What follows belongs to an exercise in optimizing a design on an open flow for small area and a short achievable clock period; a production flow would make more cautious choices.
The RTL was checked by simulation tests, not by an equivalence proof against the original design.
The series may have gaps, and a smaller design here may also do less where the tests do not look.
The clock port is modelled as an ideal driver; clocking choices that lean on that would not hold on a real chip.

Fig. 1: run 1, signal wires on met3
Drawn at 1.5 px/um.
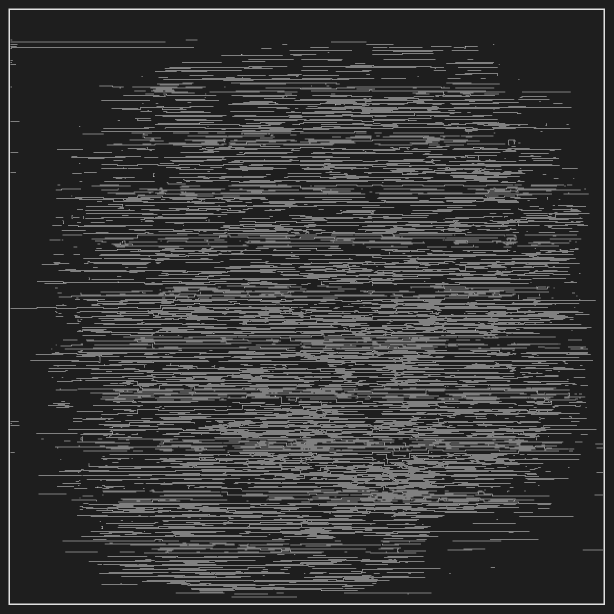
Fig. 2: run 1, wiring by layer
Drawn at 1 px/um.
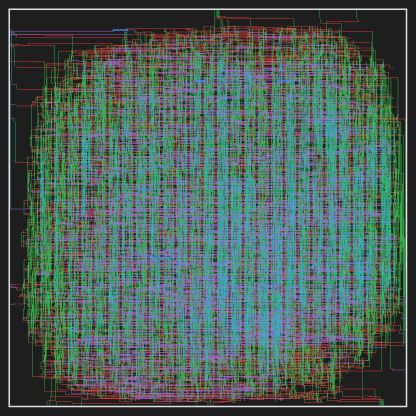
Fig. 3: run 1, placed standard cells
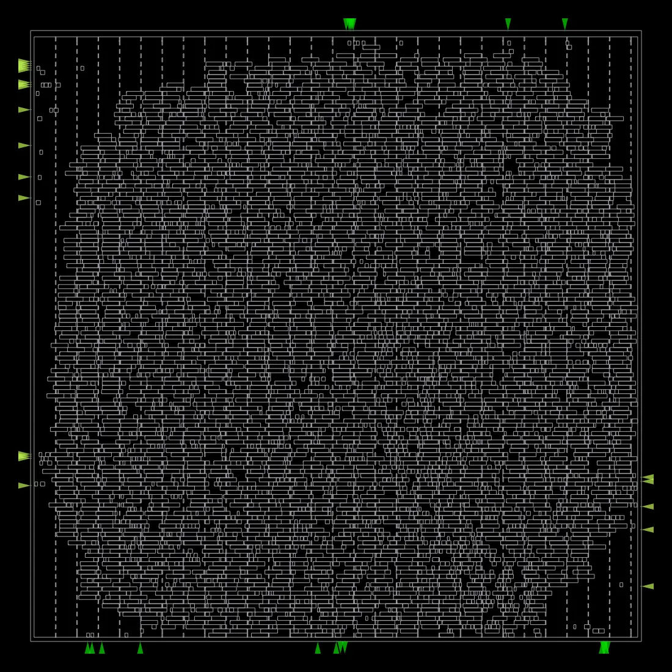
Fig. 4: run 1, cells colored by class
Drawn at 1 px/um.
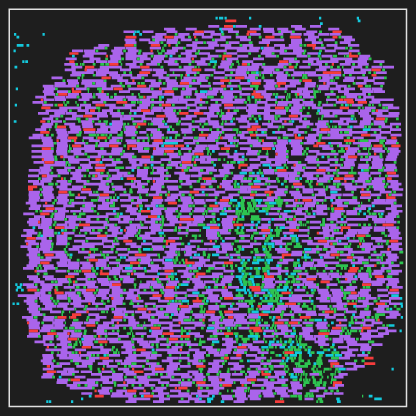
$ cat design/flow/config.mk
export PLATFORM = sky130hd
export DESIGN_NAME = PISO_SRAM
export DESIGN_NICKNAME = PISO_SRAM
export VERILOG_FILES = /design/flow/design.v
export SDC_FILE = /design/flow/constraint.sdc
export NUM_CORES = 4
export LEC_CHECK = 0
export CAP_MARGIN = 20
export CORE_MARGIN = 2
export CORE_UTILIZATION = 50
export PLACE_DENSITY = 0.6
export SLEW_MARGIN = 20
$ cat design/flow/constraint.sdc
create_clock -name core_clock -period 5.0 [get_ports {clk}]
set_input_delay 1.0000 -clock core_clock [delete_from_list [all_inputs] [get_ports {clk}]]
set_output_delay 1.0000 -clock core_clock [all_outputs]
set_load 0.01 [all_outputs]
$ cat design/flow/design.v
`timescale 1ns/1ps
module FIFO#(
    parameter width = 32,
    parameter depth = 64,
    parameter ptr_w = 6
)
(
    clk, rstn,
    rd_en, wrt_en,
    data_in,
    read_ready,
    data_out,
    full, empty,
    out_valid
);
input clk, rstn;
input rd_en, wrt_en;
input [width-1 : 0] data_in;
input read_ready;
output [width-1 : 0] data_out;
output full, empty;
output out_valid;
reg full, empty;
reg [width-1 : 0] sram_mem [0 : depth-1];
reg [ptr_w-1 : 0] waddr, raddr;
wire rd_do, wr_do;
wire [ptr_w-1 : 0] waddr_inc, raddr_inc;
assign waddr_inc = waddr + 1'b1;
assign raddr_inc = raddr + 1'b1;
assign rd_do = rd_en & !empty & read_ready;
assign wr_do = wrt_en & (!full | rd_do);
wire slot_free = !full | (rd_en & read_ready);
assign out_valid = rd_do;
reg [width-1 : 0] rdata;
integer i;
always @(*) begin
    rdata = {width{1'b0}};
    for (i = 0; i < depth; i = i + 1)
        rdata = rdata | (sram_mem[i] & {width{raddr == i}});
end
assign data_out = rdata;
always @(posedge clk) begin
    if (slot_free)
        sram_mem[waddr] <= data_in;
end
always @(posedge clk or negedge rstn) begin
    if(!rstn)
        raddr <= 'b0;
    else if(rd_do)
        raddr <= raddr_inc;
end
always @(posedge clk or negedge rstn) begin
    if(!rstn)
        waddr <= 'b0;
    else if(wr_do)
        waddr <= waddr_inc;
end
always @(posedge clk or negedge rstn) begin
    if(!rstn)
        full <= 'b0;
    else if((wr_do & !rd_do) && (waddr_inc == raddr))
        full <= 'b1;
    else if(rd_do & !wr_do)
        full <= 'b0;
end
always @(posedge clk or negedge rstn) begin
    if(!rstn)
        empty <= 'b1;
    else if((rd_do & !wr_do) && (raddr_inc == waddr))
        empty <= 'b1;
    else if(wr_do & !rd_do)
        empty <= 'b0;
end
endmodule
`timescale 1ns/1ps
module serial_out#(
    parameter width = 32,
    parameter count_w = 5
)
(
    clk, rstn,
    rd_en,
    data_in,
    data_out,
    read_ready,
    data_valid
);
input clk ,rstn;
input [width-1 : 0] data_in;
input rd_en;
output data_out;
output read_ready;
output data_valid;
reg [width-1 : 1] data_hi;
reg data_lo;
reg [count_w-1 : 0] count;
reg data_valid;
reg read_ready;
wire last = (count == 'd31);
wire load = rd_en & read_ready;
wire keep = data_valid & !last;
always @(posedge clk) begin
    data_hi <= load ? data_in[width-1:1] : {data_hi[width-1], data_hi[width-1:2]};
end
always@(posedge clk or negedge rstn) begin
    if(!rstn) begin
        count <= 'b0;
        data_lo <= 'b0;
        data_valid <= 'b0;
        read_ready <= 'b1;
    end
    else begin
        data_lo <= load ? data_in[0] : (keep & data_hi[1]);
        if(last) begin
            data_valid <= 'b0;
            read_ready <= 'b1;
            count <= 'b0;
        end
        else if(load) begin
            data_valid <= 'b1;
            read_ready <= 'b0;
            count <= 'b0;
        end
        else if(data_valid)
            count <= count + 'b1;
    end
end
assign data_out = data_lo;
endmodule
`timescale 1ns/1ps
module PISO_SRAM#(
    parameter width = 32,
    parameter depth = 64,
    parameter ptr_w = 6
)
(
    clk, rstn,
    rd_en, wrt_en,
    data_in,
    data_out,
    full, empty,
    out_valid,
    read_ready
);
input clk, rstn;
input rd_en, wrt_en;
input [width-1 : 0] data_in;
output data_out;
output full, empty;
output out_valid;
output read_ready;
wire [width-1 : 0] trans_data;
wire trans_valid;
FIFO fifo0(
    .clk(clk),
    .rstn(rstn),
    .rd_en(rd_en),
    .wrt_en(wrt_en),
    .data_in(data_in),
    .read_ready(read_ready),
    .data_out(trans_data),
    .full(full),
    .empty(empty),
    .out_valid(trans_valid));
serial_out so1(
    .clk(clk), .rstn(rstn),
    .rd_en(trans_valid),
    .data_in(trans_data),
    .data_out(data_out),
    .read_ready(read_ready),
    .data_valid(out_valid)
);
endmodule
$ cat design/flow/run.sh
#!/bin/bash
# synth_recipe.tcl (not shown) runs the flow's synth.tcl, then flattens the netlist and writes it again
# the make line also repeats each setting of config.mk as NAME=value (left out here)
make -C /OpenROAD-flow-scripts/flow DESIGN_CONFIG=/design/flow/config.mk WORK_HOME=/design/flow/orfs CLKGATE_MAP_FILE= SYNTH_SCRIPT=/design/flow/synth_recipe.tcl finish
==> flow_metrics.env, run 1 <==
export IMPL_hold_class="in -> reg"
export IMPL_via_per_inst=7.69
export IMPL_async_flop_share=0.0105
export IMPL_drive_gt1_frac=0.171
export IMPL_final_cell_mix="2049 x edfxtp_1, 816 x a22oi_1, 268 x buf_4"
export IMPL_routedWlPerCell_um=50.9
export IMPL_die_height_um=396
export IMPL_cts_buffer_depth=3
export IMPL_cts_max_level=4
export IMPL_grt_pass1_wl_um=452000
export IMPL_clkSlewWorstSetupHoldPaths_ns=0.06
export IMPL_drtIter0Drc=11900
export IMPL_drt_pass1_iter_count=8
export IMPL_postRouteAntennaNets=0
export IMPL_ys_warn_count=2
export IMPL_path_cells="buf_4 -> and3b_1 -> and3_1 -> a2111oi_0 -> nand3_1 -> or4_1 -> o32a_1"
export IMPL_post_cts_setup_buffer_count=0
export IMPL_syn_area_um2=76700
export IMPL_antenna_found_initial=29
export IMPL_max_freq_ghz=0.227
export IMPL_worstPathArrival_ns=5.16
export IMPL_dr_total_vias=52900
export IMPL_io_buffers=40
export IMPL_die_area_um2=157000
export IMPL_synthesis_instances=4323
export IMPL_final_common_cell="edfxtp_1"
export IMPL_die_width_um=396
export IMPL_cts_resized_gates=0
export IMPL_setup_violations_final=0
export IMPL_synth_cell_types=66
export IMPL_ctsHoldBuffers=0
export IMPL_slowest_stage="dfrtp_2"
export IMPL_cts_tree="done"
export IMPL_place_hpwl_um=207000
export IMPL_clockRootBuffer="clkbuf_16"
export IMPL_route_detailed_drc=0
export IMPL_multi_input_area_um2=14100
export IMPL_numCtsBuffers=204
export IMPL_core_area_um2=152000
export IMPL_synth_edff_count=2049
export IMPL_syn_area_per_cell_um2=17.7
export IMPL_path_max_fanout=28
export IMPL_critical_path_required_ns=5.74
export IMPL_synth_flop_cell="edfxtp_1"
export IMPL_fin_crit_ns=4.41
export IMPL_gp_congestion=1.01
export IMPL_fin_ws_ns=0.588
export IMPL_syn2layout_area_growth_pct=16.3
export IMPL_io_pins=41
export IMPL_tightestPinTransition_ns=1.26
export IMPL_fin_crit_sh=0.882
export IMPL_grt_pass1_vias=47700
export IMPL_hold_violations=0
export IMPL_cpPeakStageDelay_ns=1.00
export IMPL_synth_net_count=4366
export IMPL_critical_path_class="reg -> reg"
export IMPL_insertion_delay_ns=0.87
export IMPL_start_kind="register"
export IMPL_finalWirelength_um=350000
export IMPL_fin_nets=4688
export IMPL_grtUsageTotal=0.443
export IMPL_grt_max_degree=65
export IMPL_clkSinkCount=2101
export IMPL_skew_ns=0.0452
export IMPL_tns_ns=0
export IMPL_critPathCaptureType="register"
export IMPL_ys_ff_latch=2101
export IMPL_dp_slack_ns=0.658
export IMPL_status="timing/DRC/antenna clean"
export IMPL_grt_overflow=0
export IMPL_fin_util=0.587
export IMPL_seq_area_frac_synth=0.817
export IMPL_maxSlewViolCount=0
export IMPL_max_cap_viol_count=0
export IMPL_max_slew_margin=0.153
export IMPL_start_util=0.505
export IMPL_seq_area_um2=62700
export IMPL_rsz0062_at_grt="no"
-- Fig. 1 (at the start) --
main direction: horizontal
share of all routed wire: 18%
longest straight run: 185 um

-- Fig. 2 (at the start) --
| color | layer | wire length |
|---|---|---|
| cyan | metal 4 | 30.7 mm |
| blue | metal 5 | 123 um |
| purple | metal 3 | 62.8 mm |
| red | metal 1 | 112 mm |
| green | metal 2 | 144 mm |

-- Fig. 3 (at the start) --
sequential cell area share: 0.702
Layout Cells excl Fill: 6880
layout filler cell count: 11.3k
std cell rows: 143

-- Fig. 4 (at the start) --
| color | class | cells |
|---|---|---|
| green | combinational and other logic | 1978 |
| purple | flops | 2101 |
| cyan | other buffers and delay cells | 360 |
| red | clock drivers and dummy loads | 380 |

## run 1: kinds of logic (layout without fill, tap and decap cells)
family	count (synthesis)	count (layout)	share of synthesized area
and+or+nand+nor	853	853	0.0569
adders and majority gates	7	7	0.00114
muxes	38	38	0.00512
xor gates and xnor gates	26	26	0.00297
other	0	31	0
DFF	2101	2101	0.817
buffers and inverters	248	744	0.0129
AOI/OAI and AO/OA	1050	1050	0.104
## run 1: critical path, delay by kind of cell, from the launching register on
kind / cells / cell delay, ns
simple gates: 4 / 1.89
compound gates: 2 / 0.91
flops: 1 / 1.00
buf+inv: 1 / 0.46
## run 1: cells in the mapped netlist, types with 5 or more instances
master	instances	area (um2)
edfxtp_1	2049	61500
a22oi_1	816	6130
clkbuf_1	183	687
nor2_1	182	683
nand2_1	180	676
nand4_1	119	744
and3_1	113	707
nand3_1	71	355
nor3_1	62	310
nor4_1	48	300
a2111oi_0	38	333
a22o_1	38	333
a21oi_1	31	155
a31oi_1	31	194
buf_1	30	113
dfxtp_1	30	601
mux2i_1	28	280
buf_2	24	120
dfrtp_1	20	500
a32oi_1	16	140
xnor2_1	16	140
nand3b_1	15	113
nand2b_1	14	87.6
a221oi_1	13	114
a211oi_1	11	82.6
a222oi_1	11	110
mux2_2	10	113
xor2_1	10	87.6
o21ai_0	8	40.0
ha_1	7	87.6
or3b_2	7	61.3
and3b_1	6	52.6
nor2b_1	6	37.5
o31ai_1	5	37.5
or4_1	5	37.5
## run 1: layer usage
metal	global-route usage	vias up	part of all wire
li1	-	18700	-
met1	0.560	26400	0.32
met2	0.614	6296	0.41
met3	0.189	1583	0.18
met4	0.309	18	0.088
met5	0	-	0.00035
## run 1: path summary, 6_finish.rpt
check                      slack, ns  depth (start not counted)                                to                  startpoint
max                             0.59                          7            so1.data_hi[8]$_DFF_P_  fifo0.raddr[4]$_DFFE_PN0P_
min                             0.45                          1  fifo0.sram_mem[18][18]$_DFFE_PP_                 data_in[18]
max reg2reg                     0.59                          7            so1.data_hi[8]$_DFF_P_  fifo0.raddr[4]$_DFFE_PN0P_
min reg2reg                     0.47                          1            so1.data_hi[8]$_DFF_P_      so1.data_hi[9]$_DFF_P_
max in group asynchronous       4.08                          2        so1.read_ready$_DFFE_PN1P_                        rstn
min in group asynchronous       0.55                          2             so1.data_lo$_DFF_PN0_                        rstn
## run 1: layout make-up
cell class	count	area share
Clock inverter	83	0.00794
Sequential cell	2101	0.702
Clock buffer	297	0.0649
Antenna cell	31	0.000869
Multi-Input combinational cell	1974	0.158
Tap cell	2030	0.0285
Inverter	4	0.000168
Timing Repair Buffer	360	0.0370
## run 1: stage by stage
step	hold WS, ns	cells	area (um2)
finish	0.452	6880	89200
global route	0.462	6851	89200
CTS	0.444	6845	89100
detailed placement	0.437	6465	82600
global placement	0.444	6463	82500
floorplan	0.423	4323	76700
## run 1: registers in the layout, summed over array words and instances (netlist names)
register        count
so1.data_lo         1
fifo0.full          1
fifo0.waddr         6
so1.data_hi        31
so1.count           5
so1.data_valid      1
so1.read_ready      1
fifo0.empty         1
fifo0.raddr         6
fifo0.sram_mem   2048
==> run 2, diff against run 1 <==
--- a/design/flow/design.v
+++ b/design/flow/design.v
@@ -20,23 +20,41 @@
 output [width-1 : 0] data_out;
 output full, empty;
 output out_valid;
-reg full, empty;
+reg full, not_empty;
+assign empty = !not_empty;
 reg [width-1 : 0] sram_mem [0 : depth-1];
 reg [ptr_w-1 : 0] waddr, raddr;
 wire rd_do, wr_do;
 wire [ptr_w-1 : 0] waddr_inc, raddr_inc;
 assign waddr_inc = waddr + 1'b1;
 assign raddr_inc = raddr + 1'b1;
-assign rd_do = rd_en & !empty & read_ready;
+assign rd_do = rd_en & not_empty & read_ready;
 assign wr_do = wrt_en & (!full | rd_do);
 wire slot_free = !full | (rd_en & read_ready);
 assign out_valid = rd_do;
-reg [width-1 : 0] rdata;
-integer i;
+reg [3:0] rsel_hi;
+reg [15:0] rsel_lo;
+always @(posedge clk or negedge rstn) begin
+    if(!rstn) begin
+        rsel_hi <= 4'd1;
+        rsel_lo <= 16'd1;
+    end
+    else if(rd_do) begin
+        rsel_lo <= {rsel_lo[14:0], rsel_lo[15]};
+        if(rsel_lo[15])
+            rsel_hi <= {rsel_hi[2:0], rsel_hi[3]};
+    end
+end
+reg [width-1 : 0] rdata, grp;
+integer i, j;
 always @(*) begin
     rdata = {width{1'b0}};
-    for (i = 0; i < depth; i = i + 1)
-        rdata = rdata | (sram_mem[i] & {width{raddr == i}});
+    for (i = 0; i < 4; i = i + 1) begin
+        grp = {width{1'b0}};
+        for (j = 0; j < 16; j = j + 1)
+            grp = grp | (sram_mem[16*i+j] & {width{rsel_lo[j]}});
+        rdata = rdata | (grp & {width{rsel_hi[i]}});
+    end
 end
 assign data_out = rdata;
 always @(posedge clk) begin
@@ -65,11 +83,11 @@
 end
 always @(posedge clk or negedge rstn) begin
     if(!rstn)
-        empty <= 'b1;
+        not_empty <= 'b0;
     else if((rd_do & !wr_do) && (raddr_inc == waddr))
-        empty <= 'b1;
+        not_empty <= 'b0;
     else if(wr_do & !rd_do)
-        empty <= 'b0;
+        not_empty <= 'b1;
 end
 endmodule
 `timescale 1ns/1ps
@@ -95,7 +113,7 @@
 reg data_lo;
 reg [count_w-1 : 0] count;
 reg data_valid;
-reg read_ready;
+assign read_ready = !data_valid;
 wire last = (count == 'd31);
 wire load = rd_en & read_ready;
 wire keep = data_valid & !last;
@@ -107,18 +125,15 @@
         count <= 'b0;
         data_lo <= 'b0;
         data_valid <= 'b0;
-        read_ready <= 'b1;
     end
     else begin
         data_lo <= load ? data_in[0] : (keep & data_hi[1]);
         if(last) begin
             data_valid <= 'b0;
-            read_ready <= 'b1;
             count <= 'b0;
         end
         else if(load) begin
             data_valid <= 'b1;
-            read_ready <= 'b0;
             count <= 'b0;
         end
         else if(data_valid)
--- a/design/flow/config.mk
+++ b/design/flow/config.mk
@@ -8,5 +8,8 @@
 export CAP_MARGIN = 20
 export CORE_MARGIN = 2
 export CORE_UTILIZATION = 50
+export CTS_CLUSTER_DIAMETER = 100
+export CTS_CLUSTER_SIZE = 25
 export PLACE_DENSITY = 0.6
+export SETUP_SLACK_MARGIN = 2.5
 export SLEW_MARGIN = 20
==> run 2 against run 1 <==
Synthesized cell count is 9.7% lower. Register-to-register slack better by 1.8 ns. Sequential share of layout area increased by 2.4 points. Routed wire length down 29%. Critical path depth up 2. Non-clock buffer count up 63. Area after synthesis is 0.81% lower. Flip-flop and latch count is 19 higher. Maximum frequency rose by 67%.
==> flow_metrics.env, run 2 <==
export IMPL_r2r_slack_ns=2.35
export IMPL_tightestPinTransition_ns=1.08
export IMPL_final_cell_area_um2=87000
export IMPL_die_width_um=394
export IMPL_synth_compound_area_frac=0.128
export IMPL_critPathCaptureType="register"
export IMPL_placed_cell_area_um2=79900
export IMPL_numCtsBuffers=94
export IMPL_wl_met1_um=95800
export IMPL_max_cap_viol_count=0
export IMPL_worstPathArrival_ns=3.29
export IMPL_route_detailed_drc=0
export IMPL_reg2regPathDepth=9
export IMPL_grt_overflow=0
export IMPL_clockRootBuffer="clkbuf_16"
export IMPL_synthesis_instances=3902
export IMPL_fin_util=0.574
export IMPL_highest_layer="met5"
export IMPL_grt_pass1_wl_um=335000
export IMPL_clkSinkCount=2120
export IMPL_fin_crit_sh=0.529
export IMPL_synth_net_count=3942
export IMPL_skew_ns=0.0458
export IMPL_seq_area_um2=63200
export IMPL_place_hpwl_um=121000
export IMPL_insertion_delay_ns=0.78
export IMPL_syn2layout_area_growth_pct=14.4
export IMPL_routedWlPerCell_um=39.9
export IMPL_final_common_cell="edfxtp_1"
export IMPL_postRouteAntennaNets=0
export IMPL_synth_cell_types=45
export IMPL_hold_ws_ns=0.365
export IMPL_yosys_area_share_simple=0.0232
export IMPL_r2r_end="so1.data_hi[5]$_DFF_P_"
export IMPL_syn_area_um2=76100
export IMPL_start_kind="register"
export IMPL_maxSlewViolCount=0
export IMPL_status="timing/DRC/antenna clean"
export IMPL_io_buffers=40
export IMPL_syn_area_per_cell_um2=19.5
export IMPL_ctsHoldBuffers=0
export IMPL_rsz0062_at_grt="yes"
export IMPL_largest_register_ffs=2048
export IMPL_fp_row_count=143
export IMPL_synth_edff_count=2049
-- run 2: metal layers --
| layer | GRT usage | vias to the layer above |
|---|---|---|
| li1 | - | 17200 |
| met1 | 0.450 | 23200 |
| met2 | 0.482 | 2861 |
| met3 | 0.0555 | 336 |
| met4 | 0.104 | 8 |
| met5 | 0 | - |
-- run 2: repair_timing --
action                      CTS  global route
setup buffers               148            39
cloned                       18             8
resized for setup           225           114
pin swaps                    96           115
setup endpoints to repair  1809          1010
-- run 2: how the worst min path moves through the flow --
stage,start,to,cells past startpoint
after floorplan,so1.data_hi[1]$_DFF_P_,so1.data_lo$_DFF_PN0_,2
after CTS,rstn,so1.count[3]$_DFFE_PN0P_,1
after global placement,so1.data_hi[25]$_DFF_P_,so1.data_hi[24]$_DFF_P_,2
final,rstn,so1.count[3]$_DFFE_PN0P_,1
after global routing,data_in[18],fifo0.sram_mem[27][18]$_DFFE_PP_,1
after detailed placement,so1.data_hi[24]$_DFF_P_,so1.data_hi[23]$_DFF_P_,2
-- run 2: cell type report --
type,count,share of cell area
Multi-Input combinational cell,1517,0.155
Timing Repair Buffer,423,0.0591
Sequential cell,2120,0.727
Antenna cell,3,0.0000863
Tap cell,2030,0.0292
Clock inverter,4,0.000431
Inverter,4,0.000201
Clock buffer,130,0.0298
-- run 2: logic make-up after synthesis --
kind of cell | after synthesis
flip-flops | 2120
AO/OA/AOI/OAI | 1136
XOR/XNOR | 19
AND/OR/NAND/NOR | 350
adder cells (fa/ha/maj) | 4
buffers and inverters | 267
multiplexers | 6
-- run 2: worst max-delay path: stages (launching register included) --
cell and delay [ns]:
dfrtp_4 0.54, buf_12 0.18, buf_16 0.15, buf_4 0.16
buf_12 0.14, a22o_1 0.21, a221oi_2 0.24, nand4_1 0.44
a22oi_1 0.33, a31oi_1 0.11
-- run 2: stage by stage --
stage,setup WS (ns),cells
4_1_cts,2.36,6180
6_report,2.35,6231
2_1_floorplan,2.03,3902
3_3_place_gp,1.20,5880
3_5_place_dp,1.15,5880
5_1_grt,2.33,6228
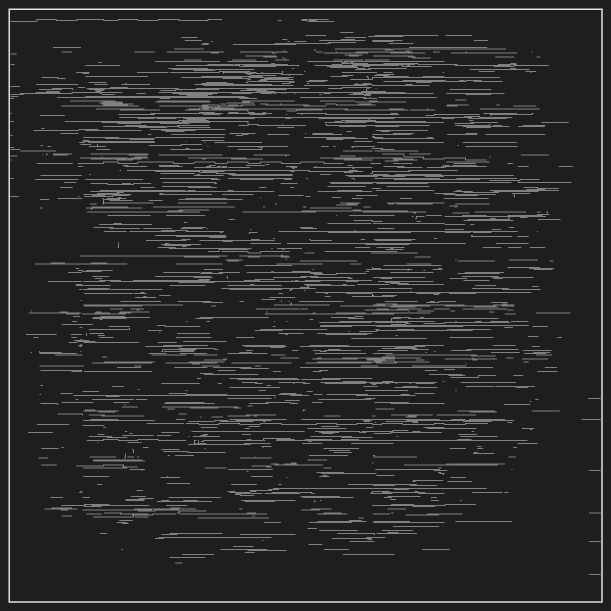
Fig. 5. Signal wires on met3 (run 2).
Drawn at 1.5 px/um.
longest straight run: 167 um
share of all routed wire: 11%
wire length on this layer: 27.5 mm

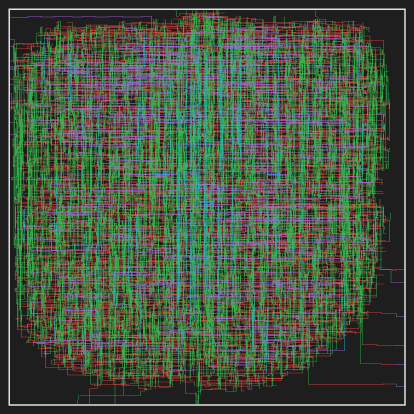
Fig. 6. Wiring by layer (run 2).
Drawn at 1 px/um.
| color | layer | wire length |
|---|---|---|
| blue | metal 5 | 50.6 um |
| red | metal 1 | 95.8 mm |
| cyan | metal 4 | 8480 um |
| purple | metal 3 | 27.5 mm |
| green | metal 2 | 117 mm |

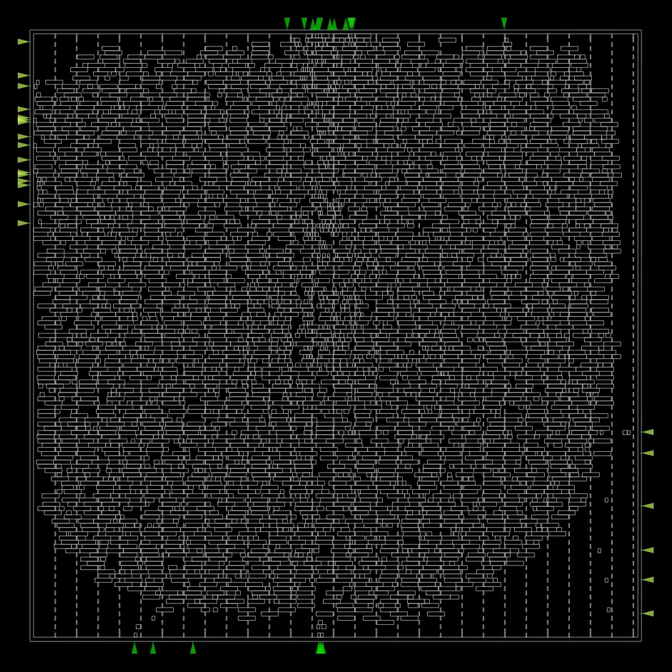
Fig. 7. Placed standard cells (run 2).
Core Box Area: 152000 um2
FFs & Latches: 2120
sequential cell area share: 0.727
layout filler cell count: 11.2k
Layout Cells excl Fill: 6231

Fig. 8: run 2, cells colored by class
Drawn at 1 px/um.
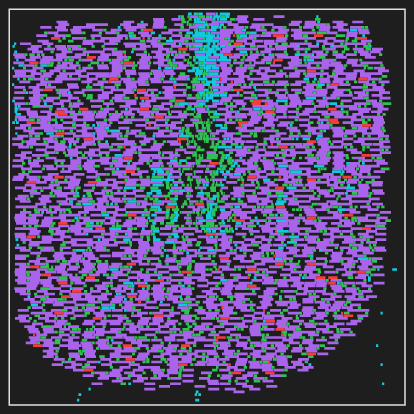

==> run 3, diff against run 2 <==
--- a/design/flow/design.v
+++ b/design/flow/design.v
@@ -24,14 +24,32 @@
 assign empty = !not_empty;
 reg [width-1 : 0] sram_mem [0 : depth-1];
 reg [ptr_w-1 : 0] waddr, raddr;
+reg pend;                       
+reg [width-1 : 0] din_q;        
+reg was_empty;                  
 wire rd_do, wr_do;
 wire [ptr_w-1 : 0] waddr_inc, raddr_inc;
 assign waddr_inc = waddr + 1'b1;
 assign raddr_inc = raddr + 1'b1;
 assign rd_do = rd_en & not_empty & read_ready;
 assign wr_do = wrt_en & (!full | rd_do);
-wire slot_free = !full | (rd_en & read_ready);
 assign out_valid = rd_do;
+always @(posedge clk) begin
+    if (!full)
+        sram_mem[waddr] <= data_in;
+    else if (pend)
+        sram_mem[waddr] <= din_q;
+end
+always @(posedge clk) begin
+    din_q <= data_in;
+    was_empty <= !not_empty;
+end
+always @(posedge clk or negedge rstn) begin
+    if(!rstn)
+        pend <= 1'b0;
+    else
+        pend <= full & wr_do;
+end
 reg [3:0] rsel_hi;
 reg [15:0] rsel_lo;
 always @(posedge clk or negedge rstn) begin
@@ -45,22 +63,27 @@
             rsel_hi <= {rsel_hi[2:0], rsel_hi[3]};
     end
 end
-reg [width-1 : 0] rdata, grp;
+reg [width-1 : 0] grp [0 : 3];
+reg [width-1 : 0] grp_d [0 : 3];
 integer i, j;
 always @(*) begin
+    for (i = 0; i < 4; i = i + 1) begin
+        grp_d[i] = {width{1'b0}};
+        for (j = 0; j < 16; j = j + 1)
+            grp_d[i] = grp_d[i] | (sram_mem[16*i+j] & {width{rsel_lo[j]}});
+    end
+end
+always @(posedge clk) begin
+    for (i = 0; i < 4; i = i + 1)
+        grp[i] <= grp_d[i];
+end
+reg [width-1 : 0] rdata;
+always @(*) begin
     rdata = {width{1'b0}};
-    for (i = 0; i < 4; i = i + 1) begin
-        grp = {width{1'b0}};
-        for (j = 0; j < 16; j = j + 1)
-            grp = grp | (sram_mem[16*i+j] & {width{rsel_lo[j]}});
-        rdata = rdata | (grp & {width{rsel_hi[i]}});
-    end
-end
-assign data_out = rdata;
-always @(posedge clk) begin
-    if (slot_free)
-        sram_mem[waddr] <= data_in;
-end
+    for (i = 0; i < 4; i = i + 1)
+        rdata = rdata | (grp[i] & {width{rsel_hi[i]}});
+end
+assign data_out = was_empty ? din_q : rdata;
 always @(posedge clk or negedge rstn) begin
     if(!rstn)
         raddr <= 'b0;
@@ -70,7 +93,7 @@
 always @(posedge clk or negedge rstn) begin
     if(!rstn)
         waddr <= 'b0;
-    else if(wr_do)
+    else if((wr_do & !full) | pend)
         waddr <= waddr_inc;
 end
 always @(posedge clk or negedge rstn) begin
--- a/design/flow/config.mk
+++ b/design/flow/config.mk
@@ -11,5 +11,5 @@
 export CTS_CLUSTER_DIAMETER = 100
 export CTS_CLUSTER_SIZE = 25
 export PLACE_DENSITY = 0.6
-export SETUP_SLACK_MARGIN = 2.5
+export SETUP_SLACK_MARGIN = 2.4
 export SLEW_MARGIN = 20
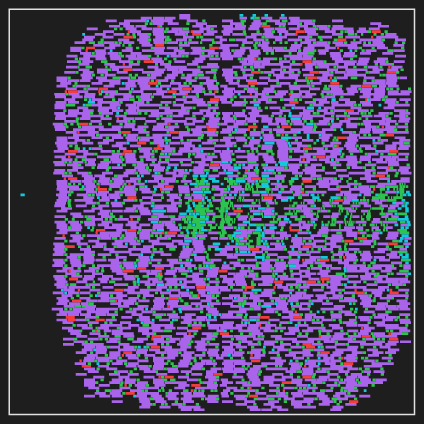
Fig. 9. Cells colored by class (run 3).
Drawn at 1 px/um.
| color | class | cells |
|---|---|---|
| cyan | other buffers and delay cells | 329 |
| purple | flops | 2282 |
| green | combinational and other logic | 1624 |
| red | clock drivers and dummy loads | 188 |

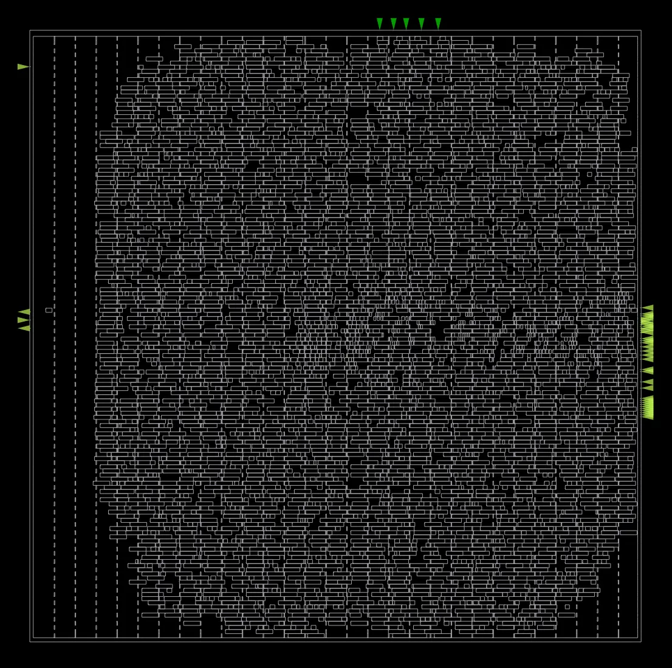
Fig. 10. Placed standard cells (run 3).
std cell rows: 146
Tapcell Cnt: 2072
sequential cell area share: 0.748
layout filler cell count: 11.9k
final core utilization: 0.560

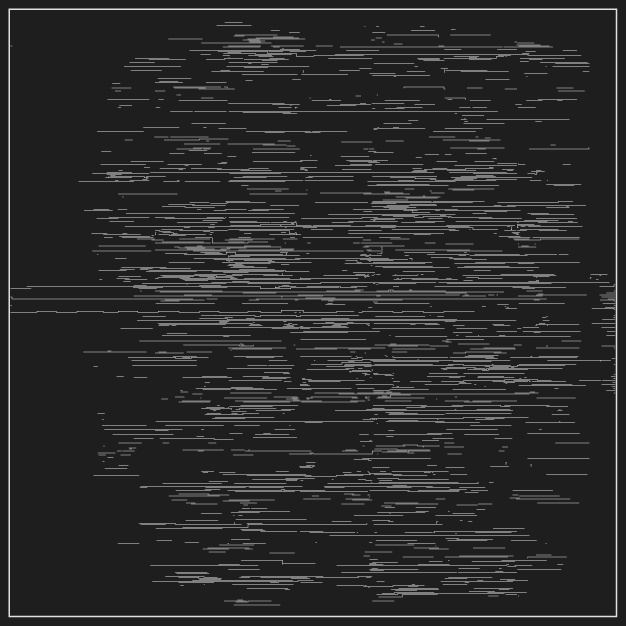
Fig. 11. Signal wires on met3 (run 3).
Drawn at 1.5 px/um.
wire length on this layer: 28.0 mm
main direction: horizontal
share of all routed wire: 11%

==> run 3 against run 2 <==
Clock skew is 0.017 ns lower. Hold slack worse by 0.15 ns. Area after synthesis grew 5.0%. Critical path depth decreased by 5. Sequential share of layout area up 2.2 points. Register-to-register slack got worse by 0.02 ns. Count of clock-buffer cells in the layout grew 57. Critical endpoint is now fifo0.sram_mem[58][5]$_DFFE_PP_.
==> flow_metrics.env, run 3 <==
export IMPL_max_freq_ghz=0.375
export IMPL_syn_area_per_cell_um2=19.2
export IMPL_syn_area_um2=79900
export IMPL_cts_buffer_depth=3
export IMPL_worstPathArrival_ns=3.08
export IMPL_fin_crit_ns=2.67
export IMPL_critical_path_class="reg -> reg"
export IMPL_cts_tree="done"
export IMPL_core_area_um2=159000
export IMPL_synth_top_area_share=0.770
export IMPL_hold_class="in -> async"
export IMPL_drive_gt1_frac=0.126
export IMPL_gp_congestion=0.858
export IMPL_async_flop_share=0.0184
export IMPL_fin_crit_sh=0.534
export IMPL_reg_largest_list="fifo0.sram_mem x2048, fifo0.grp x128, fifo0.din_q x32"
export IMPL_largest_register_ffs=2048
export IMPL_insertion_delay_ns=0.77
export IMPL_synth_top_area_cell="edfxtp_1"
export IMPL_critPathCaptureType="register"
export IMPL_place_hpwl_um=127000
export IMPL_regToRegStartpoint="fifo0.waddr[0]$_DFFE_PN0P_"
export IMPL_final_common_cell="edfxtp_1"
export IMPL_reg2regPathDepth=4
export IMPL_clkSlewWorstSetupHoldPaths_ns=0.10
export IMPL_synthesis_instances=4165
export IMPL_ys_warn_count=4
export IMPL_numCtsBuffers=101
export IMPL_die_area_um2=163000
export IMPL_yosysMostFrequentCell="edfxtp_1"
export IMPL_max_slew_margin=0.316
export IMPL_clockRootBuffer="clkbuf_16"
export IMPL_rsz0062_at_grt="yes"
export IMPL_synth_commonest_cells="2049 x edfxtp_1, 512 x a221oi_1, 512 x a22o_1, 238 x clkbuf_1, 191 x dfxtp_1"
export IMPL_tns_ns=0
export IMPL_grt_max_degree=75
export IMPL_tightestPinTransition_ns=1.03
export IMPL_hold_violations=0
export IMPL_max_cap_viol_count=0
export IMPL_postRouteAntennaNets=0
export IMPL_skew_ns=0.0290
export IMPL_synth_cell_types=44
export IMPL_clkSinkCount=2282
export IMPL_critical_path_required_ns=5.41
export IMPL_final_cell_mix="2049 x edfxtp_1, 512 x a22o_1, 512 x a221oi_1"
export IMPL_status="timing/DRC/antenna clean"
export IMPL_drtIter0Drc=7567
export IMPL_routedWlPerCell_um=37.5
export IMPL_io_pins=41
export IMPL_synth_edff_count=2049
export IMPL_synth_net_count=4205
export IMPL_path_max_fanout=19
export IMPL_maxSlewViolCount=0
export IMPL_grt_overflow=0
export IMPL_route_detailed_drc=0
export IMPL_fin_nets=4378
export IMPL_grt_pass1_vias=41900
export IMPL_r2r_end="fifo0.sram_mem[58][5]$_DFFE_PP_"
export IMPL_cts_max_level=3
export IMPL_ys_ff_latch=2282
export IMPL_finalWirelength_um=244000
export IMPL_largest_register="fifo0.sram_mem"
export IMPL_die_width_um=404
export IMPL_die_height_um=404
export IMPL_r2r_slack_ns=2.33
export IMPL_grt_pass1_wl_um=335000
export IMPL_via_per_inst=6.87
export IMPL_start_util=0.504
-- run 3: cell types whose count changed in the layout (fill, tap and decap cells not counted), moves of 30 or more --
cell	before	now
dfxtp_1	30	190
a221oi_1	386	512
a221oi_2	116	0
a21oi_1	5	67
clkbuf_1	31	82
a22oi_2	45	0
a22oi_1	26	64
clkdlybuf4s50_1	1	34
buf_2	32	0
buf_6	43	11
a31oi_1	30	0
-- run 3: area by class of cell --
type | count | area (um2)
antenna | 8 | 20.0
sequential | 2282 | 66500
multi-input combinational | 1619 | 13400
fill | 11900 | 69700
clock inverter | 1 | 20.0
inverter | 5 | 22.5
clock buffer | 187 | 2940
timing repair buffer | 329 | 3340
tap | 2072 | 2590
-- run 3: routing by layer --
layer / GRT usage / part of all wire / up-vias / wire length (um)
li1: - / - / 18000 / -
met1: 0.435 / 0.40 / 23600 / 98100
met2: 0.446 / 0.45 / 2878 / 110000
met3: 0.0606 / 0.11 / 290 / 28000
met4: 0.0867 / 0.030 / 2 / 7270
met5: 0 / 0.000037 / - / 9
-- run 3: cell families after synthesis --
family	after synthesis	share of synthesized area
AO/OA/AOI/OAI	1198	0.125
XOR/XNOR	20	0.00219
adder cells (fa/ha/maj)	4	0.000626
buffers and inverters	278	0.0135
flip-flops	2282	0.831
multiplexers	39	0.00548
AND/OR/NAND/NOR	344	0.0221
-- run 3: worst max-delay path by stage --
stage	to	slack, ns	start	cells past startpoint
final	fifo0.sram_mem[58][5]$_DFFE_PP_	2.33	fifo0.waddr[0]$_DFFE_PN0P_	4
after global routing	fifo0.sram_mem[58][5]$_DFFE_PP_	2.31	fifo0.waddr[0]$_DFFE_PN0P_	4
after CTS	fifo0.sram_mem[10][28]$_DFFE_PP_	1.88	fifo0.waddr[0]$_DFFE_PN0P_	5
after detailed placement	fifo0.sram_mem[56][20]$_DFFE_PP_	1.58	fifo0.waddr[2]$_DFFE_PN0P_	4
after global placement	fifo0.sram_mem[0][2]$_DFFE_PP_	1.56	fifo0.waddr[2]$_DFFE_PN0P_	4
after floorplan	fifo0.sram_mem[12][0]$_DFFE_PP_	2.03	fifo0.waddr[1]$_DFFE_PN0P_	4
-- run 3: worst max-delay path: stages, from the launching register on --
cell	delay, ns
dfrtp_1	0.56
or3b_2	0.74
nand2b_4	0.34
nor2_4	0.25
buf_4	0.40
-- run 3: stage by stage --
| stage | hold slack (ns) | instances | setup slack, ns | util | area [um2] |
|---|---|---|---|---|---|
| 3_3_place_gp | 0.409 | 6136 | 1.56 | 0.528 | 83600 |
| 5_1_grt | 0.253 | 6496 | 2.31 | 0.560 | 88800 |
| 4_1_cts | 0.417 | 6448 | 1.88 | 0.556 | 88200 |
| 6_report | 0.216 | 6503 | 2.33 | 0.560 | 88800 |
| 2_1_floorplan | 0.401 | 4165 | 2.03 | - | 80000 |
| 3_5_place_dp | 0.410 | 6149 | 1.58 | 0.530 | 84000 |
-- run 3: timing repair --
item | CTS | global route
hold endpoints to repair | 0 | 0
pin swaps | 43 | 14
setup buffers | 100 | 44
cloned | 11 | 3
setup endpoints to repair | 2932 | 1830
gates resized for setup | 57 | 37
==> run 4, diff against run 3 <==
--- a/design/flow/design.v
+++ b/design/flow/design.v
@@ -34,11 +34,28 @@
 assign rd_do = rd_en & not_empty & read_ready;
 assign wr_do = wrt_en & (!full | rd_do);
 assign out_valid = rd_do;
-always @(posedge clk) begin
-    if (!full)
-        sram_mem[waddr] <= data_in;
-    else if (pend)
-        sram_mem[waddr] <= din_q;
+reg [3:0] wsel_hi;
+reg [15:0] wsel_lo;
+wire wr_move = (wr_do & !full) | pend;
+always @(posedge clk or negedge rstn) begin
+    if(!rstn) begin
+        wsel_hi <= 4'd1;
+        wsel_lo <= 16'd1;
+    end
+    else if(wr_move) begin
+        wsel_lo <= {wsel_lo[14:0], wsel_lo[15]};
+        if(wsel_lo[15])
+            wsel_hi <= {wsel_hi[2:0], wsel_hi[3]};
+    end
+end
+wire wen = !full | pend;
+wire [width-1 : 0] wdata = full ? din_q : data_in;
+wire [3:0] wgrp = wsel_hi & {4{wen}};
+integer w;
+always @(posedge clk) begin
+    for (w = 0; w < depth; w = w + 1)
+        if (wgrp[w/16] & wsel_lo[w%16])
+            sram_mem[w] <= wdata;
 end
 always @(posedge clk) begin
     din_q <= data_in;
@@ -93,7 +110,7 @@
 always @(posedge clk or negedge rstn) begin
     if(!rstn)
         waddr <= 'b0;
-    else if((wr_do & !full) | pend)
+    else if(wr_move)
         waddr <= waddr_inc;
 end
 always @(posedge clk or negedge rstn) begin
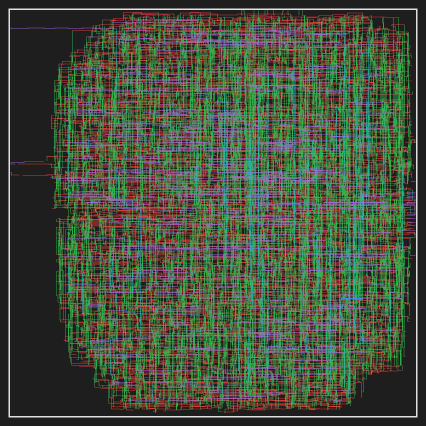
Fig. 12. Wiring by layer (run 4).
Drawn at 1 px/um.
| color | layer | wire length |
|---|---|---|
| cyan | metal 4 | 7260 um |
| blue | metal 5 | 39.6 um |
| purple | metal 3 | 27.1 mm |
| red | metal 1 | 99.9 mm |
| green | metal 2 | 112 mm |

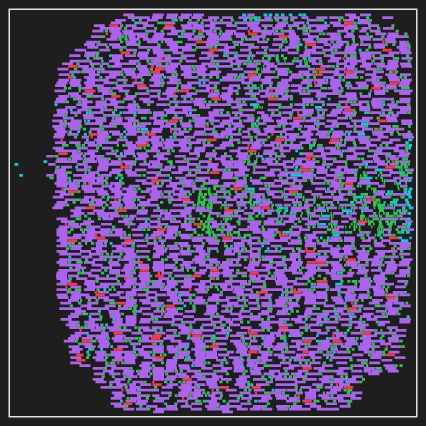
Fig. 13. Cells colored by class (run 4).
Drawn at 1 px/um.
| color | class | cells |
|---|---|---|
| red | clock drivers and dummy loads | 192 |
| purple | flops | 2302 |
| green | combinational and other logic | 1635 |
| cyan | other buffers and delay cells | 202 |

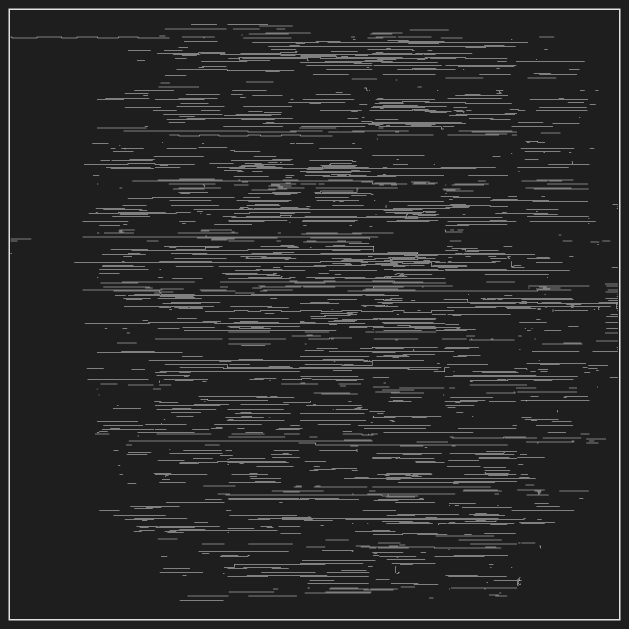
Fig. 14. Signal wires on met3 (run 4).
Drawn at 1.5 px/um.
longest straight run: 197 um
nets with wire on the layer: 472
main direction: horizontal
wire length on this layer: 27.1 mm

==> run 4 against run 3 <==
First-iteration DRC count shrank 8.1%. Non-clock buffer count down 127. Via count is 0.25% lower. Cell count shrank 0.14%. Area after synthesis grew 1.1%. Final area decreased by 1.5%. Sequential share of layout area increased by 1.7 points. Critical path type unchanged.
==> flow_metrics.env, run 4 <==
export IMPL_gp_congestion=0.825
export IMPL_place_hpwl_um=128000
export IMPL_synth_net_count=4258
export IMPL_fin_ws_ns=2.14
export IMPL_drtIter0Drc=6951
export IMPL_start_util=0.503
export IMPL_insertion_delay_ns=0.77
export IMPL_final_cell_mix="2049 x edfxtp_1, 512 x a22o_1, 512 x a221oi_1"
export IMPL_hold_class="in -> async"
export IMPL_numCtsBuffers=102
export IMPL_synth_top_area_cell="edfxtp_1"
export IMPL_fin_nets=4283
export IMPL_max_cap_viol_count=0
export IMPL_cts_buffer_depth=3
export IMPL_syn_area_um2=80800
export IMPL_fp_row_count=147
export IMPL_grt_max_degree=92
export IMPL_die_area_um2=165000
export IMPL_fin_crit_sh=0.571
export IMPL_tightestPinTransition_ns=1.16
export IMPL_final_cell_area_um2=87400
export IMPL_cpPeakStageDelay_ns=0.93
export IMPL_slowest_stage="and3_2"
export IMPL_placed_cell_area_um2=84200
export IMPL_synth_edff_count=2049
export IMPL_hold_ws_ns=0.227
export IMPL_setup_violations_final=0
export IMPL_grt_pass1_wl_um=335000
export IMPL_critical_path_class="reg -> reg"
export IMPL_tns_ns=0
export IMPL_routedWlPerCell_um=37.9
export IMPL_maxSlewViolCount=0
export IMPL_async_flop_share=0.0269
export IMPL_crit_family="simple AND/OR/NAND/NOR gates"
export IMPL_io_pins=41
export IMPL_seq_area_frac_synth=0.828
export IMPL_synth_commonest_cells="2049 x edfxtp_1, 512 x a221oi_1, 512 x a22o_1, 191 x dfxtp_1, 146 x clkbuf_1"
export IMPL_crit_top_cell="buf_4"
export IMPL_syn_area_per_cell_um2=19.2
export IMPL_final_common_cell="edfxtp_1"
export IMPL_worstPathArrival_ns=3.30
export IMPL_drive_gt1_frac=0.0954
export IMPL_fillers=12400
export IMPL_ys_warn_count=5
export IMPL_route_detailed_drc=0
export IMPL_clockRootBuffer="clkbuf_16"
export IMPL_multi_input_area_um2=12900
export IMPL_r2r_slack_ns=2.14
export IMPL_largest_register_ffs=2048
export IMPL_drt_pass1_iter_count=7
export IMPL_rsz0062_at_grt="yes"
export IMPL_cp_num_buf_inv=3
export IMPL_grt_pass1_vias=41900
export IMPL_core_area_um2=161000
export IMPL_cts_max_level=3
export IMPL_dp_slack_ns=1.89
export IMPL_critical_path_required_ns=5.44
export IMPL_grtUsageTotal=0.294
export IMPL_clkSinkCount=2302
export IMPL_dr_total_vias=44600
export IMPL_hold_violations=0
export IMPL_antenna_found_initial=9
export IMPL_seq_area_um2=67000
export IMPL_critPathCaptureType="register"
export IMPL_path_cells="buf_4 -> nand2b_1 -> buf_6 -> and3_2 -> buf_4"
export IMPL_ys_ff_latch=2302
export IMPL_clkSlewWorstSetupHoldPaths_ns=0.10
export IMPL_synth_flop_cell="edfxtp_1"
export IMPL_fin_crit_ns=2.86
export IMPL_path_max_fanout=64
export IMPL_reg_largest_list="fifo0.sram_mem x2048, fifo0.grp x128, fifo0.din_q x32"
export IMPL_cts_tree="done"
export IMPL_grt_overflow=0
export IMPL_syn2layout_area_growth_pct=8.21
export IMPL_max_slew_margin=0.228
export IMPL_io_buffers=40
export IMPL_status="timing/DRC/antenna clean"
export IMPL_via_per_inst=6.86
export IMPL_largest_register="fifo0.sram_mem"
export IMPL_postRouteAntennaNets=0
export IMPL_die_width_um=406
export IMPL_start_kind="register"
export IMPL_finalWirelength_um=246000
export IMPL_synth_area_leaders="edfxtp_1 76%, a221oi_1 5.5%, a22o_1 5.5%, dfxtp_1 4.7%, dfrtp_1 1.8%"
export IMPL_synthesis_instances=4218
export IMPL_max_freq_ghz=0.350
export IMPL_yosysMostFrequentCell="edfxtp_1"
export IMPL_skew_ns=0.0417
export IMPL_synth_cell_types=43
export IMPL_synth_top_area_share=0.761
export IMPL_die_height_um=406
[run 4: area by class of cell]
class	instances	area share
antenna	3	0.0000859
clock inverter	6	0.000758
inverter	4	0.000229
tap	2160	0.0309
sequential	2302	0.766
multi-input combinational	1631	0.147
timing repair buffer	202	0.0214
clock buffer	186	0.0334
[run 4: timing repair]
item / CTS / global route
resized for setup: 16 / 23
pin swaps: 0 / 5
endpoints found under the setup margin: 304 / 1027
buffers inserted: 5 / 2
gates cloned: 1 / 0
hold buffers: 0 / 0
endpoints found under the hold margin: 0 / 0
[run 4: path summary, 6_finish.rpt]
kind,from,endpoint,cells past startpoint
worst max register to register,fifo0.full$_DFFE_PN0P_,fifo0.sram_mem[58][22]$_DFFE_PP_,5
worst min register to register,so1.data_hi[7]$_DFF_P_,so1.data_hi[6]$_DFF_P_,2
worst min-delay path,rstn,fifo0.pend$_DFF_PN0_,1
max in group asynchronous,rstn,fifo0.rsel_lo[2]$_DFFE_PN0P_,2
worst max-delay path,fifo0.full$_DFFE_PN0P_,fifo0.sram_mem[58][22]$_DFFE_PP_,5
min in group core_clock,so1.data_hi[7]$_DFF_P_,so1.data_hi[6]$_DFF_P_,2
[run 4: logic make-up after synthesis]
kind of cell | synth area share
flops | 0.828
compound gates | 0.124
simple gates | 0.0238
buf+inv | 0.0151
mux | 0.00610
xor+xnor | 0.00269
fa+ha+maj | 0.000619
[run 4: per-stage QoR]
stage,instances,utilization
final,6494,0.545
after global routing,6491,0.545
after CTS,6489,0.544
after detailed placement,6291,0.524
after global placement,6291,0.524
after floorplan,4218,-
[run 4: metal layers]
layer | vias up | share of wire | track usage
met2 | 2672 | 0.45 | 0.450
met4 | 4 | 0.030 | 0.0834
met3 | 303 | 0.11 | 0.0531
li1 | 17800 | - | -
met5 | - | 0.00016 | 0
met1 | 23800 | 0.41 | 0.437
==> run 5, diff against run 4 <==
--- a/design/flow/design.v
+++ b/design/flow/design.v
@@ -34,23 +34,27 @@
 assign rd_do = rd_en & not_empty & read_ready;
 assign wr_do = wrt_en & (!full | rd_do);
 assign out_valid = rd_do;
-reg [3:0] wsel_hi;
+reg [3:0] wsel_hi, wgrp;
 reg [15:0] wsel_lo;
 wire wr_move = (wr_do & !full) | pend;
+wire full_nxt = ((wr_do & !rd_do) && (waddr_inc == raddr)) ? 1'b1 :
+                (rd_do & !wr_do) ? 1'b0 : full;
+wire pend_nxt = full & wr_do;
+wire [3:0] wsel_hi_nxt = (wr_move & wsel_lo[15]) ? {wsel_hi[2:0], wsel_hi[3]} : wsel_hi;
 always @(posedge clk or negedge rstn) begin
     if(!rstn) begin
         wsel_hi <= 4'd1;
         wsel_lo <= 16'd1;
-    end
-    else if(wr_move) begin
-        wsel_lo <= {wsel_lo[14:0], wsel_lo[15]};
-        if(wsel_lo[15])
-            wsel_hi <= {wsel_hi[2:0], wsel_hi[3]};
-    end
-end
-wire wen = !full | pend;
+        wgrp <= 4'd1;
+    end
+    else begin
+        if(wr_move)
+            wsel_lo <= {wsel_lo[14:0], wsel_lo[15]};
+        wsel_hi <= wsel_hi_nxt;
+        wgrp <= wsel_hi_nxt & {4{!full_nxt | pend_nxt}};
+    end
+end
 wire [width-1 : 0] wdata = full ? din_q : data_in;
-wire [3:0] wgrp = wsel_hi & {4{wen}};
 integer w;
 always @(posedge clk) begin
     for (w = 0; w < depth; w = w + 1)
@@ -65,7 +69,7 @@
     if(!rstn)
         pend <= 1'b0;
     else
-        pend <= full & wr_do;
+        pend <= pend_nxt;
 end
 reg [3:0] rsel_hi;
 reg [15:0] rsel_lo;
@@ -116,10 +120,8 @@
 always @(posedge clk or negedge rstn) begin
     if(!rstn)
         full <= 'b0;
-    else if((wr_do & !rd_do) && (waddr_inc == raddr))
-        full <= 'b1;
-    else if(rd_do & !wr_do)
-        full <= 'b0;
+    else
+        full <= full_nxt;
 end
 always @(posedge clk or negedge rstn) begin
     if(!rstn)
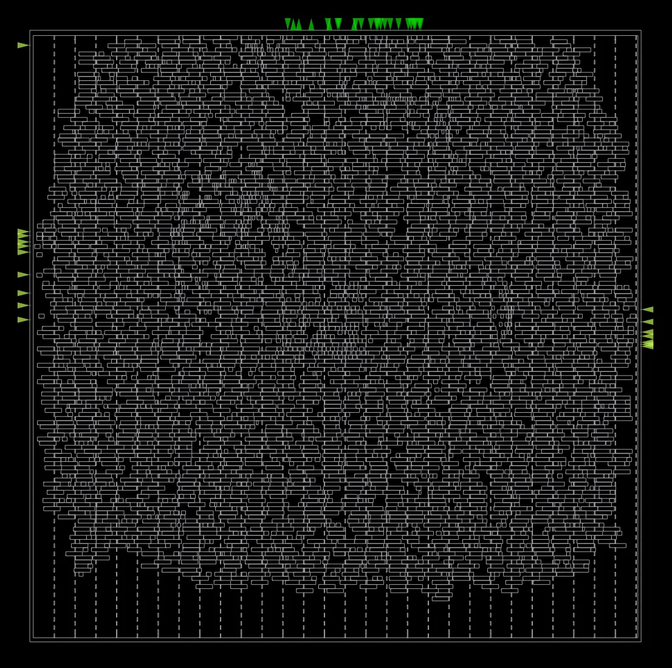
Fig. 15. Placed standard cells (run 5).
Core Box Area: 161000 um2
final core utilization: 0.544
FFs & Latches: 2306

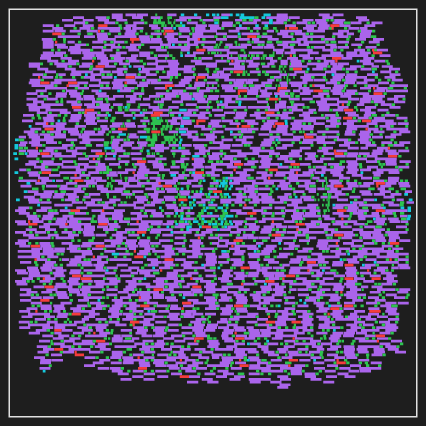
Fig. 16. Cells colored by class (run 5).
Drawn at 1 px/um.
| color | class | cells |
|---|---|---|
| purple | flops | 2306 |
| cyan | other buffers and delay cells | 198 |
| red | clock drivers and dummy loads | 190 |
| green | combinational and other logic | 1610 |

==> run 5 against run 4 <==
Global-route usage up 0.095 points. Critical endpoint is now fifo0.sram_mem[10][28]$_DFFE_PP_. Area after synthesis barely moved. First-iteration DRC count down 4.5%. Largest cell class unchanged. Critical path type unchanged. Routed wire length about the same. Highest routed layer unchanged. Utilization is 0.074 points lower. Clock skew about the same. Critical path depth fell by 1. Die area is essentially flat.
==> flow_metrics.env, run 5 <==
export IMPL_status="timing/DRC/antenna clean"
export IMPL_setup_violations_final=0
export IMPL_numCtsBuffers=102
export IMPL_synth_flop_cell="edfxtp_1"
export IMPL_rsz0062_at_grt="yes"
export IMPL_finalWirelength_um=246000
export IMPL_drtIter0Drc=6636
export IMPL_start_util=0.503
export IMPL_grt_max_degree=83
export IMPL_use_met2=0.466
export IMPL_routedWlPerCell_um=38.0
export IMPL_max_slew_margin=0.188
export IMPL_hold_class="in -> async"
export IMPL_io_buffers=40
export IMPL_maxSlewViolCount=0
export IMPL_largest_register_ffs=2048
export IMPL_max_cap_viol_count=0
export IMPL_critPathCaptureType="register"
export IMPL_synthesis_instances=4187
export IMPL_yosysMostFrequentCell="edfxtp_1"
export IMPL_route_detailed_drc=0
export IMPL_cts_buffer_depth=3
export IMPL_synth_top_area_share=0.761
export IMPL_grt_pass1_vias=41900
export IMPL_grt_pass1_wl_um=336000
export IMPL_use_met1=0.433
export IMPL_busiest_layer="met2"
export IMPL_via_per_inst=6.88
export IMPL_die_width_um=406
export IMPL_fp_row_count=147
export IMPL_path_max_fanout=33
export IMPL_tightestPinTransition_ns=1.22
export IMPL_die_height_um=406
export IMPL_postRouteAntennaNets=0
export IMPL_cts_max_level=3
export IMPL_async_flop_share=0.0286
export IMPL_final_cell_mix="2049 x edfxtp_1, 512 x a22o_1, 512 x a221oi_1"
export IMPL_start_kind="register"
export IMPL_synth_commonest_cells="2049 x edfxtp_1, 512 x a221oi_1, 512 x a22o_1, 229 x clkbuf_1, 191 x dfxtp_1"
export IMPL_fin_nets=4258
export IMPL_skew_ns=0.0418
export IMPL_synth_top_area_cell="edfxtp_1"
export IMPL_critical_path_required_ns=5.50
export IMPL_critical_path_class="reg -> reg"
export IMPL_ys_ff_latch=2306
export IMPL_synth_edff_count=2049
export IMPL_clockRootBuffer="clkbuf_16"
export IMPL_hold_violations=0
export IMPL_ys_warn_count=5
export IMPL_cts_tree="done"
export IMPL_reg_largest_list="fifo0.sram_mem x2048, fifo0.grp x128, fifo0.din_q x32"
export IMPL_final_common_cell="edfxtp_1"
export IMPL_gr_usage_met3=0.0480
export IMPL_seq_area_frac_synth=0.829
export IMPL_largest_register="fifo0.sram_mem"
export IMPL_fin_crit_ns=2.62
export IMPL_drive_gt1_frac=0.0980
export IMPL_tns_ns=0
export IMPL_drt_pass1_iter_count=6
export IMPL_synth_net_count=4227
export IMPL_clkSlewWorstSetupHoldPaths_ns=0.10
export IMPL_insertion_delay_ns=0.77
export IMPL_dr_total_vias=44500
export IMPL_syn2layout_area_growth_pct=8.06
export IMPL_syn_area_um2=80800
export IMPL_gp_congestion=0.818
export IMPL_antenna_found_initial=6
export IMPL_synth_cell_types=48
export IMPL_syn_area_per_cell_um2=19.3
export IMPL_io_pins=41
export IMPL_max_freq_ghz=0.381
export IMPL_synth_area_leaders="edfxtp_1 76%, a221oi_1 5.5%, a22o_1 5.5%, dfxtp_1 4.7%, dfrtp_1 1.9%"
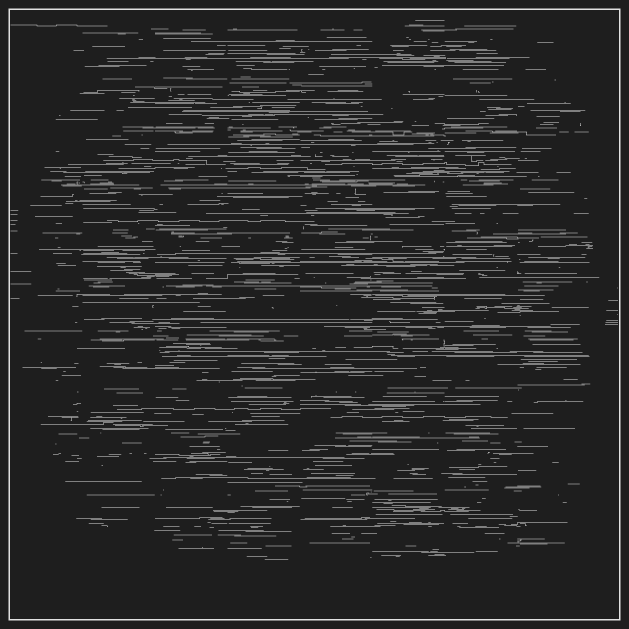
Fig. 17. Signal wires on met3 (run 5).
Drawn at 1.5 px/um.
main direction: horizontal
share of all routed wire: 10%
longest straight run: 176 um
wire length on this layer: 25.5 mm

## run 5: path summary, 6_finish.rpt
kind / startpoint / to / slack (ns) / cells past startpoint
max: fifo0.full$_DFF_PN0_ / fifo0.sram_mem[10][28]$_DFFE_PP_ / 2.38 / 4
min: rstn / so1.count[4]$_DFFE_PN0P_ / 0.34 / 1
max reg2reg: fifo0.full$_DFF_PN0_ / fifo0.sram_mem[10][28]$_DFFE_PP_ / 2.38 / 4
min reg2reg: so1.data_hi[17]$_DFF_P_ / so1.data_hi[16]$_DFF_P_ / 0.44 / 2
max in group asynchronous: rstn / fifo0.rsel_lo[5]$_DFFE_PN0P_ / 3.92 / 1
min in group core_clock: so1.data_hi[17]$_DFF_P_ / so1.data_hi[16]$_DFF_P_ / 0.44 / 2
## run 5: metal layers
layer | part of all wire | up-vias
li1 | - | 17700
met1 | 0.40 | 23800
met2 | 0.47 | 2630
met3 | 0.10 | 290
met4 | 0.026 | 2
met5 | 0.000053 | -
## run 5: stage by stage
step | setup slack, ns | area (um2) | cells | hold WS, ns
final | 2.38 | 87300 | 6469 | 0.340
after global routing | 2.34 | 87300 | 6464 | 0.398
after CTS | 2.34 | 87300 | 6463 | 0.359
after detailed placement | 1.92 | 84200 | 6267 | 0.414
after global placement | 1.95 | 84200 | 6267 | 0.415
after floorplan | 2.96 | 80800 | 4187 | 0.401
## run 5: layout make-up
class                           instances  area [um2]
Antenna cell                            5        12.5
Clock buffer                          189        2940
Clock inverter                          1        20.0
Fill cell                           12300       73200
Inverter                                5        23.8
Multi-Input combinational cell       1605       12800
Sequential cell                      2306       67100
Tap cell                             2160        2700
Timing Repair Buffer                  198        1690
## run 5: critical path, cell delays in order (launching register included)
cell and delay (ns):
dfrtp_4 0.48, buf_4 0.29, buf_4 0.35, mux2_2 0.67, buf_4 0.49
## run 5: timing repair
action                     in CTS  in global routing
hold buffers                    0                  0
resized for setup              14                  5
setup buffers                   6                  1
setup endpoints to repair     738                199
cloned                          0                  0
## run 5: kinds of logic after synthesis
logic type	after synthesis	synth area share
xor+xnor	20	0.00217
compound gates	1202	0.124
buf+inv	276	0.0134
flops	2306	0.829
mux	59	0.00819
simple gates	320	0.0220
fa+ha+maj	4	0.000619
==> run 6, diff against run 5 <==
==> design/flow/flow/run.sh (new file) <==
#!/bin/bash
# The standard layout (standard.sh, unchanged synthesis), with the port buffers
# that buffer_ports inserts made plain buf_4 cells instead of the delay cells it
# picks by default. Each tool's full output stays in orfs/logs; make's own
# output goes to standard.log here.
set -euo pipefail
export BUFFER_PORTS_ARGS="-buffer_cell sky130_fd_sc_hd__buf_4"
bash standard.sh > standard.log 2>&1
==> design/flow/standard.sh (new file) <==
#!/bin/bash
# synth_recipe.tcl (not shown) runs the flow's synth.tcl, then flattens the netlist and writes it again
# the make line also repeats each setting of config.mk as NAME=value (left out here)
make -C /OpenROAD-flow-scripts/flow DESIGN_CONFIG=/design/flow/config.mk WORK_HOME=/design/flow/orfs CLKGATE_MAP_FILE= SYNTH_SCRIPT=/design/flow/synth_recipe.tcl "${@:-finish}"
--- a/design/flow/config.mk
+++ b/design/flow/config.mk
@@ -11,5 +11,5 @@
 export CTS_CLUSTER_DIAMETER = 100
 export CTS_CLUSTER_SIZE = 25
 export PLACE_DENSITY = 0.6
-export SETUP_SLACK_MARGIN = 2.4
+export SETUP_SLACK_MARGIN = 2.45
 export SLEW_MARGIN = 20
removed: design/flow/run.sh
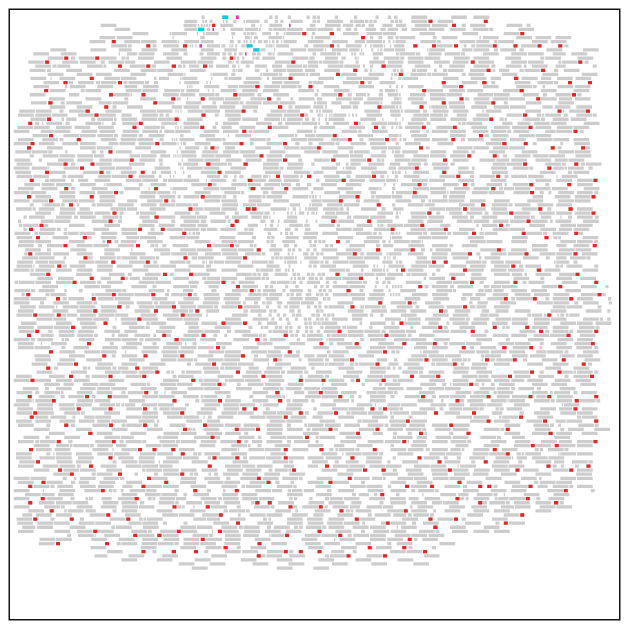
Fig. 18. Logic cells by family (run 6).
Drawn at 1.5 px/um.
| color | family | cells |
|---|---|---|
| magenta | inverters | 5 |
| cyan | adder and majority cells | 4 |
| red | AND-OR and OR-AND gates | 518 |

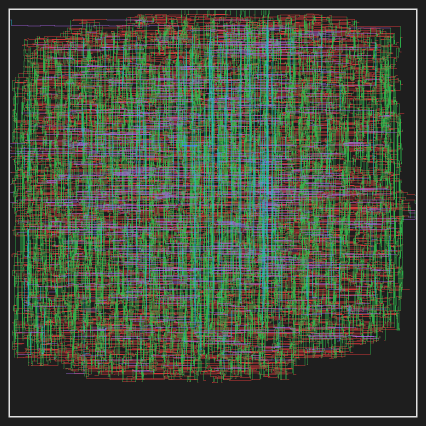
Fig. 19. Wiring by layer (run 6).
Drawn at 1 px/um.
| color | layer | wire length |
|---|---|---|
| cyan | metal 4 | 8440 um |
| red | metal 1 | 97.9 mm |
| blue | metal 5 | 13.8 um |
| purple | metal 3 | 24.1 mm |
| green | metal 2 | 110 mm |

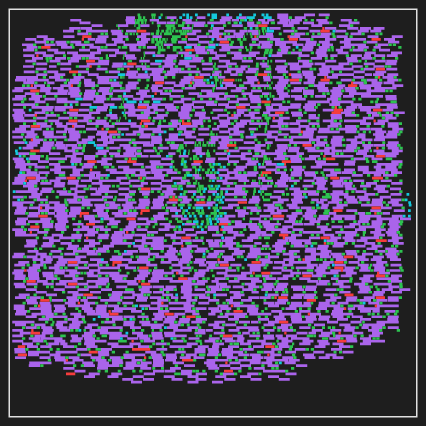
Fig. 20. Cells colored by class (run 6).
Drawn at 1 px/um.
| color | class | cells |
|---|---|---|
| cyan | other buffers and delay cells | 187 |
| green | combinational and other logic | 1610 |
| purple | flops | 2306 |
| red | clock drivers and dummy loads | 186 |

==> run 6 against run 5 <==
Non-clock buffer count fell by 11. Cell count fell by 0.26%. Clock skew rose by 0.0020 ns. Via count fell by 0.67%. Flip-flop and latch count did not move. First-iteration DRC count fell by 7.9%. Register-to-register slack improved by 0.12 ns. Maximum frequency rose by 5.0%. Area after synthesis did not move. Synthesized cell count did not move. Global-route usage fell by 0.47 points. Critical path type unchanged. Critical endpoint is now fifo0.grp[0][15]$_DFF_P_.
==> flow_metrics.env, run 6 <==
export IMPL_hold_class="in -> reg"
export IMPL_insertion_delay_ns=0.76
export IMPL_final_common_cell="edfxtp_1"
export IMPL_synth_area_leaders="edfxtp_1 76%, a221oi_1 5.5%, a22o_1 5.5%, dfxtp_1 4.7%, dfrtp_1 1.9%"
export IMPL_placed_cells=6255
export IMPL_grt_overflow=0
export IMPL_io_buffers=40
export IMPL_die_width_um=406
export IMPL_start_kind="register"
export IMPL_largest_register_ffs=2048
export IMPL_fin_crit_ns=2.50
export IMPL_fp_row_count=147
export IMPL_finalWirelength_um=241000
export IMPL_postRouteAntennaNets=0
export IMPL_fin_nets=4247
export IMPL_status="timing/DRC/antenna clean"
export IMPL_routedWlPerCell_um=37.3
export IMPL_skew_ns=0.0438
export IMPL_synth_commonest_cells="2049 x edfxtp_1, 512 x a221oi_1, 512 x a22o_1, 229 x clkbuf_1, 191 x dfxtp_1"
export IMPL_dr_total_vias=44200
export IMPL_gp_congestion=0.910
export IMPL_seq_area_frac_synth=0.829
export IMPL_start_util=0.503
export IMPL_clockRootBuffer="clkbuf_16"
export IMPL_async_flop_share=0.0286
export IMPL_clkSlewWorstSetupHoldPaths_ns=0.10
export IMPL_reg_largest_list="fifo0.sram_mem x2048, fifo0.grp x128, fifo0.din_q x32"
export IMPL_multi_input_area_um2=12800
export IMPL_worstPathArrival_ns=3.18
export IMPL_critPathCaptureType="register"
export IMPL_grt_pass1_wl_um=332000
export IMPL_synth_flop_cell="edfxtp_1"
export IMPL_yosysMostFrequentCell="edfxtp_1"
export IMPL_drive_gt1_frac=0.104
export IMPL_synthesis_instances=4187
export IMPL_grt_pass1_vias=41600
export IMPL_die_height_um=406
export IMPL_antenna_found_initial=5
export IMPL_route_detailed_drc=0
export IMPL_synth_net_count=4227
export IMPL_hold_violations=0
export IMPL_synth_cell_types=48
export IMPL_seq_area_um2=67100
export IMPL_drtIter0Drc=6113
export IMPL_critical_path_required_ns=5.68
export IMPL_fin_cells=6452
export IMPL_syn2layout_area_growth_pct=7.85
export IMPL_grt_max_degree=83
export IMPL_final_cell_mix="2049 x edfxtp_1, 512 x a22o_1, 512 x a221oi_1"
export IMPL_drt_pass1_iter_count=6
export IMPL_tightestPinTransition_ns=1.10
export IMPL_die_area_um2=165000
export IMPL_path_max_fanout=29
export IMPL_ys_warn_count=5
export IMPL_cts_tree="done"
export IMPL_max_cap_viol_count=0
export IMPL_rsz0062_at_grt="no"
export IMPL_tns_ns=0
export IMPL_io_pins=41
export IMPL_ys_ff_latch=2306
export IMPL_place_hpwl_um=120000
export IMPL_numCtsBuffers=102
export IMPL_core_area_um2=161000
export IMPL_maxSlewViolCount=0
export IMPL_critical_path_class="reg -> reg"
export IMPL_grtUsageTotal=0.291
export IMPL_synth_top_area_cell="edfxtp_1"
export IMPL_syn_area_per_cell_um2=19.3
[run 6: cell families after synthesis]
| kind of cell | share of synthesized area |
|---|---|
| flip-flops | 0.829 |
| AO/OA/AOI/OAI | 0.124 |
| AND/OR/NAND/NOR | 0.0220 |
| buffers and inverters | 0.0134 |
| multiplexers | 0.00819 |
| XOR/XNOR | 0.00217 |
| adder cells (fa/ha/maj) | 0.000619 |
[run 6: worst max-delay path, stage by stage, from the launching register on]
cell and delay [ns]:
dfrtp_4 0.93, buf_4 0.55, buf_4 0.46, a22o_1 0.22, a221oi_1 0.05, nand4_1 0.15
[run 6: path summary, 6_finish.rpt]
kind / from / end / slack (ns) / cells past startpoint
min in group asynchronous: rstn / fifo0.raddr[2]$_DFFE_PN0P_ / 0.37 / 1
min reg2reg: so1.data_hi[29]$_DFF_P_ / so1.data_hi[28]$_DFF_P_ / 0.41 / 2
max in group asynchronous: rstn / fifo0.rsel_lo[11]$_DFFE_PN0P_ / 3.89 / 1
max reg2reg: fifo0.rsel_lo[7]$_DFFE_PN0P_ / fifo0.grp[0][15]$_DFF_P_ / 2.50 / 5
min: data_in[20] / fifo0.din_q[20]$_DFF_P_ / 0.35 / 1
max: fifo0.rsel_lo[7]$_DFFE_PN0P_ / fifo0.grp[0][15]$_DFF_P_ / 2.50 / 5
[run 6: repair_timing]
action / in CTS / in global routing
resized for setup: 2 / 1
endpoints found under the setup margin: 1026 / 2
endpoints found under the hold margin: 0 / 0
pin swaps: 0 / 0
hold buffers: 0 / 0
buffers inserted: 6 / 2
[run 6: metal layers]
| layer | global-route usage | vias to the layer above | wire, um |
|---|---|---|---|
| met5 | 0 | - | 13 |
| met4 | 0.0918 | 2 | 8440 |
| met3 | 0.0498 | 348 | 24100 |
| met2 | 0.444 | 2453 | 110000 |
| met1 | 0.430 | 23700 | 97900 |
| li1 | - | 17700 | - |
[run 6: layout make-up]
type | instances | area share
inverter | 5 | 0.000273
clock inverter | 2 | 0.000330
antenna | 3 | 0.0000861
sequential | 2306 | 0.770
multi-input combinational | 1605 | 0.147
clock buffer | 184 | 0.0331
tap | 2160 | 0.0310
timing repair buffer | 187 | 0.0183
[run 6: per-stage QoR]
stage           util  hold slack (ns)  setup slack (ns)  cell area [um2]
6_report       0.543            0.345              2.50            87200
3_3_place_gp   0.524            0.407              2.16            84100
3_5_place_dp   0.524            0.414              2.15            84100
5_1_grt        0.543            0.310              2.46            87100
2_1_floorplan      -            0.401              2.96            80800
4_1_cts        0.543            0.304              2.46            87100
==> run 7, diff against run 6 <==
--- a/design/flow/config.mk
+++ b/design/flow/config.mk
@@ -11,5 +11,5 @@
 export CTS_CLUSTER_DIAMETER = 100
 export CTS_CLUSTER_SIZE = 25
 export PLACE_DENSITY = 0.6
-export SETUP_SLACK_MARGIN = 2.45
+export SETUP_SLACK_MARGIN = 2.6
 export SLEW_MARGIN = 20
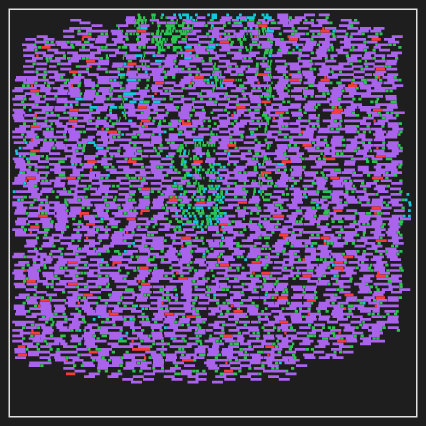
Fig. 21. Cells colored by class (run 7).
Drawn at 1 px/um.
| color | class | cells |
|---|---|---|
| purple | flops | 2306 |
| green | combinational and other logic | 1610 |
| red | clock drivers and dummy loads | 186 |
| cyan | other buffers and delay cells | 195 |

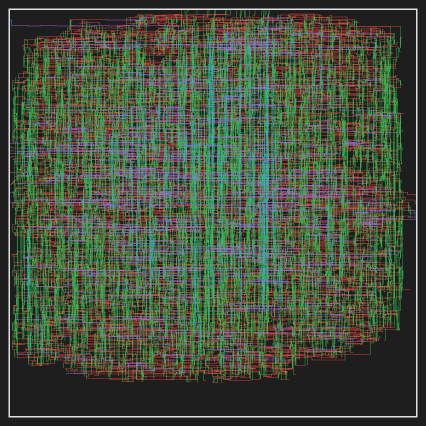
Fig. 22. Wiring by layer (run 7).
Drawn at 1 px/um.
| color | layer | wire length |
|---|---|---|
| cyan | metal 4 | 8760 um |
| purple | metal 3 | 25.2 mm |
| red | metal 1 | 98.6 mm |
| green | metal 2 | 111 mm |
| blue | metal 5 | 13.8 um |

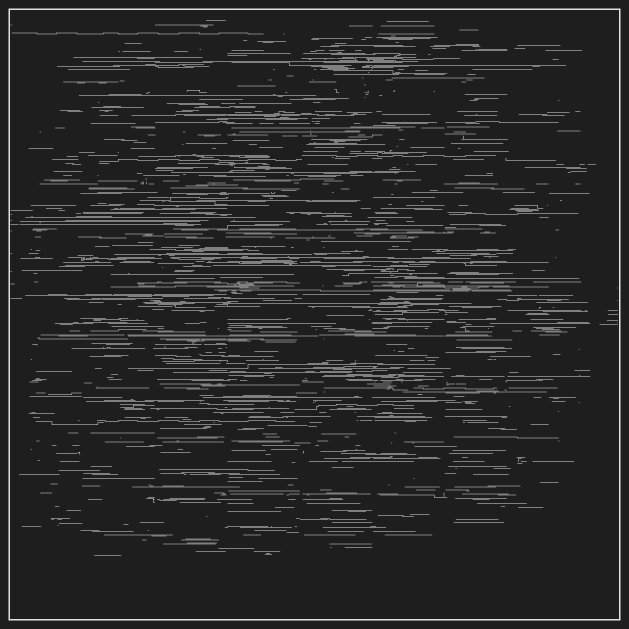
Fig. 23. Signal wires on met3 (run 7).
Drawn at 1.5 px/um.
longest straight run: 166 um
nets with wire on the layer: 420
main direction: horizontal

==> run 7 against run 6 <==
Hold slack barely moved. Die area unchanged. Global-route usage is 0.19 points higher. Largest cell class unchanged. Synthesized cell count unchanged. Area after synthesis unchanged. Cell count up 0.12%.
==> flow_metrics.env, run 7 <==
export IMPL_status="timing/DRC/antenna clean"
export IMPL_fp_row_count=147
export IMPL_postRouteAntennaNets=0
export IMPL_synth_top_area_cell="edfxtp_1"
export IMPL_cts_max_level=3
export IMPL_maxSlewViolCount=0
export IMPL_die_width_um=406
export IMPL_syn_area_um2=80800
export IMPL_clkSinkCount=2306
export IMPL_ys_ff_latch=2306
export IMPL_fin_cells=6460
export IMPL_worstPathArrival_ns=2.92
export IMPL_routed_wl_met3_um=25200
export IMPL_skew_ns=0.0416
export IMPL_grt_pass1_wl_um=334000
export IMPL_grt_pass1_vias=41700
export IMPL_seq_area_frac_synth=0.829
export IMPL_clkSlewWorstSetupHoldPaths_ns=0.10
export IMPL_die_height_um=406
export IMPL_max_slew_margin=0.294
export IMPL_place_hpwl_um=120000
export IMPL_start_kind="register"
export IMPL_path_max_fanout=33
export IMPL_dr_total_vias=44300
export IMPL_synth_net_count=4227
export IMPL_synth_fa_ha_area_frac=0.000619
export IMPL_drt_pass1_iter_count=5
export IMPL_synth_area_leaders="edfxtp_1 76%, a221oi_1 5.5%, a22o_1 5.5%, dfxtp_1 4.7%, dfrtp_1 1.9%"
export IMPL_synth_compound_area_frac=0.124
export IMPL_synthesis_instances=4187
export IMPL_yosys_area_share_simple=0.0220
export IMPL_grt_overflow=0
export IMPL_synth_area_mux_share=0.00819
export IMPL_ctsHoldBuffers=0
export IMPL_critical_path_class="reg -> reg"
export IMPL_fillers=12400
export IMPL_clockRootBuffer="clkbuf_16"
export IMPL_antenna_found_initial=5
export IMPL_drive_gt1_frac=0.106
export IMPL_async_flop_share=0.0286
export IMPL_route_detailed_drc=0
export IMPL_synth_edff_count=2049
export IMPL_drtIter0Drc=6283
export IMPL_synth_flop_cell="edfxtp_1"
export IMPL_final_cell_mix="2049 x edfxtp_1, 512 x a22o_1, 512 x a221oi_1"
export IMPL_max_cap_viol_count=0
export IMPL_grtUsageTotal=0.293
export IMPL_via_per_inst=6.86
export IMPL_numCtsBuffers=102
export IMPL_gp_congestion=0.910
export IMPL_highest_layer="met5"
export IMPL_synth_top_area_share=0.761
export IMPL_grt_max_degree=83
export IMPL_synth_xor_area_frac=0.00217
export IMPL_start_util=0.503
export IMPL_tightestPinTransition_ns=1.06
export IMPL_tns_ns=0
## run 7: layout make-up
class | count | area [um2] | area share
flip-flops and latches | 2306 | 67100 | 0.768
clock inverters | 2 | 28.8 | 0.000329
repair buffers | 195 | 1750 | 0.0200
multi-input cells | 1605 | 12900 | 0.148
clock buffers | 184 | 2880 | 0.0330
diodes | 3 | 7.51 | 0.0000859
well taps | 2160 | 2700 | 0.0309
inverters | 5 | 26.3 | 0.000301
## run 7: cells by family after synthesis
logic type      Yosys count
simple gates            320
xor+xnor                 20
compound gates         1202
buf+inv                 276
fa+ha+maj                 4
mux                      59
flops                  2306
## run 7: timing repair
item,CTS,global route
pin swaps,0,1
setup buffers,14,2
endpoints found under the setup margin,1351,552
resized for setup,10,19
## run 7: worst paths after layout
path                                         start                         endpoint  slack [ns]  depth (start not counted)
min reg2reg                so1.data_hi[29]$_DFF_P_          so1.data_hi[28]$_DFF_P_        0.42                          2
max reg2reg                   fifo0.full$_DFF_PN0_  fifo0.sram_mem[36][5]$_DFFE_PP_        2.57                          4
max in group asynchronous                     rstn     fifo0.rsel_lo[6]$_DFFE_PN0P_        3.90                          1
min                                    data_in[20]          fifo0.din_q[20]$_DFF_P_        0.35                          1
min in group asynchronous                     rstn       fifo0.waddr[2]$_DFFE_PN0N_        0.36                          1
max                           fifo0.full$_DFF_PN0_  fifo0.sram_mem[36][5]$_DFFE_PP_        2.57                          4
## run 7: metal layers
metal,track usage,vias to the layer above
met5,0,-
met4,0.0923,2
met3,0.0500,345
met2,0.447,2558
met1,0.432,23700
li1,-,17700
## run 7: per-stage QoR
stage                      util  cell area, um2
final                     0.544           87400
after global routing      0.544           87400
after floorplan               -           80800
after CTS                 0.543           87300
after global placement    0.524           84100
after detailed placement  0.524           84100
## run 7: worst max-delay path, cell delays in order, from the launching register on
cell,delay (ns)
dfrtp_4,0.50
buf_4,0.21
buf_12,0.19
mux2_2,0.70
buf_4,0.51
==> run 8, diff against run 7 <==
==> design/flow/flow/run.sh (replaced) <==
#!/bin/bash
# The standard layout (standard.sh, unchanged synthesis), with two changes:
# the port buffers that buffer_ports inserts are plain buf_4 cells instead of
# the delay cells it picks by default, and after CTS the setup repair is run
# again (flow/post_cts.tcl, through ORFS's POST_CTS_TCL hook). Each tool's
# full output stays in orfs/logs; make's own output goes to standard.log here.
set -euo pipefail
here=$(pwd)
export BUFFER_PORTS_ARGS="-buffer_cell sky130_fd_sc_hd__buf_4"
export POST_CTS_TCL="$here/flow/post_cts.tcl"
bash standard.sh > standard.log 2>&1
==> design/flow/flow/post_cts.tcl (new file) <==
# Sourced by ORFS's cts.tcl (POST_CTS_TCL) after its own setup repair: the
# repair often stops early, so run it again from where it stopped, then
# legalize the placement as cts.tcl does.
log_cmd estimate_parasitics -placement
for {set pass 0} {$pass < 2} {incr pass} {
  repair_timing_helper
  log_cmd estimate_parasitics -placement
}
set result [catch { detailed_placement } msg]
if { $result != 0 } {
  error "Detailed placement failed after the extra repair: $msg"
}
check_placement -verbose
report_worst_slack
report_design_area
--- a/design/flow/config.mk
+++ b/design/flow/config.mk
@@ -11,5 +11,5 @@
 export CTS_CLUSTER_DIAMETER = 100
 export CTS_CLUSTER_SIZE = 25
 export PLACE_DENSITY = 0.6
-export SETUP_SLACK_MARGIN = 2.6
+export SETUP_SLACK_MARGIN = 2.65
 export SLEW_MARGIN = 20
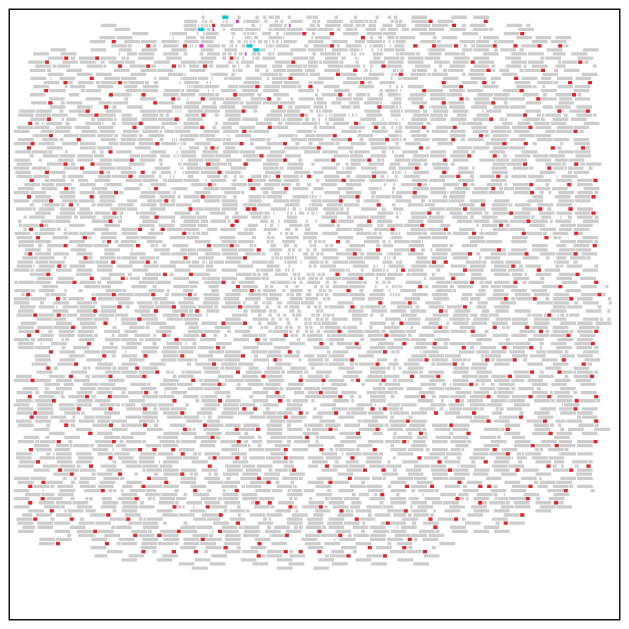
Fig. 24. Logic cells by family (run 8).
Drawn at 1.5 px/um.
| color | family | cells |
|---|---|---|
| magenta | inverters | 5 |
| cyan | adder and majority cells | 4 |
| red | AND-OR and OR-AND gates | 518 |

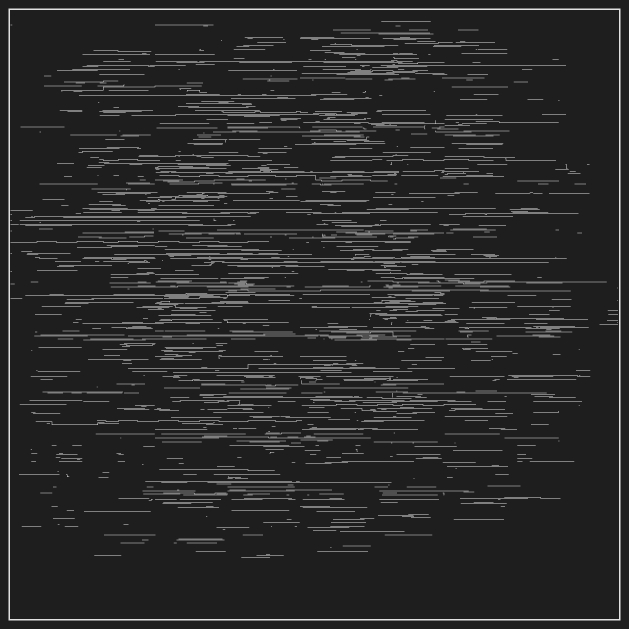
Fig. 25. Signal wires on met3 (run 8).
Drawn at 1.5 px/um.
main direction: horizontal
share of all routed wire: 10%

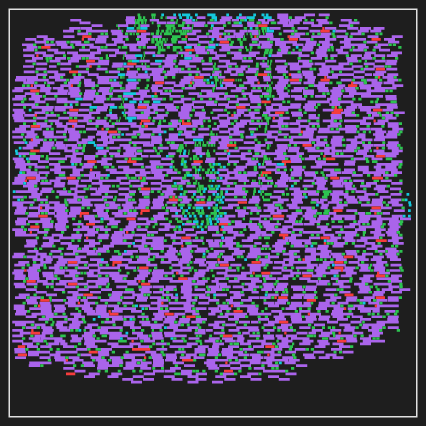
Fig. 26. Cells colored by class (run 8).
Drawn at 1 px/um.
| color | class | cells |
|---|---|---|
| cyan | other buffers and delay cells | 198 |
| green | combinational and other logic | 1611 |
| purple | flops | 2306 |
| red | clock drivers and dummy loads | 186 |

==> run 8 against run 7 <==
The layout now fails its checks (antenna violations). Cell count rose by 0.11%. Critical path depth fell by 3. Sequential share of layout area fell by 0.091 points. Area after synthesis did not move. Final area rose by 0.12%. Synthesized cell count did not move.
==> flow_metrics.env, run 8 <==
export IMPL_drtIter0Drc=6396
export IMPL_dp_slack_ns=2.15
export IMPL_synth_net_count=4227
export IMPL_largest_register_ffs=2048
export IMPL_grtUsageTotal=0.294
export IMPL_syn_area_um2=80800
export IMPL_cpPeakStageDelay_ns=0.51
export IMPL_yosysMostFrequentCell="edfxtp_1"
export IMPL_worstPathArrival_ns=1.38
export IMPL_synth_commonest_cells="2049 x edfxtp_1, 512 x a221oi_1, 512 x a22o_1, 229 x clkbuf_1, 191 x dfxtp_1"
export IMPL_cts_tree="done"
export IMPL_via_per_inst=6.87
export IMPL_largest_register="fifo0.sram_mem"
export IMPL_critPathCaptureType="primary output"
export IMPL_hold_class="in -> reg"
export IMPL_io_pins=41
export IMPL_grt_max_degree=83
export IMPL_reg_largest_list="fifo0.sram_mem x2048, fifo0.grp x128, fifo0.din_q x32"
export IMPL_maxSlewViolCount=0
export IMPL_ys_ff_latch=2306
export IMPL_clkSlewWorstSetupHoldPaths_ns=0.10
export IMPL_synth_top_area_cell="edfxtp_1"
export IMPL_core_area_um2=161000
export IMPL_max_cap_viol_count=0
export IMPL_gp_congestion=0.910
export IMPL_route_detailed_drc=0
export IMPL_path_max_fanout=2
export IMPL_synth_flop_cell="edfxtp_1"
export IMPL_synth_top_area_share=0.761
export IMPL_rsz0062_at_grt="yes"
export IMPL_drive_gt1_frac=0.107
export IMPL_critical_path_required_ns=4.00
export IMPL_start_kind="register"
export IMPL_synth_edff_count=2049
export IMPL_die_height_um=406
export IMPL_place_hpwl_um=120000
export IMPL_crit_family="flip-flops"
export IMPL_fin_ws_ns=2.62
export IMPL_finalWirelength_um=246000
export IMPL_grt_overflow=0
export IMPL_synthesis_instances=4187
export IMPL_drt_pass1_iter_count=6
export IMPL_tns_ns=0
export IMPL_antenna_found_initial=5
export IMPL_routedWlPerCell_um=38.0
export IMPL_fin_crit_ns=2.38
export IMPL_grt_pass1_vias=41700
export IMPL_die_area_um2=165000
export IMPL_max_freq_ghz=0.421
export IMPL_die_width_um=406
export IMPL_seq_area_frac_synth=0.829
export IMPL_insertion_delay_ns=0.76
export IMPL_ys_warn_count=5
export IMPL_fillers=12400
export IMPL_synth_area_leaders="edfxtp_1 76%, a221oi_1 5.5%, a22o_1 5.5%, dfxtp_1 4.7%, dfrtp_1 1.9%"
export IMPL_status="finished with violations"
export IMPL_final_cell_mix="2049 x edfxtp_1, 512 x a22o_1, 512 x a221oi_1"
export IMPL_dr_total_vias=44400
export IMPL_fin_crit_sh=0.475
export IMPL_tightestPinTransition_ns=1.04
export IMPL_syn2layout_area_growth_pct=8.25
export IMPL_max_slew_margin=0.305
export IMPL_io_buffers=40
export IMPL_cp_num_buf_inv=1
export IMPL_clkSinkCount=2306
export IMPL_final_common_cell="edfxtp_1"
export IMPL_postRouteAntennaNets=1
export IMPL_path_cells="buf_6"
export IMPL_syn_area_per_cell_um2=19.3
export IMPL_async_flop_share=0.0286
export IMPL_critical_path_class="reg -> out"
export IMPL_start_util=0.503
export IMPL_slowest_stage="dfrtp_4"
export IMPL_hold_violations=0
export IMPL_setup_violations_final=0
export IMPL_fp_row_count=147
export IMPL_fin_nets=4259
export IMPL_skew_ns=0.0373
export IMPL_grt_pass1_wl_um=335000
export IMPL_synth_cell_types=48
export IMPL_violatedChecks="antenna violations"
## run 8: cell count changes in the layout (fill, tap and decap cells not counted)
cell and change:
mux2_2 -3, nand3_2 +1, buf_12 +2, buf_16 +1
buf_6 +2, mux2_4 +3, buf_4 -2, diode_2 +3
## run 8: kinds of logic (layout without fill, tap and decap cells)
group	Yosys count	in the layout	share of synthesized area
adders and majority gates	4	4	0.000619
AOI/OAI and AO/OA	1202	1202	0.124
muxes	59	59	0.00819
other	0	6	0
buffers and inverters	276	389	0.0134
DFF	2306	2306	0.829
xor gates and xnor gates	20	20	0.00217
and+or+nand+nor	320	321	0.0220
## run 8: cell type report
class / count / area, um2 / share of cell area
multi-input combinational: 1606 / 12900 / 0.148
clock buffer: 184 / 2880 / 0.0329
inverter: 5 / 26.3 / 0.000300
clock inverter: 2 / 28.8 / 0.000329
sequential: 2306 / 67100 / 0.767
antenna: 6 / 15.0 / 0.000172
tap: 2160 / 2700 / 0.0309
timing repair buffer: 198 / 1820 / 0.0208
## run 8: metrics by stage
step	cell area, um2	utilization	cells	hold slack, ns
2_1_floorplan	80800	-	4187	0.401
3_3_place_gp	84100	0.524	6255	0.407
3_5_place_dp	84100	0.524	6255	0.414
5_1_grt	87500	0.545	6461	0.311
6_report	87500	0.545	6467	0.346
## run 8: path summary, 6_finish.rpt
path,start,endpoint,slack [ns],cells after the start
worst min register to register,so1.data_hi[29]$_DFF_P_,so1.data_hi[28]$_DFF_P_,0.43,2
min in group asynchronous,rstn,fifo0.raddr[2]$_DFFE_PN0P_,0.36,1
max in group asynchronous,rstn,fifo0.rsel_lo[11]$_DFFE_PN0P_,3.91,1
worst max register to register,fifo0.rsel_lo[5]$_DFFE_PN0P_,fifo0.grp[2][3]$_DFF_P_,2.66,4
worst min-delay path,data_in[20],fifo0.din_q[20]$_DFF_P_,0.35,1
worst max-delay path,fifo0.full$_DFF_PN0_,full,2.62,1
## run 8: layer usage
| layer | vias to the layer above | share of wire | global-route usage |
|---|---|---|---|
| li1 | 17700 | - | - |
| met1 | 23800 | 0.40 | 0.434 |
| met2 | 2524 | 0.46 | 0.449 |
| met3 | 342 | 0.10 | 0.0507 |
| met4 | 2 | 0.036 | 0.0937 |
| met5 | - | 0.000081 | 0 |
==> run 9, diff against run 8 <==
--- a/design/flow/design.v
+++ b/design/flow/design.v
@@ -24,9 +24,8 @@
 assign empty = !not_empty;
 reg [width-1 : 0] sram_mem [0 : depth-1];
 reg [ptr_w-1 : 0] waddr, raddr;
-reg pend;                       
-reg [width-1 : 0] din_q;        
-reg was_empty;                  
+reg [width-1 : 0] din_q, din_qq;    
+reg was_empty, was_empty2;          
 wire rd_do, wr_do;
 wire [ptr_w-1 : 0] waddr_inc, raddr_inc;
 assign waddr_inc = waddr + 1'b1;
@@ -34,42 +33,36 @@
 assign rd_do = rd_en & not_empty & read_ready;
 assign wr_do = wrt_en & (!full | rd_do);
 assign out_valid = rd_do;
-reg [3:0] wsel_hi, wgrp;
-reg [15:0] wsel_lo;
-wire wr_move = (wr_do & !full) | pend;
-wire full_nxt = ((wr_do & !rd_do) && (waddr_inc == raddr)) ? 1'b1 :
-                (rd_do & !wr_do) ? 1'b0 : full;
-wire pend_nxt = full & wr_do;
-wire [3:0] wsel_hi_nxt = (wr_move & wsel_lo[15]) ? {wsel_hi[2:0], wsel_hi[3]} : wsel_hi;
+always @(posedge clk) begin
+    din_q <= data_in;
+    din_qq <= din_q;
+    was_empty <= !not_empty;
+    was_empty2 <= was_empty;
+end
+reg [3:0] wsel_hi, wcom_grp;
+reg [15:0] wsel_lo, wcom_lo;
 always @(posedge clk or negedge rstn) begin
     if(!rstn) begin
         wsel_hi <= 4'd1;
         wsel_lo <= 16'd1;
-        wgrp <= 4'd1;
+        wcom_grp <= 4'd0;
     end
     else begin
-        if(wr_move)
+        if(wr_do) begin
             wsel_lo <= {wsel_lo[14:0], wsel_lo[15]};
-        wsel_hi <= wsel_hi_nxt;
-        wgrp <= wsel_hi_nxt & {4{!full_nxt | pend_nxt}};
-    end
-end
-wire [width-1 : 0] wdata = full ? din_q : data_in;
+            if(wsel_lo[15])
+                wsel_hi <= {wsel_hi[2:0], wsel_hi[3]};
+        end
+        wcom_grp <= wsel_hi & {4{wr_do}};
+    end
+end
+always @(posedge clk)
+    wcom_lo <= wsel_lo;
 integer w;
 always @(posedge clk) begin
     for (w = 0; w < depth; w = w + 1)
-        if (wgrp[w/16] & wsel_lo[w%16])
-            sram_mem[w] <= wdata;
-end
-always @(posedge clk) begin
-    din_q <= data_in;
-    was_empty <= !not_empty;
-end
-always @(posedge clk or negedge rstn) begin
-    if(!rstn)
-        pend <= 1'b0;
-    else
-        pend <= pend_nxt;
+        if (wcom_grp[w/16] & wcom_lo[w%16])
+            sram_mem[w] <= din_q;
 end
 reg [3:0] rsel_hi;
 reg [15:0] rsel_lo;
@@ -104,7 +97,7 @@
     for (i = 0; i < 4; i = i + 1)
         rdata = rdata | (grp[i] & {width{rsel_hi[i]}});
 end
-assign data_out = was_empty ? din_q : rdata;
+assign data_out = was_empty ? din_q : was_empty2 ? din_qq : rdata;
 always @(posedge clk or negedge rstn) begin
     if(!rstn)
         raddr <= 'b0;
@@ -114,14 +107,16 @@
 always @(posedge clk or negedge rstn) begin
     if(!rstn)
         waddr <= 'b0;
-    else if(wr_move)
+    else if(wr_do)
         waddr <= waddr_inc;
 end
 always @(posedge clk or negedge rstn) begin
     if(!rstn)
         full <= 'b0;
-    else
-        full <= full_nxt;
+    else if((wr_do & !rd_do) && (waddr_inc == raddr))
+        full <= 'b1;
+    else if(rd_do & !wr_do)
+        full <= 'b0;
 end
 always @(posedge clk or negedge rstn) begin
     if(!rstn)
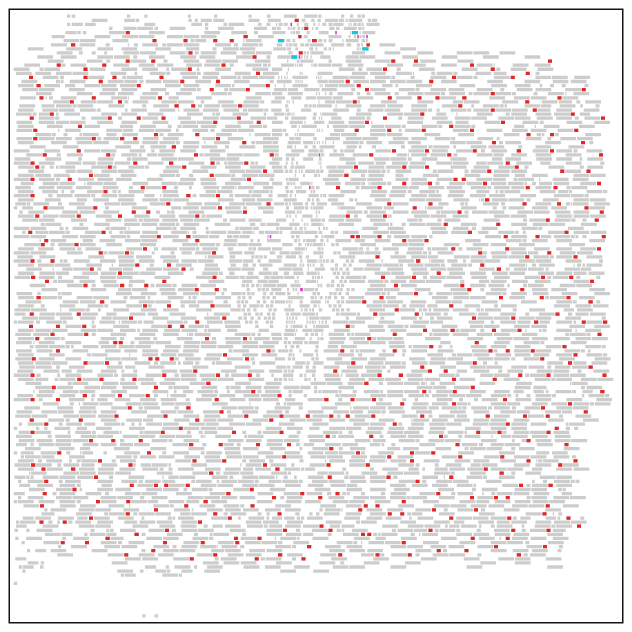
Fig. 27. Logic cells by family (run 9).
Drawn at 1.5 px/um.
| color | family | cells |
|---|---|---|
| magenta | inverters | 9 |
| red | AND-OR and OR-AND gates | 518 |
| cyan | adder and majority cells | 4 |

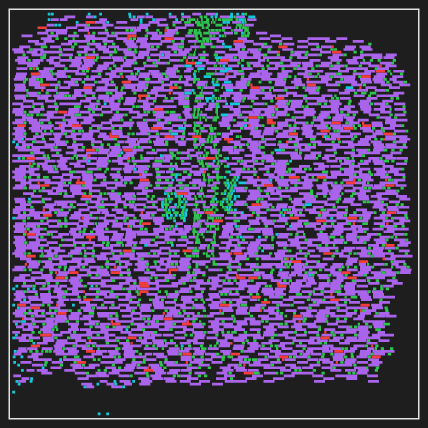
Fig. 28. Cells colored by class (run 9).
Drawn at 1 px/um.
| color | class | cells |
|---|---|---|
| purple | flops | 2354 |
| cyan | other buffers and delay cells | 195 |
| red | clock drivers and dummy loads | 192 |
| green | combinational and other logic | 1614 |

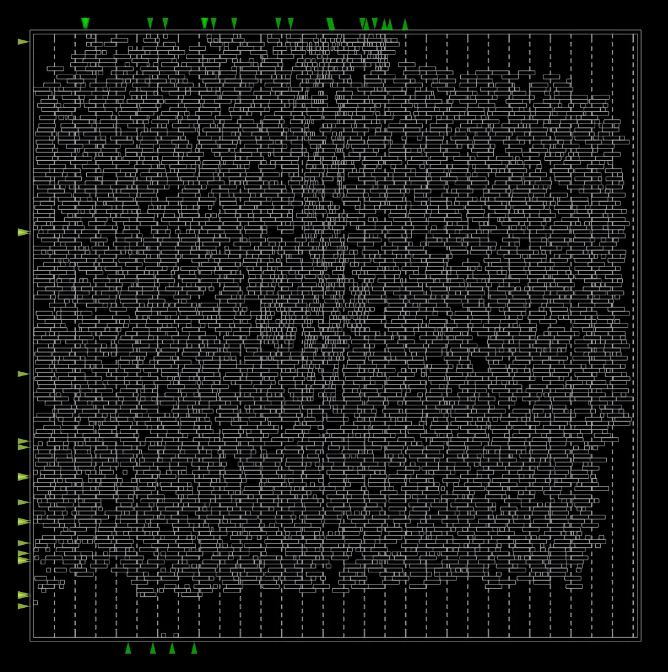
Fig. 29. Placed standard cells (run 9).
sequential cell area share: 0.771
FFs & Latches: 2354

==> run 9 against run 8 <==
The run now finishes clean. Worst setup slack better by 0.0084 ns. Final area up 0.94%. Hold slack worse by 0.029 ns. Critical path depth up 1. Cell count up 1.0%. Utilization down 0.11 points. Via count up 0.11%. Maximum frequency up 0.35%. Synthesized cell count up 1.3%. Clock skew down 0.0051 ns.
==> flow_metrics.env, run 9 <==
export IMPL_critPathLaunch="so1.data_valid$_DFFE_PN0P_"
export IMPL_gp_congestion=0.869
export IMPL_placed_cell_area_um2=85100
export IMPL_final_common_cell="edfxtp_1"
export IMPL_path_max_fanout=4
export IMPL_grt_overflow=0
export IMPL_syn_area_per_cell_um2=19.3
export IMPL_final_cell_area_um2=88300
export IMPL_hold_ws_ns=0.317
export IMPL_largest_register="fifo0.sram_mem"
export IMPL_regToRegStartpoint="fifo0.rsel_lo[8]$_DFFE_PN0P_"
export IMPL_critical_path_class="reg -> out"
export IMPL_largest_register_ffs=2048
export IMPL_critical_path_required_ns=4.00
export IMPL_fin_nets=4309
export IMPL_fp_row_count=148
export IMPL_grt_pass1_vias=42600
export IMPL_antenna_found_initial=16
export IMPL_route_detailed_drc=0
export IMPL_start_util=0.503
export IMPL_synth_cell_types=47
export IMPL_die_height_um=408
export IMPL_maxSlewViolCount=0
export IMPL_grtUsageTotal=0.285
export IMPL_syn_area_um2=81600
export IMPL_drive_gt1_frac=0.105
export IMPL_tightestPinTransition_ns=0.944
export IMPL_place_hpwl_um=115000
export IMPL_final_cell_mix="2049 x edfxtp_1, 512 x a22o_1, 512 x a221oi_1"
export IMPL_synth_edff_count=2049
export IMPL_skew_ns=0.0322
export IMPL_hold_violations=0
export IMPL_async_flop_share=0.0276
export IMPL_grt_pass1_wl_um=335000
export IMPL_fin_crit_ns=2.37
export IMPL_rsz0062_at_grt="yes"
export IMPL_critPathCaptureType="primary output"
export IMPL_tns_ns=0
export IMPL_max_freq_ghz=0.422
export IMPL_drtIter0Drc=6995
export IMPL_seq_area_um2=68100
export IMPL_worstPathArrival_ns=1.37
export IMPL_reg2regPathDepth=3
export IMPL_fin_crit_sh=0.474
export IMPL_finalWirelength_um=242000
export IMPL_clkSinkCount=2354
export IMPL_status="timing/DRC/antenna clean"
export IMPL_die_area_um2=167000
export IMPL_start_kind="register"
export IMPL_r2r_slack_ns=2.72
run 9: worst max path at each step:
stage | endpoint | slack (ns) | cells after the start
after floorplan | fifo0.wsel_lo[13]$_DFFE_PN0P_ | 3.00 | 4
after global placement | fifo0.rsel_hi[2]$_DFFE_PN0P_ | 2.05 | 6
after detailed placement | fifo0.rsel_hi[3]$_DFFE_PN0P_ | 2.02 | 6
after global routing | read_ready | 2.57 | 2
final | read_ready | 2.63 | 2
run 9: logic make-up after synthesis:
kind of cell,after synthesis,synth area share
adder cells (fa/ha/maj),4,0.000613
multiplexers,25,0.00343
AO/OA/AOI/OAI,1203,0.124
flip-flops,2354,0.833
AND/OR/NAND/NOR,351,0.0235
XOR/XNOR,21,0.00225
buffers and inverters,282,0.0133
run 9: worst max-delay path: stages, from the launching register on:
cell	delay (ns)
dfrtp_2	0.44
inv_2	0.08
buf_6	0.10
run 9: metal layers:
metal | share of wire | vias to the layer above | global-route usage | wire [um]
met5 | 0.00016 | - | 0 | 39
met2 | 0.47 | 2489 | 0.446 | 113000
li1 | - | 17900 | - | -
met4 | 0.030 | 6 | 0.0759 | 7210
met3 | 0.098 | 360 | 0.0425 | 23600
met1 | 0.40 | 23700 | 0.422 | 98000
run 9: final cells by class:
cell class              count  share of cell area
diodes                      3           0.0000850
clock buffers             189              0.0340
inverters                   9            0.000411
repair buffers            195              0.0197
flip-flops and latches   2354               0.771
clock inverters             3            0.000623
well taps                2175              0.0308
multi-input cells        1605               0.144
run 9: stage by stage:
step           worst slack, ns  instances
6_report                  2.63       6533
5_1_grt                   2.57       6530
3_5_place_dp              2.02       6327
3_3_place_gp              2.05       6327
2_1_floorplan             3.00       4240
==> run 10, diff against run 9 <==
--- a/design/flow/config.mk
+++ b/design/flow/config.mk
@@ -7,9 +7,9 @@
 export LEC_CHECK = 0
 export CAP_MARGIN = 20
 export CORE_MARGIN = 2
-export CORE_UTILIZATION = 50
+export CORE_UTILIZATION = 65
 export CTS_CLUSTER_DIAMETER = 100
 export CTS_CLUSTER_SIZE = 25
-export PLACE_DENSITY = 0.6
+export PLACE_DENSITY = 0.75
 export SETUP_SLACK_MARGIN = 2.65
 export SLEW_MARGIN = 20
==> run 10 against run 9 <==
Register-to-register slack worse by 0.05 ns. Count of clock-buffer cells in the layout rose by 7. Worst setup slack got worse by 0.058 ns. Global-route usage grew 7.1 points. Synthesized cell count is the same. Final area decreased by 0.68%. Area after synthesis unchanged. Critical endpoint is now out_valid.
==> flow_metrics.env, run 10 <==
export IMPL_status="timing/DRC/antenna clean"
export IMPL_fin_ws_ns=2.57
export IMPL_io_pins=41
export IMPL_start_kind="register"
export IMPL_slowest_stage="dfrtp_2"
export IMPL_die_height_um=358
export IMPL_async_flop_share=0.0276
export IMPL_critPathLaunch="so1.data_valid$_DFFE_PN0P_"
export IMPL_die_area_um2=128000
export IMPL_syn2layout_area_growth_pct=7.44
export IMPL_hold_class="in -> async"
export IMPL_synth_net_count=4280
export IMPL_dp_slack_ns=1.69
export IMPL_io_buffers=40
export IMPL_crit_top_cell="buf_6"
export IMPL_max_slew_margin=0.261
export IMPL_fin_crit_sh=0.485
export IMPL_max_cap_viol_count=0
export IMPL_drt_pass1_iter_count=6
export IMPL_clkSlewWorstSetupHoldPaths_ns=0.10
export IMPL_path_cells="buf_6 -> buf_6"
export IMPL_regToRegStartpoint="fifo0.rsel_lo[9]$_DFFE_PN0P_"
export IMPL_setup_violations_final=0
export IMPL_cp_depth=2
export IMPL_r2r_slack_ns=2.67
export IMPL_crit_end="out_valid"
export IMPL_critical_path_class="reg -> out"
export IMPL_placed_cells=5787
export IMPL_critical_path_required_ns=4.00
export IMPL_synth_cell_types=47
export IMPL_final_cell_mix="2049 x edfxtp_1, 512 x a22o_1, 512 x a221oi_1"
export IMPL_ys_warn_count=5
export IMPL_antenna_found_initial=5
export IMPL_tns_ns=0
export IMPL_skew_ns=0.0354
export IMPL_cts_tree="done"
export IMPL_fin_nets=4305
export IMPL_largest_register_ffs=2048
export IMPL_rsz0062_at_grt="yes"
export IMPL_syn_area_per_cell_um2=19.3
export IMPL_r2r_end="fifo0.grp[2][25]$_DFF_P_"
export IMPL_antenna_cells=0
export IMPL_finalWirelength_um=228000
export IMPL_route_detailed_drc=0
export IMPL_synth_top_area_cell="edfxtp_1"
export IMPL_synth_flop_cell="edfxtp_1"
export IMPL_synth_area_leaders="edfxtp_1 75%, dfxtp_1 5.9%, a221oi_1 5.5%, a22o_1 5.5%, dfrtp_1 1.9%"
export IMPL_ys_ff_latch=2354
export IMPL_grt_overflow=0
export IMPL_insertion_delay_ns=0.74
export IMPL_final_common_cell="edfxtp_1"
export IMPL_max_freq_ghz=0.412
export IMPL_postRouteAntennaNets=0
export IMPL_clkSinkCount=2354
export IMPL_synth_top_area_share=0.754
export IMPL_seq_area_frac_synth=0.833
export IMPL_via_per_inst=7.51
export IMPL_drtIter0Drc=8102
export IMPL_cpPeakStageDelay_ns=0.46
export IMPL_yosysMostFrequentCell="edfxtp_1"
export IMPL_tightestPinTransition_ns=1.11
export IMPL_critPathCaptureType="primary output"
export IMPL_crit_family="flip-flops"
export IMPL_fin_util=0.701
export IMPL_drive_gt1_frac=0.104
export IMPL_synth_commonest_cells="2049 x edfxtp_1, 512 x a221oi_1, 512 x a22o_1, 240 x clkbuf_1, 240 x dfxtp_1"
export IMPL_place_hpwl_um=105000
export IMPL_fin_cells=6007
export IMPL_routedWlPerCell_um=38.0
export IMPL_dr_total_vias=45100
export IMPL_fin_crit_ns=2.43
export IMPL_syn_area_um2=81600
export IMPL_grt_pass1_vias=43400
export IMPL_worstPathArrival_ns=1.43
export IMPL_cp_num_buf_inv=2
export IMPL_grt_pass1_wl_um=317000
export IMPL_reg_largest_list="fifo0.sram_mem x2048, fifo0.grp x128"
export IMPL_synthesis_instances=4240
export IMPL_fp_row_count=130
==> run 10: cell counts after synthesis <==
Identical to the previous run, type by type.
==> run 10: how the worst min path moves through the flow <==
stage,from,endpoint,slack (ns)
final,rstn,so1.count[2]$_DFFE_PN0P_,0.36
after global routing,data_in[29],fifo0.din_q[29]$_DFF_P_,0.34
after detailed placement,fifo0.wsel_lo[12]$_DFFE_PN0P_,fifo0.wcom_lo[12]$_DFF_P_,0.38
after global placement,fifo0.wsel_lo[7]$_DFFE_PN0P_,fifo0.wcom_lo[7]$_DFF_P_,0.37
after floorplan,fifo0.was_empty$_DFF_P_,fifo0.was_empty2$_DFF_P_,0.33
==> run 10: cell families (layout without fill, tap and decap cells) <==
group / after synthesis / after routing / share of synthesized area
adder cells (fa/ha/maj): 4 / 4 / 0.000613
AO/OA/AOI/OAI: 1203 / 1204 / 0.124
XOR/XNOR: 21 / 21 / 0.00225
multiplexers: 25 / 25 / 0.00343
AND/OR/NAND/NOR: 351 / 351 / 0.0235
buffers and inverters: 282 / 398 / 0.0133
flip-flops: 2354 / 2354 / 0.833
==> run 10: worst reg2reg max path, stage by stage, from the launching register on <==
cell and delay [ns]:
dfrtp_4 1.07, buf_4 0.66, a22o_1 0.22, a221oi_1 0.05
nand4_1 0.24
==> run 10: layout make-up <==
class | count | area [um2]
repair buffers | 191 | 1730
multi-input cells | 1605 | 12700
flip-flops and latches | 2354 | 68100
fillers | 7388 | 37400
clock buffers | 196 | 3080
well taps | 1650 | 2060
inverters | 9 | 38.8
clock inverters | 2 | 46.3
==> run 10: per-stage QoR <==
stage	hold WS, ns	cell area, um2
3_3_place_gp	0.374	84300
3_5_place_dp	0.377	84300
2_1_floorplan	0.329	81600
6_report	0.356	87700
5_1_grt	0.337	87700
==> run 10: per-layer routing <==
metal  vias to the layer above  share of wire  track usage
met5                         -       0.000035            0
met4                         2          0.047        0.146
met3                       572           0.15       0.0831
met2                      3793           0.46        0.544
met1                     22800           0.34        0.505
li1                      17900              -            -
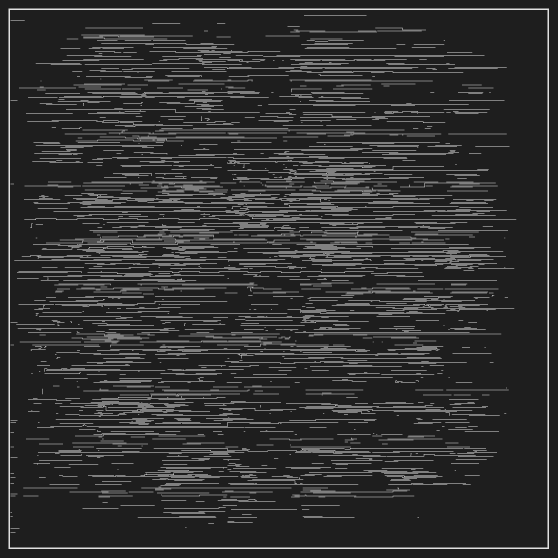
Fig. 30. Signal wires on met3 (run 10).
Drawn at 1.5 px/um.
longest straight run: 163 um
main direction: horizontal

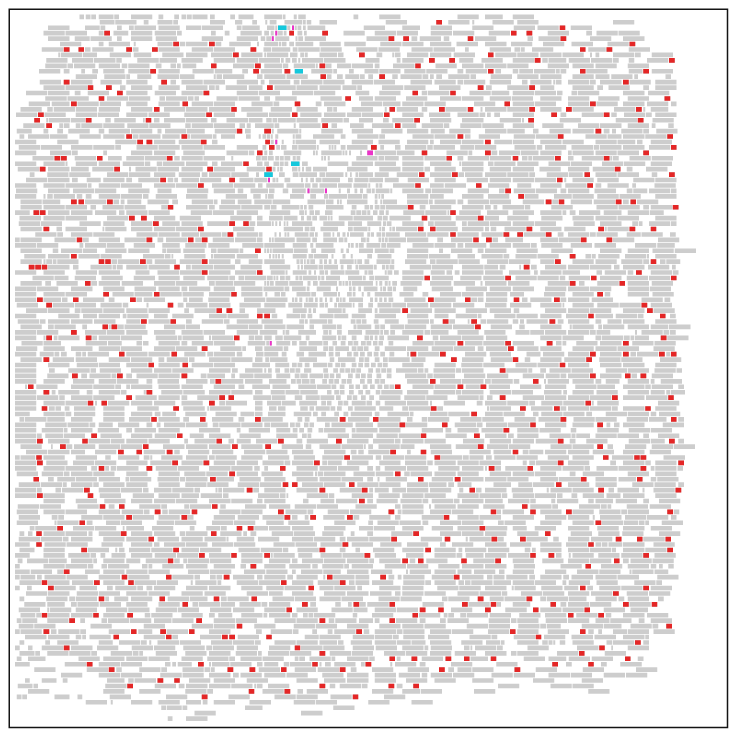
Fig. 31. Logic cells by family (run 10).
Drawn at 2 px/um.
| color | family | cells |
|---|---|---|
| cyan | adder and majority cells | 4 |
| red | AND-OR and OR-AND gates | 518 |
| magenta | inverters | 9 |

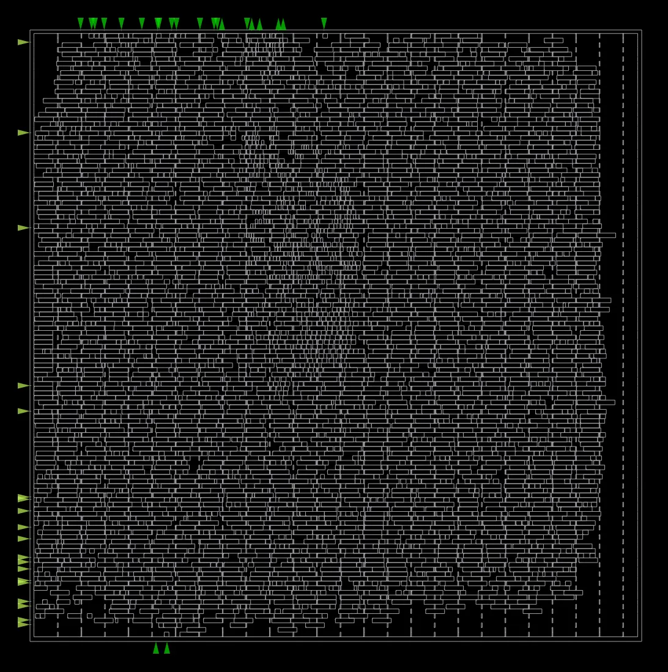
Fig. 32. Placed standard cells (run 10).
Core Box Area: 125000 um2
layout filler cell count: 7388

==> run 11, diff against run 10 <==
--- a/design/flow/design.v
+++ b/design/flow/design.v
@@ -64,37 +64,37 @@
         if (wcom_grp[w/16] & wcom_lo[w%16])
             sram_mem[w] <= din_q;
 end
-reg [3:0] rsel_hi;
-reg [15:0] rsel_lo;
+reg [1:0] rsel_hi;
+reg [31:0] rsel_lo;
 always @(posedge clk or negedge rstn) begin
     if(!rstn) begin
-        rsel_hi <= 4'd1;
-        rsel_lo <= 16'd1;
+        rsel_hi <= 2'd1;
+        rsel_lo <= 32'd1;
     end
     else if(rd_do) begin
-        rsel_lo <= {rsel_lo[14:0], rsel_lo[15]};
-        if(rsel_lo[15])
-            rsel_hi <= {rsel_hi[2:0], rsel_hi[3]};
-    end
-end
-reg [width-1 : 0] grp [0 : 3];
-reg [width-1 : 0] grp_d [0 : 3];
+        rsel_lo <= {rsel_lo[30:0], rsel_lo[31]};
+        if(rsel_lo[31])
+            rsel_hi <= {rsel_hi[0], rsel_hi[1]};
+    end
+end
+reg [width-1 : 0] grp [0 : 1];
+reg [width-1 : 0] grp_d [0 : 1];
 integer i, j;
 always @(*) begin
-    for (i = 0; i < 4; i = i + 1) begin
+    for (i = 0; i < 2; i = i + 1) begin
         grp_d[i] = {width{1'b0}};
-        for (j = 0; j < 16; j = j + 1)
-            grp_d[i] = grp_d[i] | (sram_mem[16*i+j] & {width{rsel_lo[j]}});
-    end
-end
-always @(posedge clk) begin
-    for (i = 0; i < 4; i = i + 1)
+        for (j = 0; j < 32; j = j + 1)
+            grp_d[i] = grp_d[i] | (sram_mem[32*i+j] & {width{rsel_lo[j]}});
+    end
+end
+always @(posedge clk) begin
+    for (i = 0; i < 2; i = i + 1)
         grp[i] <= grp_d[i];
 end
 reg [width-1 : 0] rdata;
 always @(*) begin
     rdata = {width{1'b0}};
-    for (i = 0; i < 4; i = i + 1)
+    for (i = 0; i < 2; i = i + 1)
         rdata = rdata | (grp[i] & {width{rsel_hi[i]}});
 end
 assign data_out = was_empty ? din_q : was_empty2 ? din_qq : rdata;
--- a/design/flow/config.mk
+++ b/design/flow/config.mk
@@ -7,9 +7,9 @@
 export LEC_CHECK = 0
 export CAP_MARGIN = 20
 export CORE_MARGIN = 2
-export CORE_UTILIZATION = 65
+export CORE_UTILIZATION = 50
 export CTS_CLUSTER_DIAMETER = 100
 export CTS_CLUSTER_SIZE = 25
-export PLACE_DENSITY = 0.75
+export PLACE_DENSITY = 0.6
 export SETUP_SLACK_MARGIN = 2.65
 export SLEW_MARGIN = 20
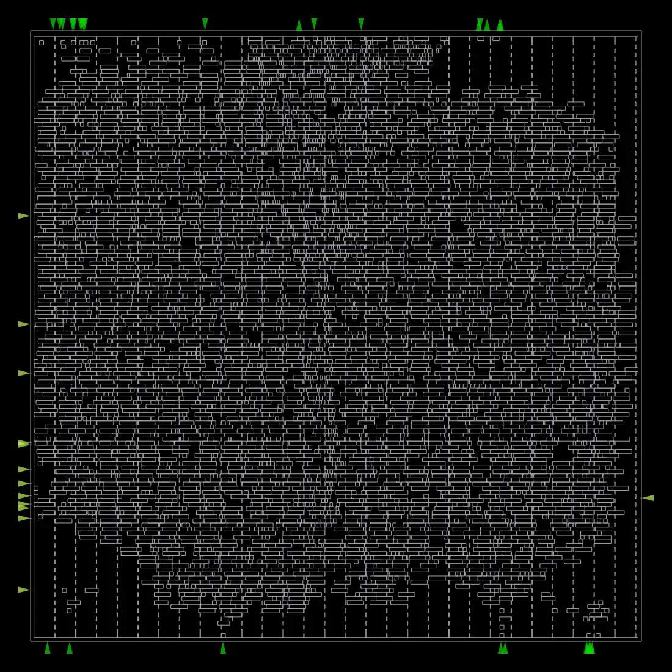
Fig. 33. Placed standard cells (run 11).
FFs & Latches: 2304
Core Box Area: 161000 um2
Layout Cells excl Fill: 6719
Tapcell Cnt: 2160
std cell rows: 147

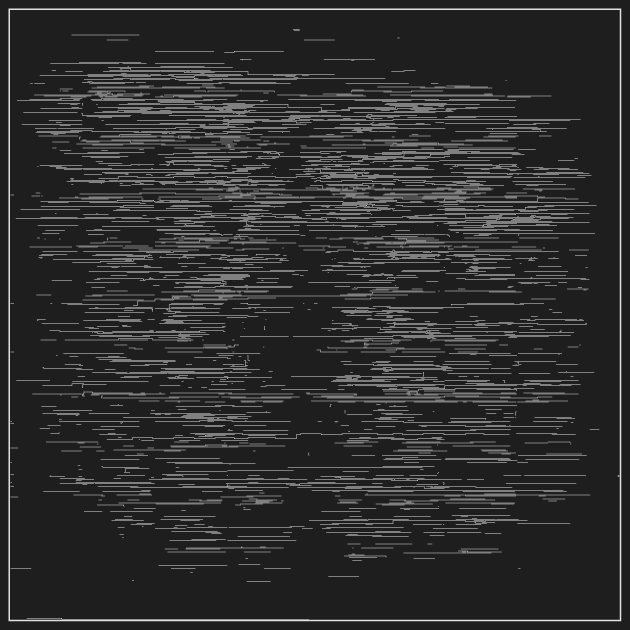
Fig. 34. Signal wires on met3 (run 11).
Drawn at 1.5 px/um.
wire length on this layer: 38.0 mm
main direction: horizontal
nets with wire on the layer: 435

==> run 11 against run 10 <==
Global-route usage shrank 3.4 points. Count of clock-buffer cells in the layout shrank 13. Highest routed layer unchanged. Synthesized cell count grew 4.5%. Critical path depth grew 2. Sequential share of layout area shrank 0.94 points.
==> flow_metrics.env, run 11 <==
export IMPL_hold_violations=0
export IMPL_reg2regPathDepth=4
export IMPL_max_cap_viol_count=0
export IMPL_status="timing/DRC/antenna clean"
export IMPL_grt_pass1_vias=43400
export IMPL_largest_register="fifo0.sram_mem"
export IMPL_largest_register_ffs=2048
export IMPL_crit_family="flip-flops"
export IMPL_gr_usage_met3=0.0679
export IMPL_drt_pass1_iter_count=7
export IMPL_use_met1=0.466
export IMPL_critPathCaptureType="register"
export IMPL_die_width_um=407
export IMPL_yosysMostFrequentCell="edfxtp_1"
export IMPL_routedWlPerCell_um=40.9
export IMPL_highest_layer="met5"
export IMPL_fin_nets=4505
export IMPL_reg_largest_list="fifo0.sram_mem x2048, fifo0.grp x64"
export IMPL_fin_crit_sh=0.481
export IMPL_path_cells="buf_6 -> a22oi_1 -> nand4_1 -> or4_1"
export IMPL_busiest_layer="met2"
export IMPL_drive_gt1_frac=0.102
export IMPL_max_freq_ghz=0.416
export IMPL_wl_met1_um=102000
export IMPL_setup_violations_final=0
export IMPL_antenna_found_initial=8
export IMPL_synth_net_count=4470
export IMPL_final_common_cell="edfxtp_1"
export IMPL_slowest_stage="dfrtp_4"
export IMPL_start_util=0.504
export IMPL_io_pins=41
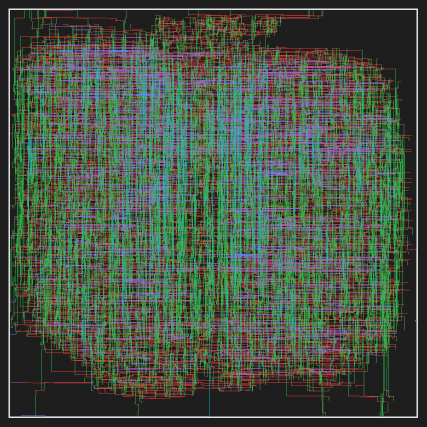
Fig. 35. Wiring by layer (run 11).
Drawn at 1 px/um.
| color | layer | wire length |
|---|---|---|
| blue | metal 5 | 87.4 um |
| green | metal 2 | 123 mm |
| red | metal 1 | 102 mm |
| purple | metal 3 | 38.0 mm |
| cyan | metal 4 | 11300 um |

==> run 11: worst max-delay path by stage <==
stage	depth (start not counted)	slack, ns	end
2_1_floorplan	4	3.14	fifo0.wsel_hi[1]$_DFFE_PN0P_
3_3_place_gp	4	2.45	so1.data_hi[19]$_DFF_P_
3_5_place_dp	4	2.45	so1.data_hi[19]$_DFF_P_
5_1_grt	2	2.56	empty
6_report	4	2.59	fifo0.grp[0][30]$_DFF_P_
==> run 11: final cells by class <==
type,instances,area [um2],share of cell area
antenna,5,12.5,0.000143
multi-input combinational,1847,12600,0.144
timing repair buffer,203,2030,0.0232
sequential,2304,67200,0.767
tap,2160,2700,0.0308
inverter,6,22.5,0.000257
clock buffer,183,2890,0.0329
clock inverter,11,166,0.00190
==> run 11: cell families (layout without fill, tap and decap cells) <==
group,Yosys count,count (layout),share of synthesized area
AO/OA/AOI/OAI,1140,1140,0.104
XOR/XNOR,19,19,0.00205
adder cells (fa/ha/maj),4,4,0.000618
buffers and inverters,279,403,0.0183
flip-flops,2304,2304,0.827
multiplexers,8,8,0.00108
other,0,5,0
AND/OR/NAND/NOR,676,676,0.0467
==> run 11: stage by stage <==
step	util	instances	hold slack (ns)	setup slack, ns
finish	0.545	6719	0.212	2.59
global route	0.545	6714	0.228	2.56
detailed placement	0.521	6486	0.379	2.45
global placement	0.521	6485	0.378	2.45
floorplan	-	4430	0.329	3.14

==> layout pictures side by side <==
Wiring by layer.
image #1
Drawn at 1.5 px/um.
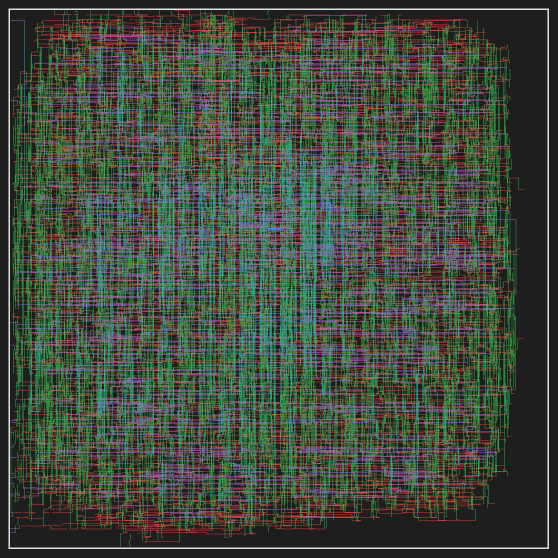
image #2
Drawn at 1 px/um.
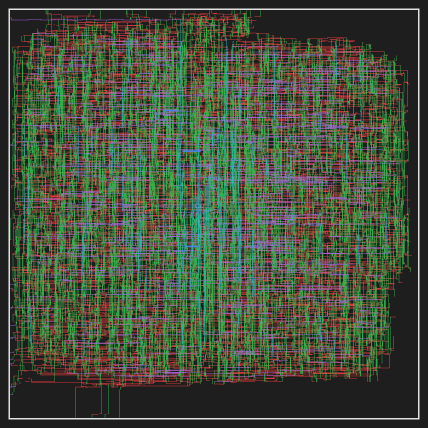
image #3
Drawn at 1 px/um.
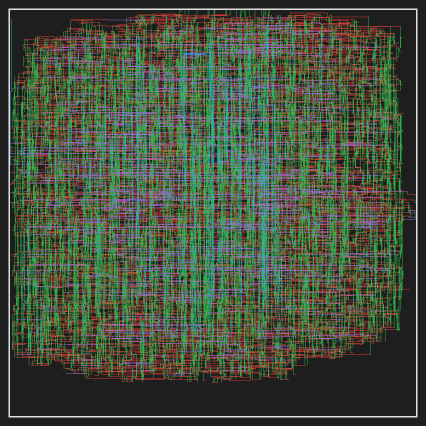
image #4
Drawn at 1 px/um.
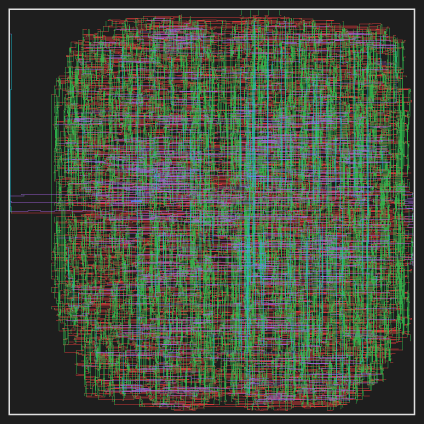
image #5
Drawn at 1 px/um.
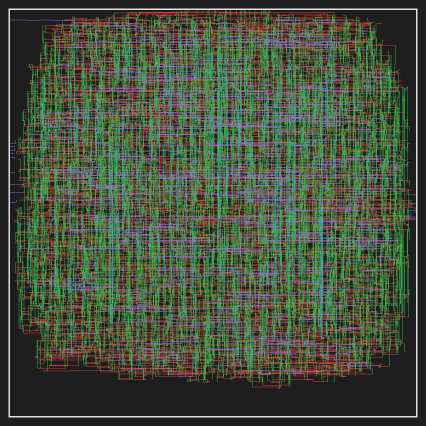
Of these, smallest die: image #1
| picture | from |
|---|---|
| image #2 | run 9 |
| image #3 | run 8 |
| image #4 | run 3 |
| image #1 | run 10 |
| image #5 | run 5 |

Key to image #2:
| color | layer | wire length |
|---|---|---|
| blue | metal 5 | 39.6 um |
| purple | metal 3 | 23.6 mm |
| red | metal 1 | 98.0 mm |
| cyan | metal 4 | 7210 um |
| green | metal 2 | 113 mm |

## static timing again, ports no longer ideal
The flow's constraints put no driver on any port. The routed layouts listed below were extracted and timed again, unchanged, in two steps.
Step 1: set_driving_cell puts a clkbuf_16 on clk and a buf_2 on each other input, an assumption about the parent block.
Step 2 also shifts input and output timing later by t, the mid clock arrival at the registers, as if the neighbouring blocks saw the same clock.
a / b / c = ideal ports / drivers / drivers and shift; a / b = the first two.
| run | t (ns) | setup WS [ns] | cell pins on the clock port's net |
|---|---|---|---|
| run 1 | 0.927 | 0.588 / 0.588 / 0.357 | 1 |
| run 2 | 0.845 | 2.353 / 2.353 / 2.017 | 1 |
| run 3 | 0.830 | 2.332 / 2.332 / 1.787 | 1 |
| run 4 | 0.842 | 2.145 / 2.145 / 1.807 | 1 |
| run 5 | 0.830 | 2.376 / 2.310 / 1.907 | 1 |
| run 6 | 0.825 | 2.500 / 2.485 / 2.183 | 1 |
| run 7 | 0.825 | 2.574 / 2.524 / 2.245 | 1 |
| run 8 | 0.821 | 2.624 / 2.545 / 2.388 | 1 |
| run 9 | 0.851 | 2.632 / 2.543 / 2.279 | 1 |
| run 10 | 0.801 | 2.574 / 2.493 / 2.096 | 1 |
| run 11 | 0.841 | 2.594 / 2.554 / 2.418 | 1 |
For run 3, which loses most, drivers alone change the setup slack by 0.000 ns; drivers and shift together by -0.545 ns.
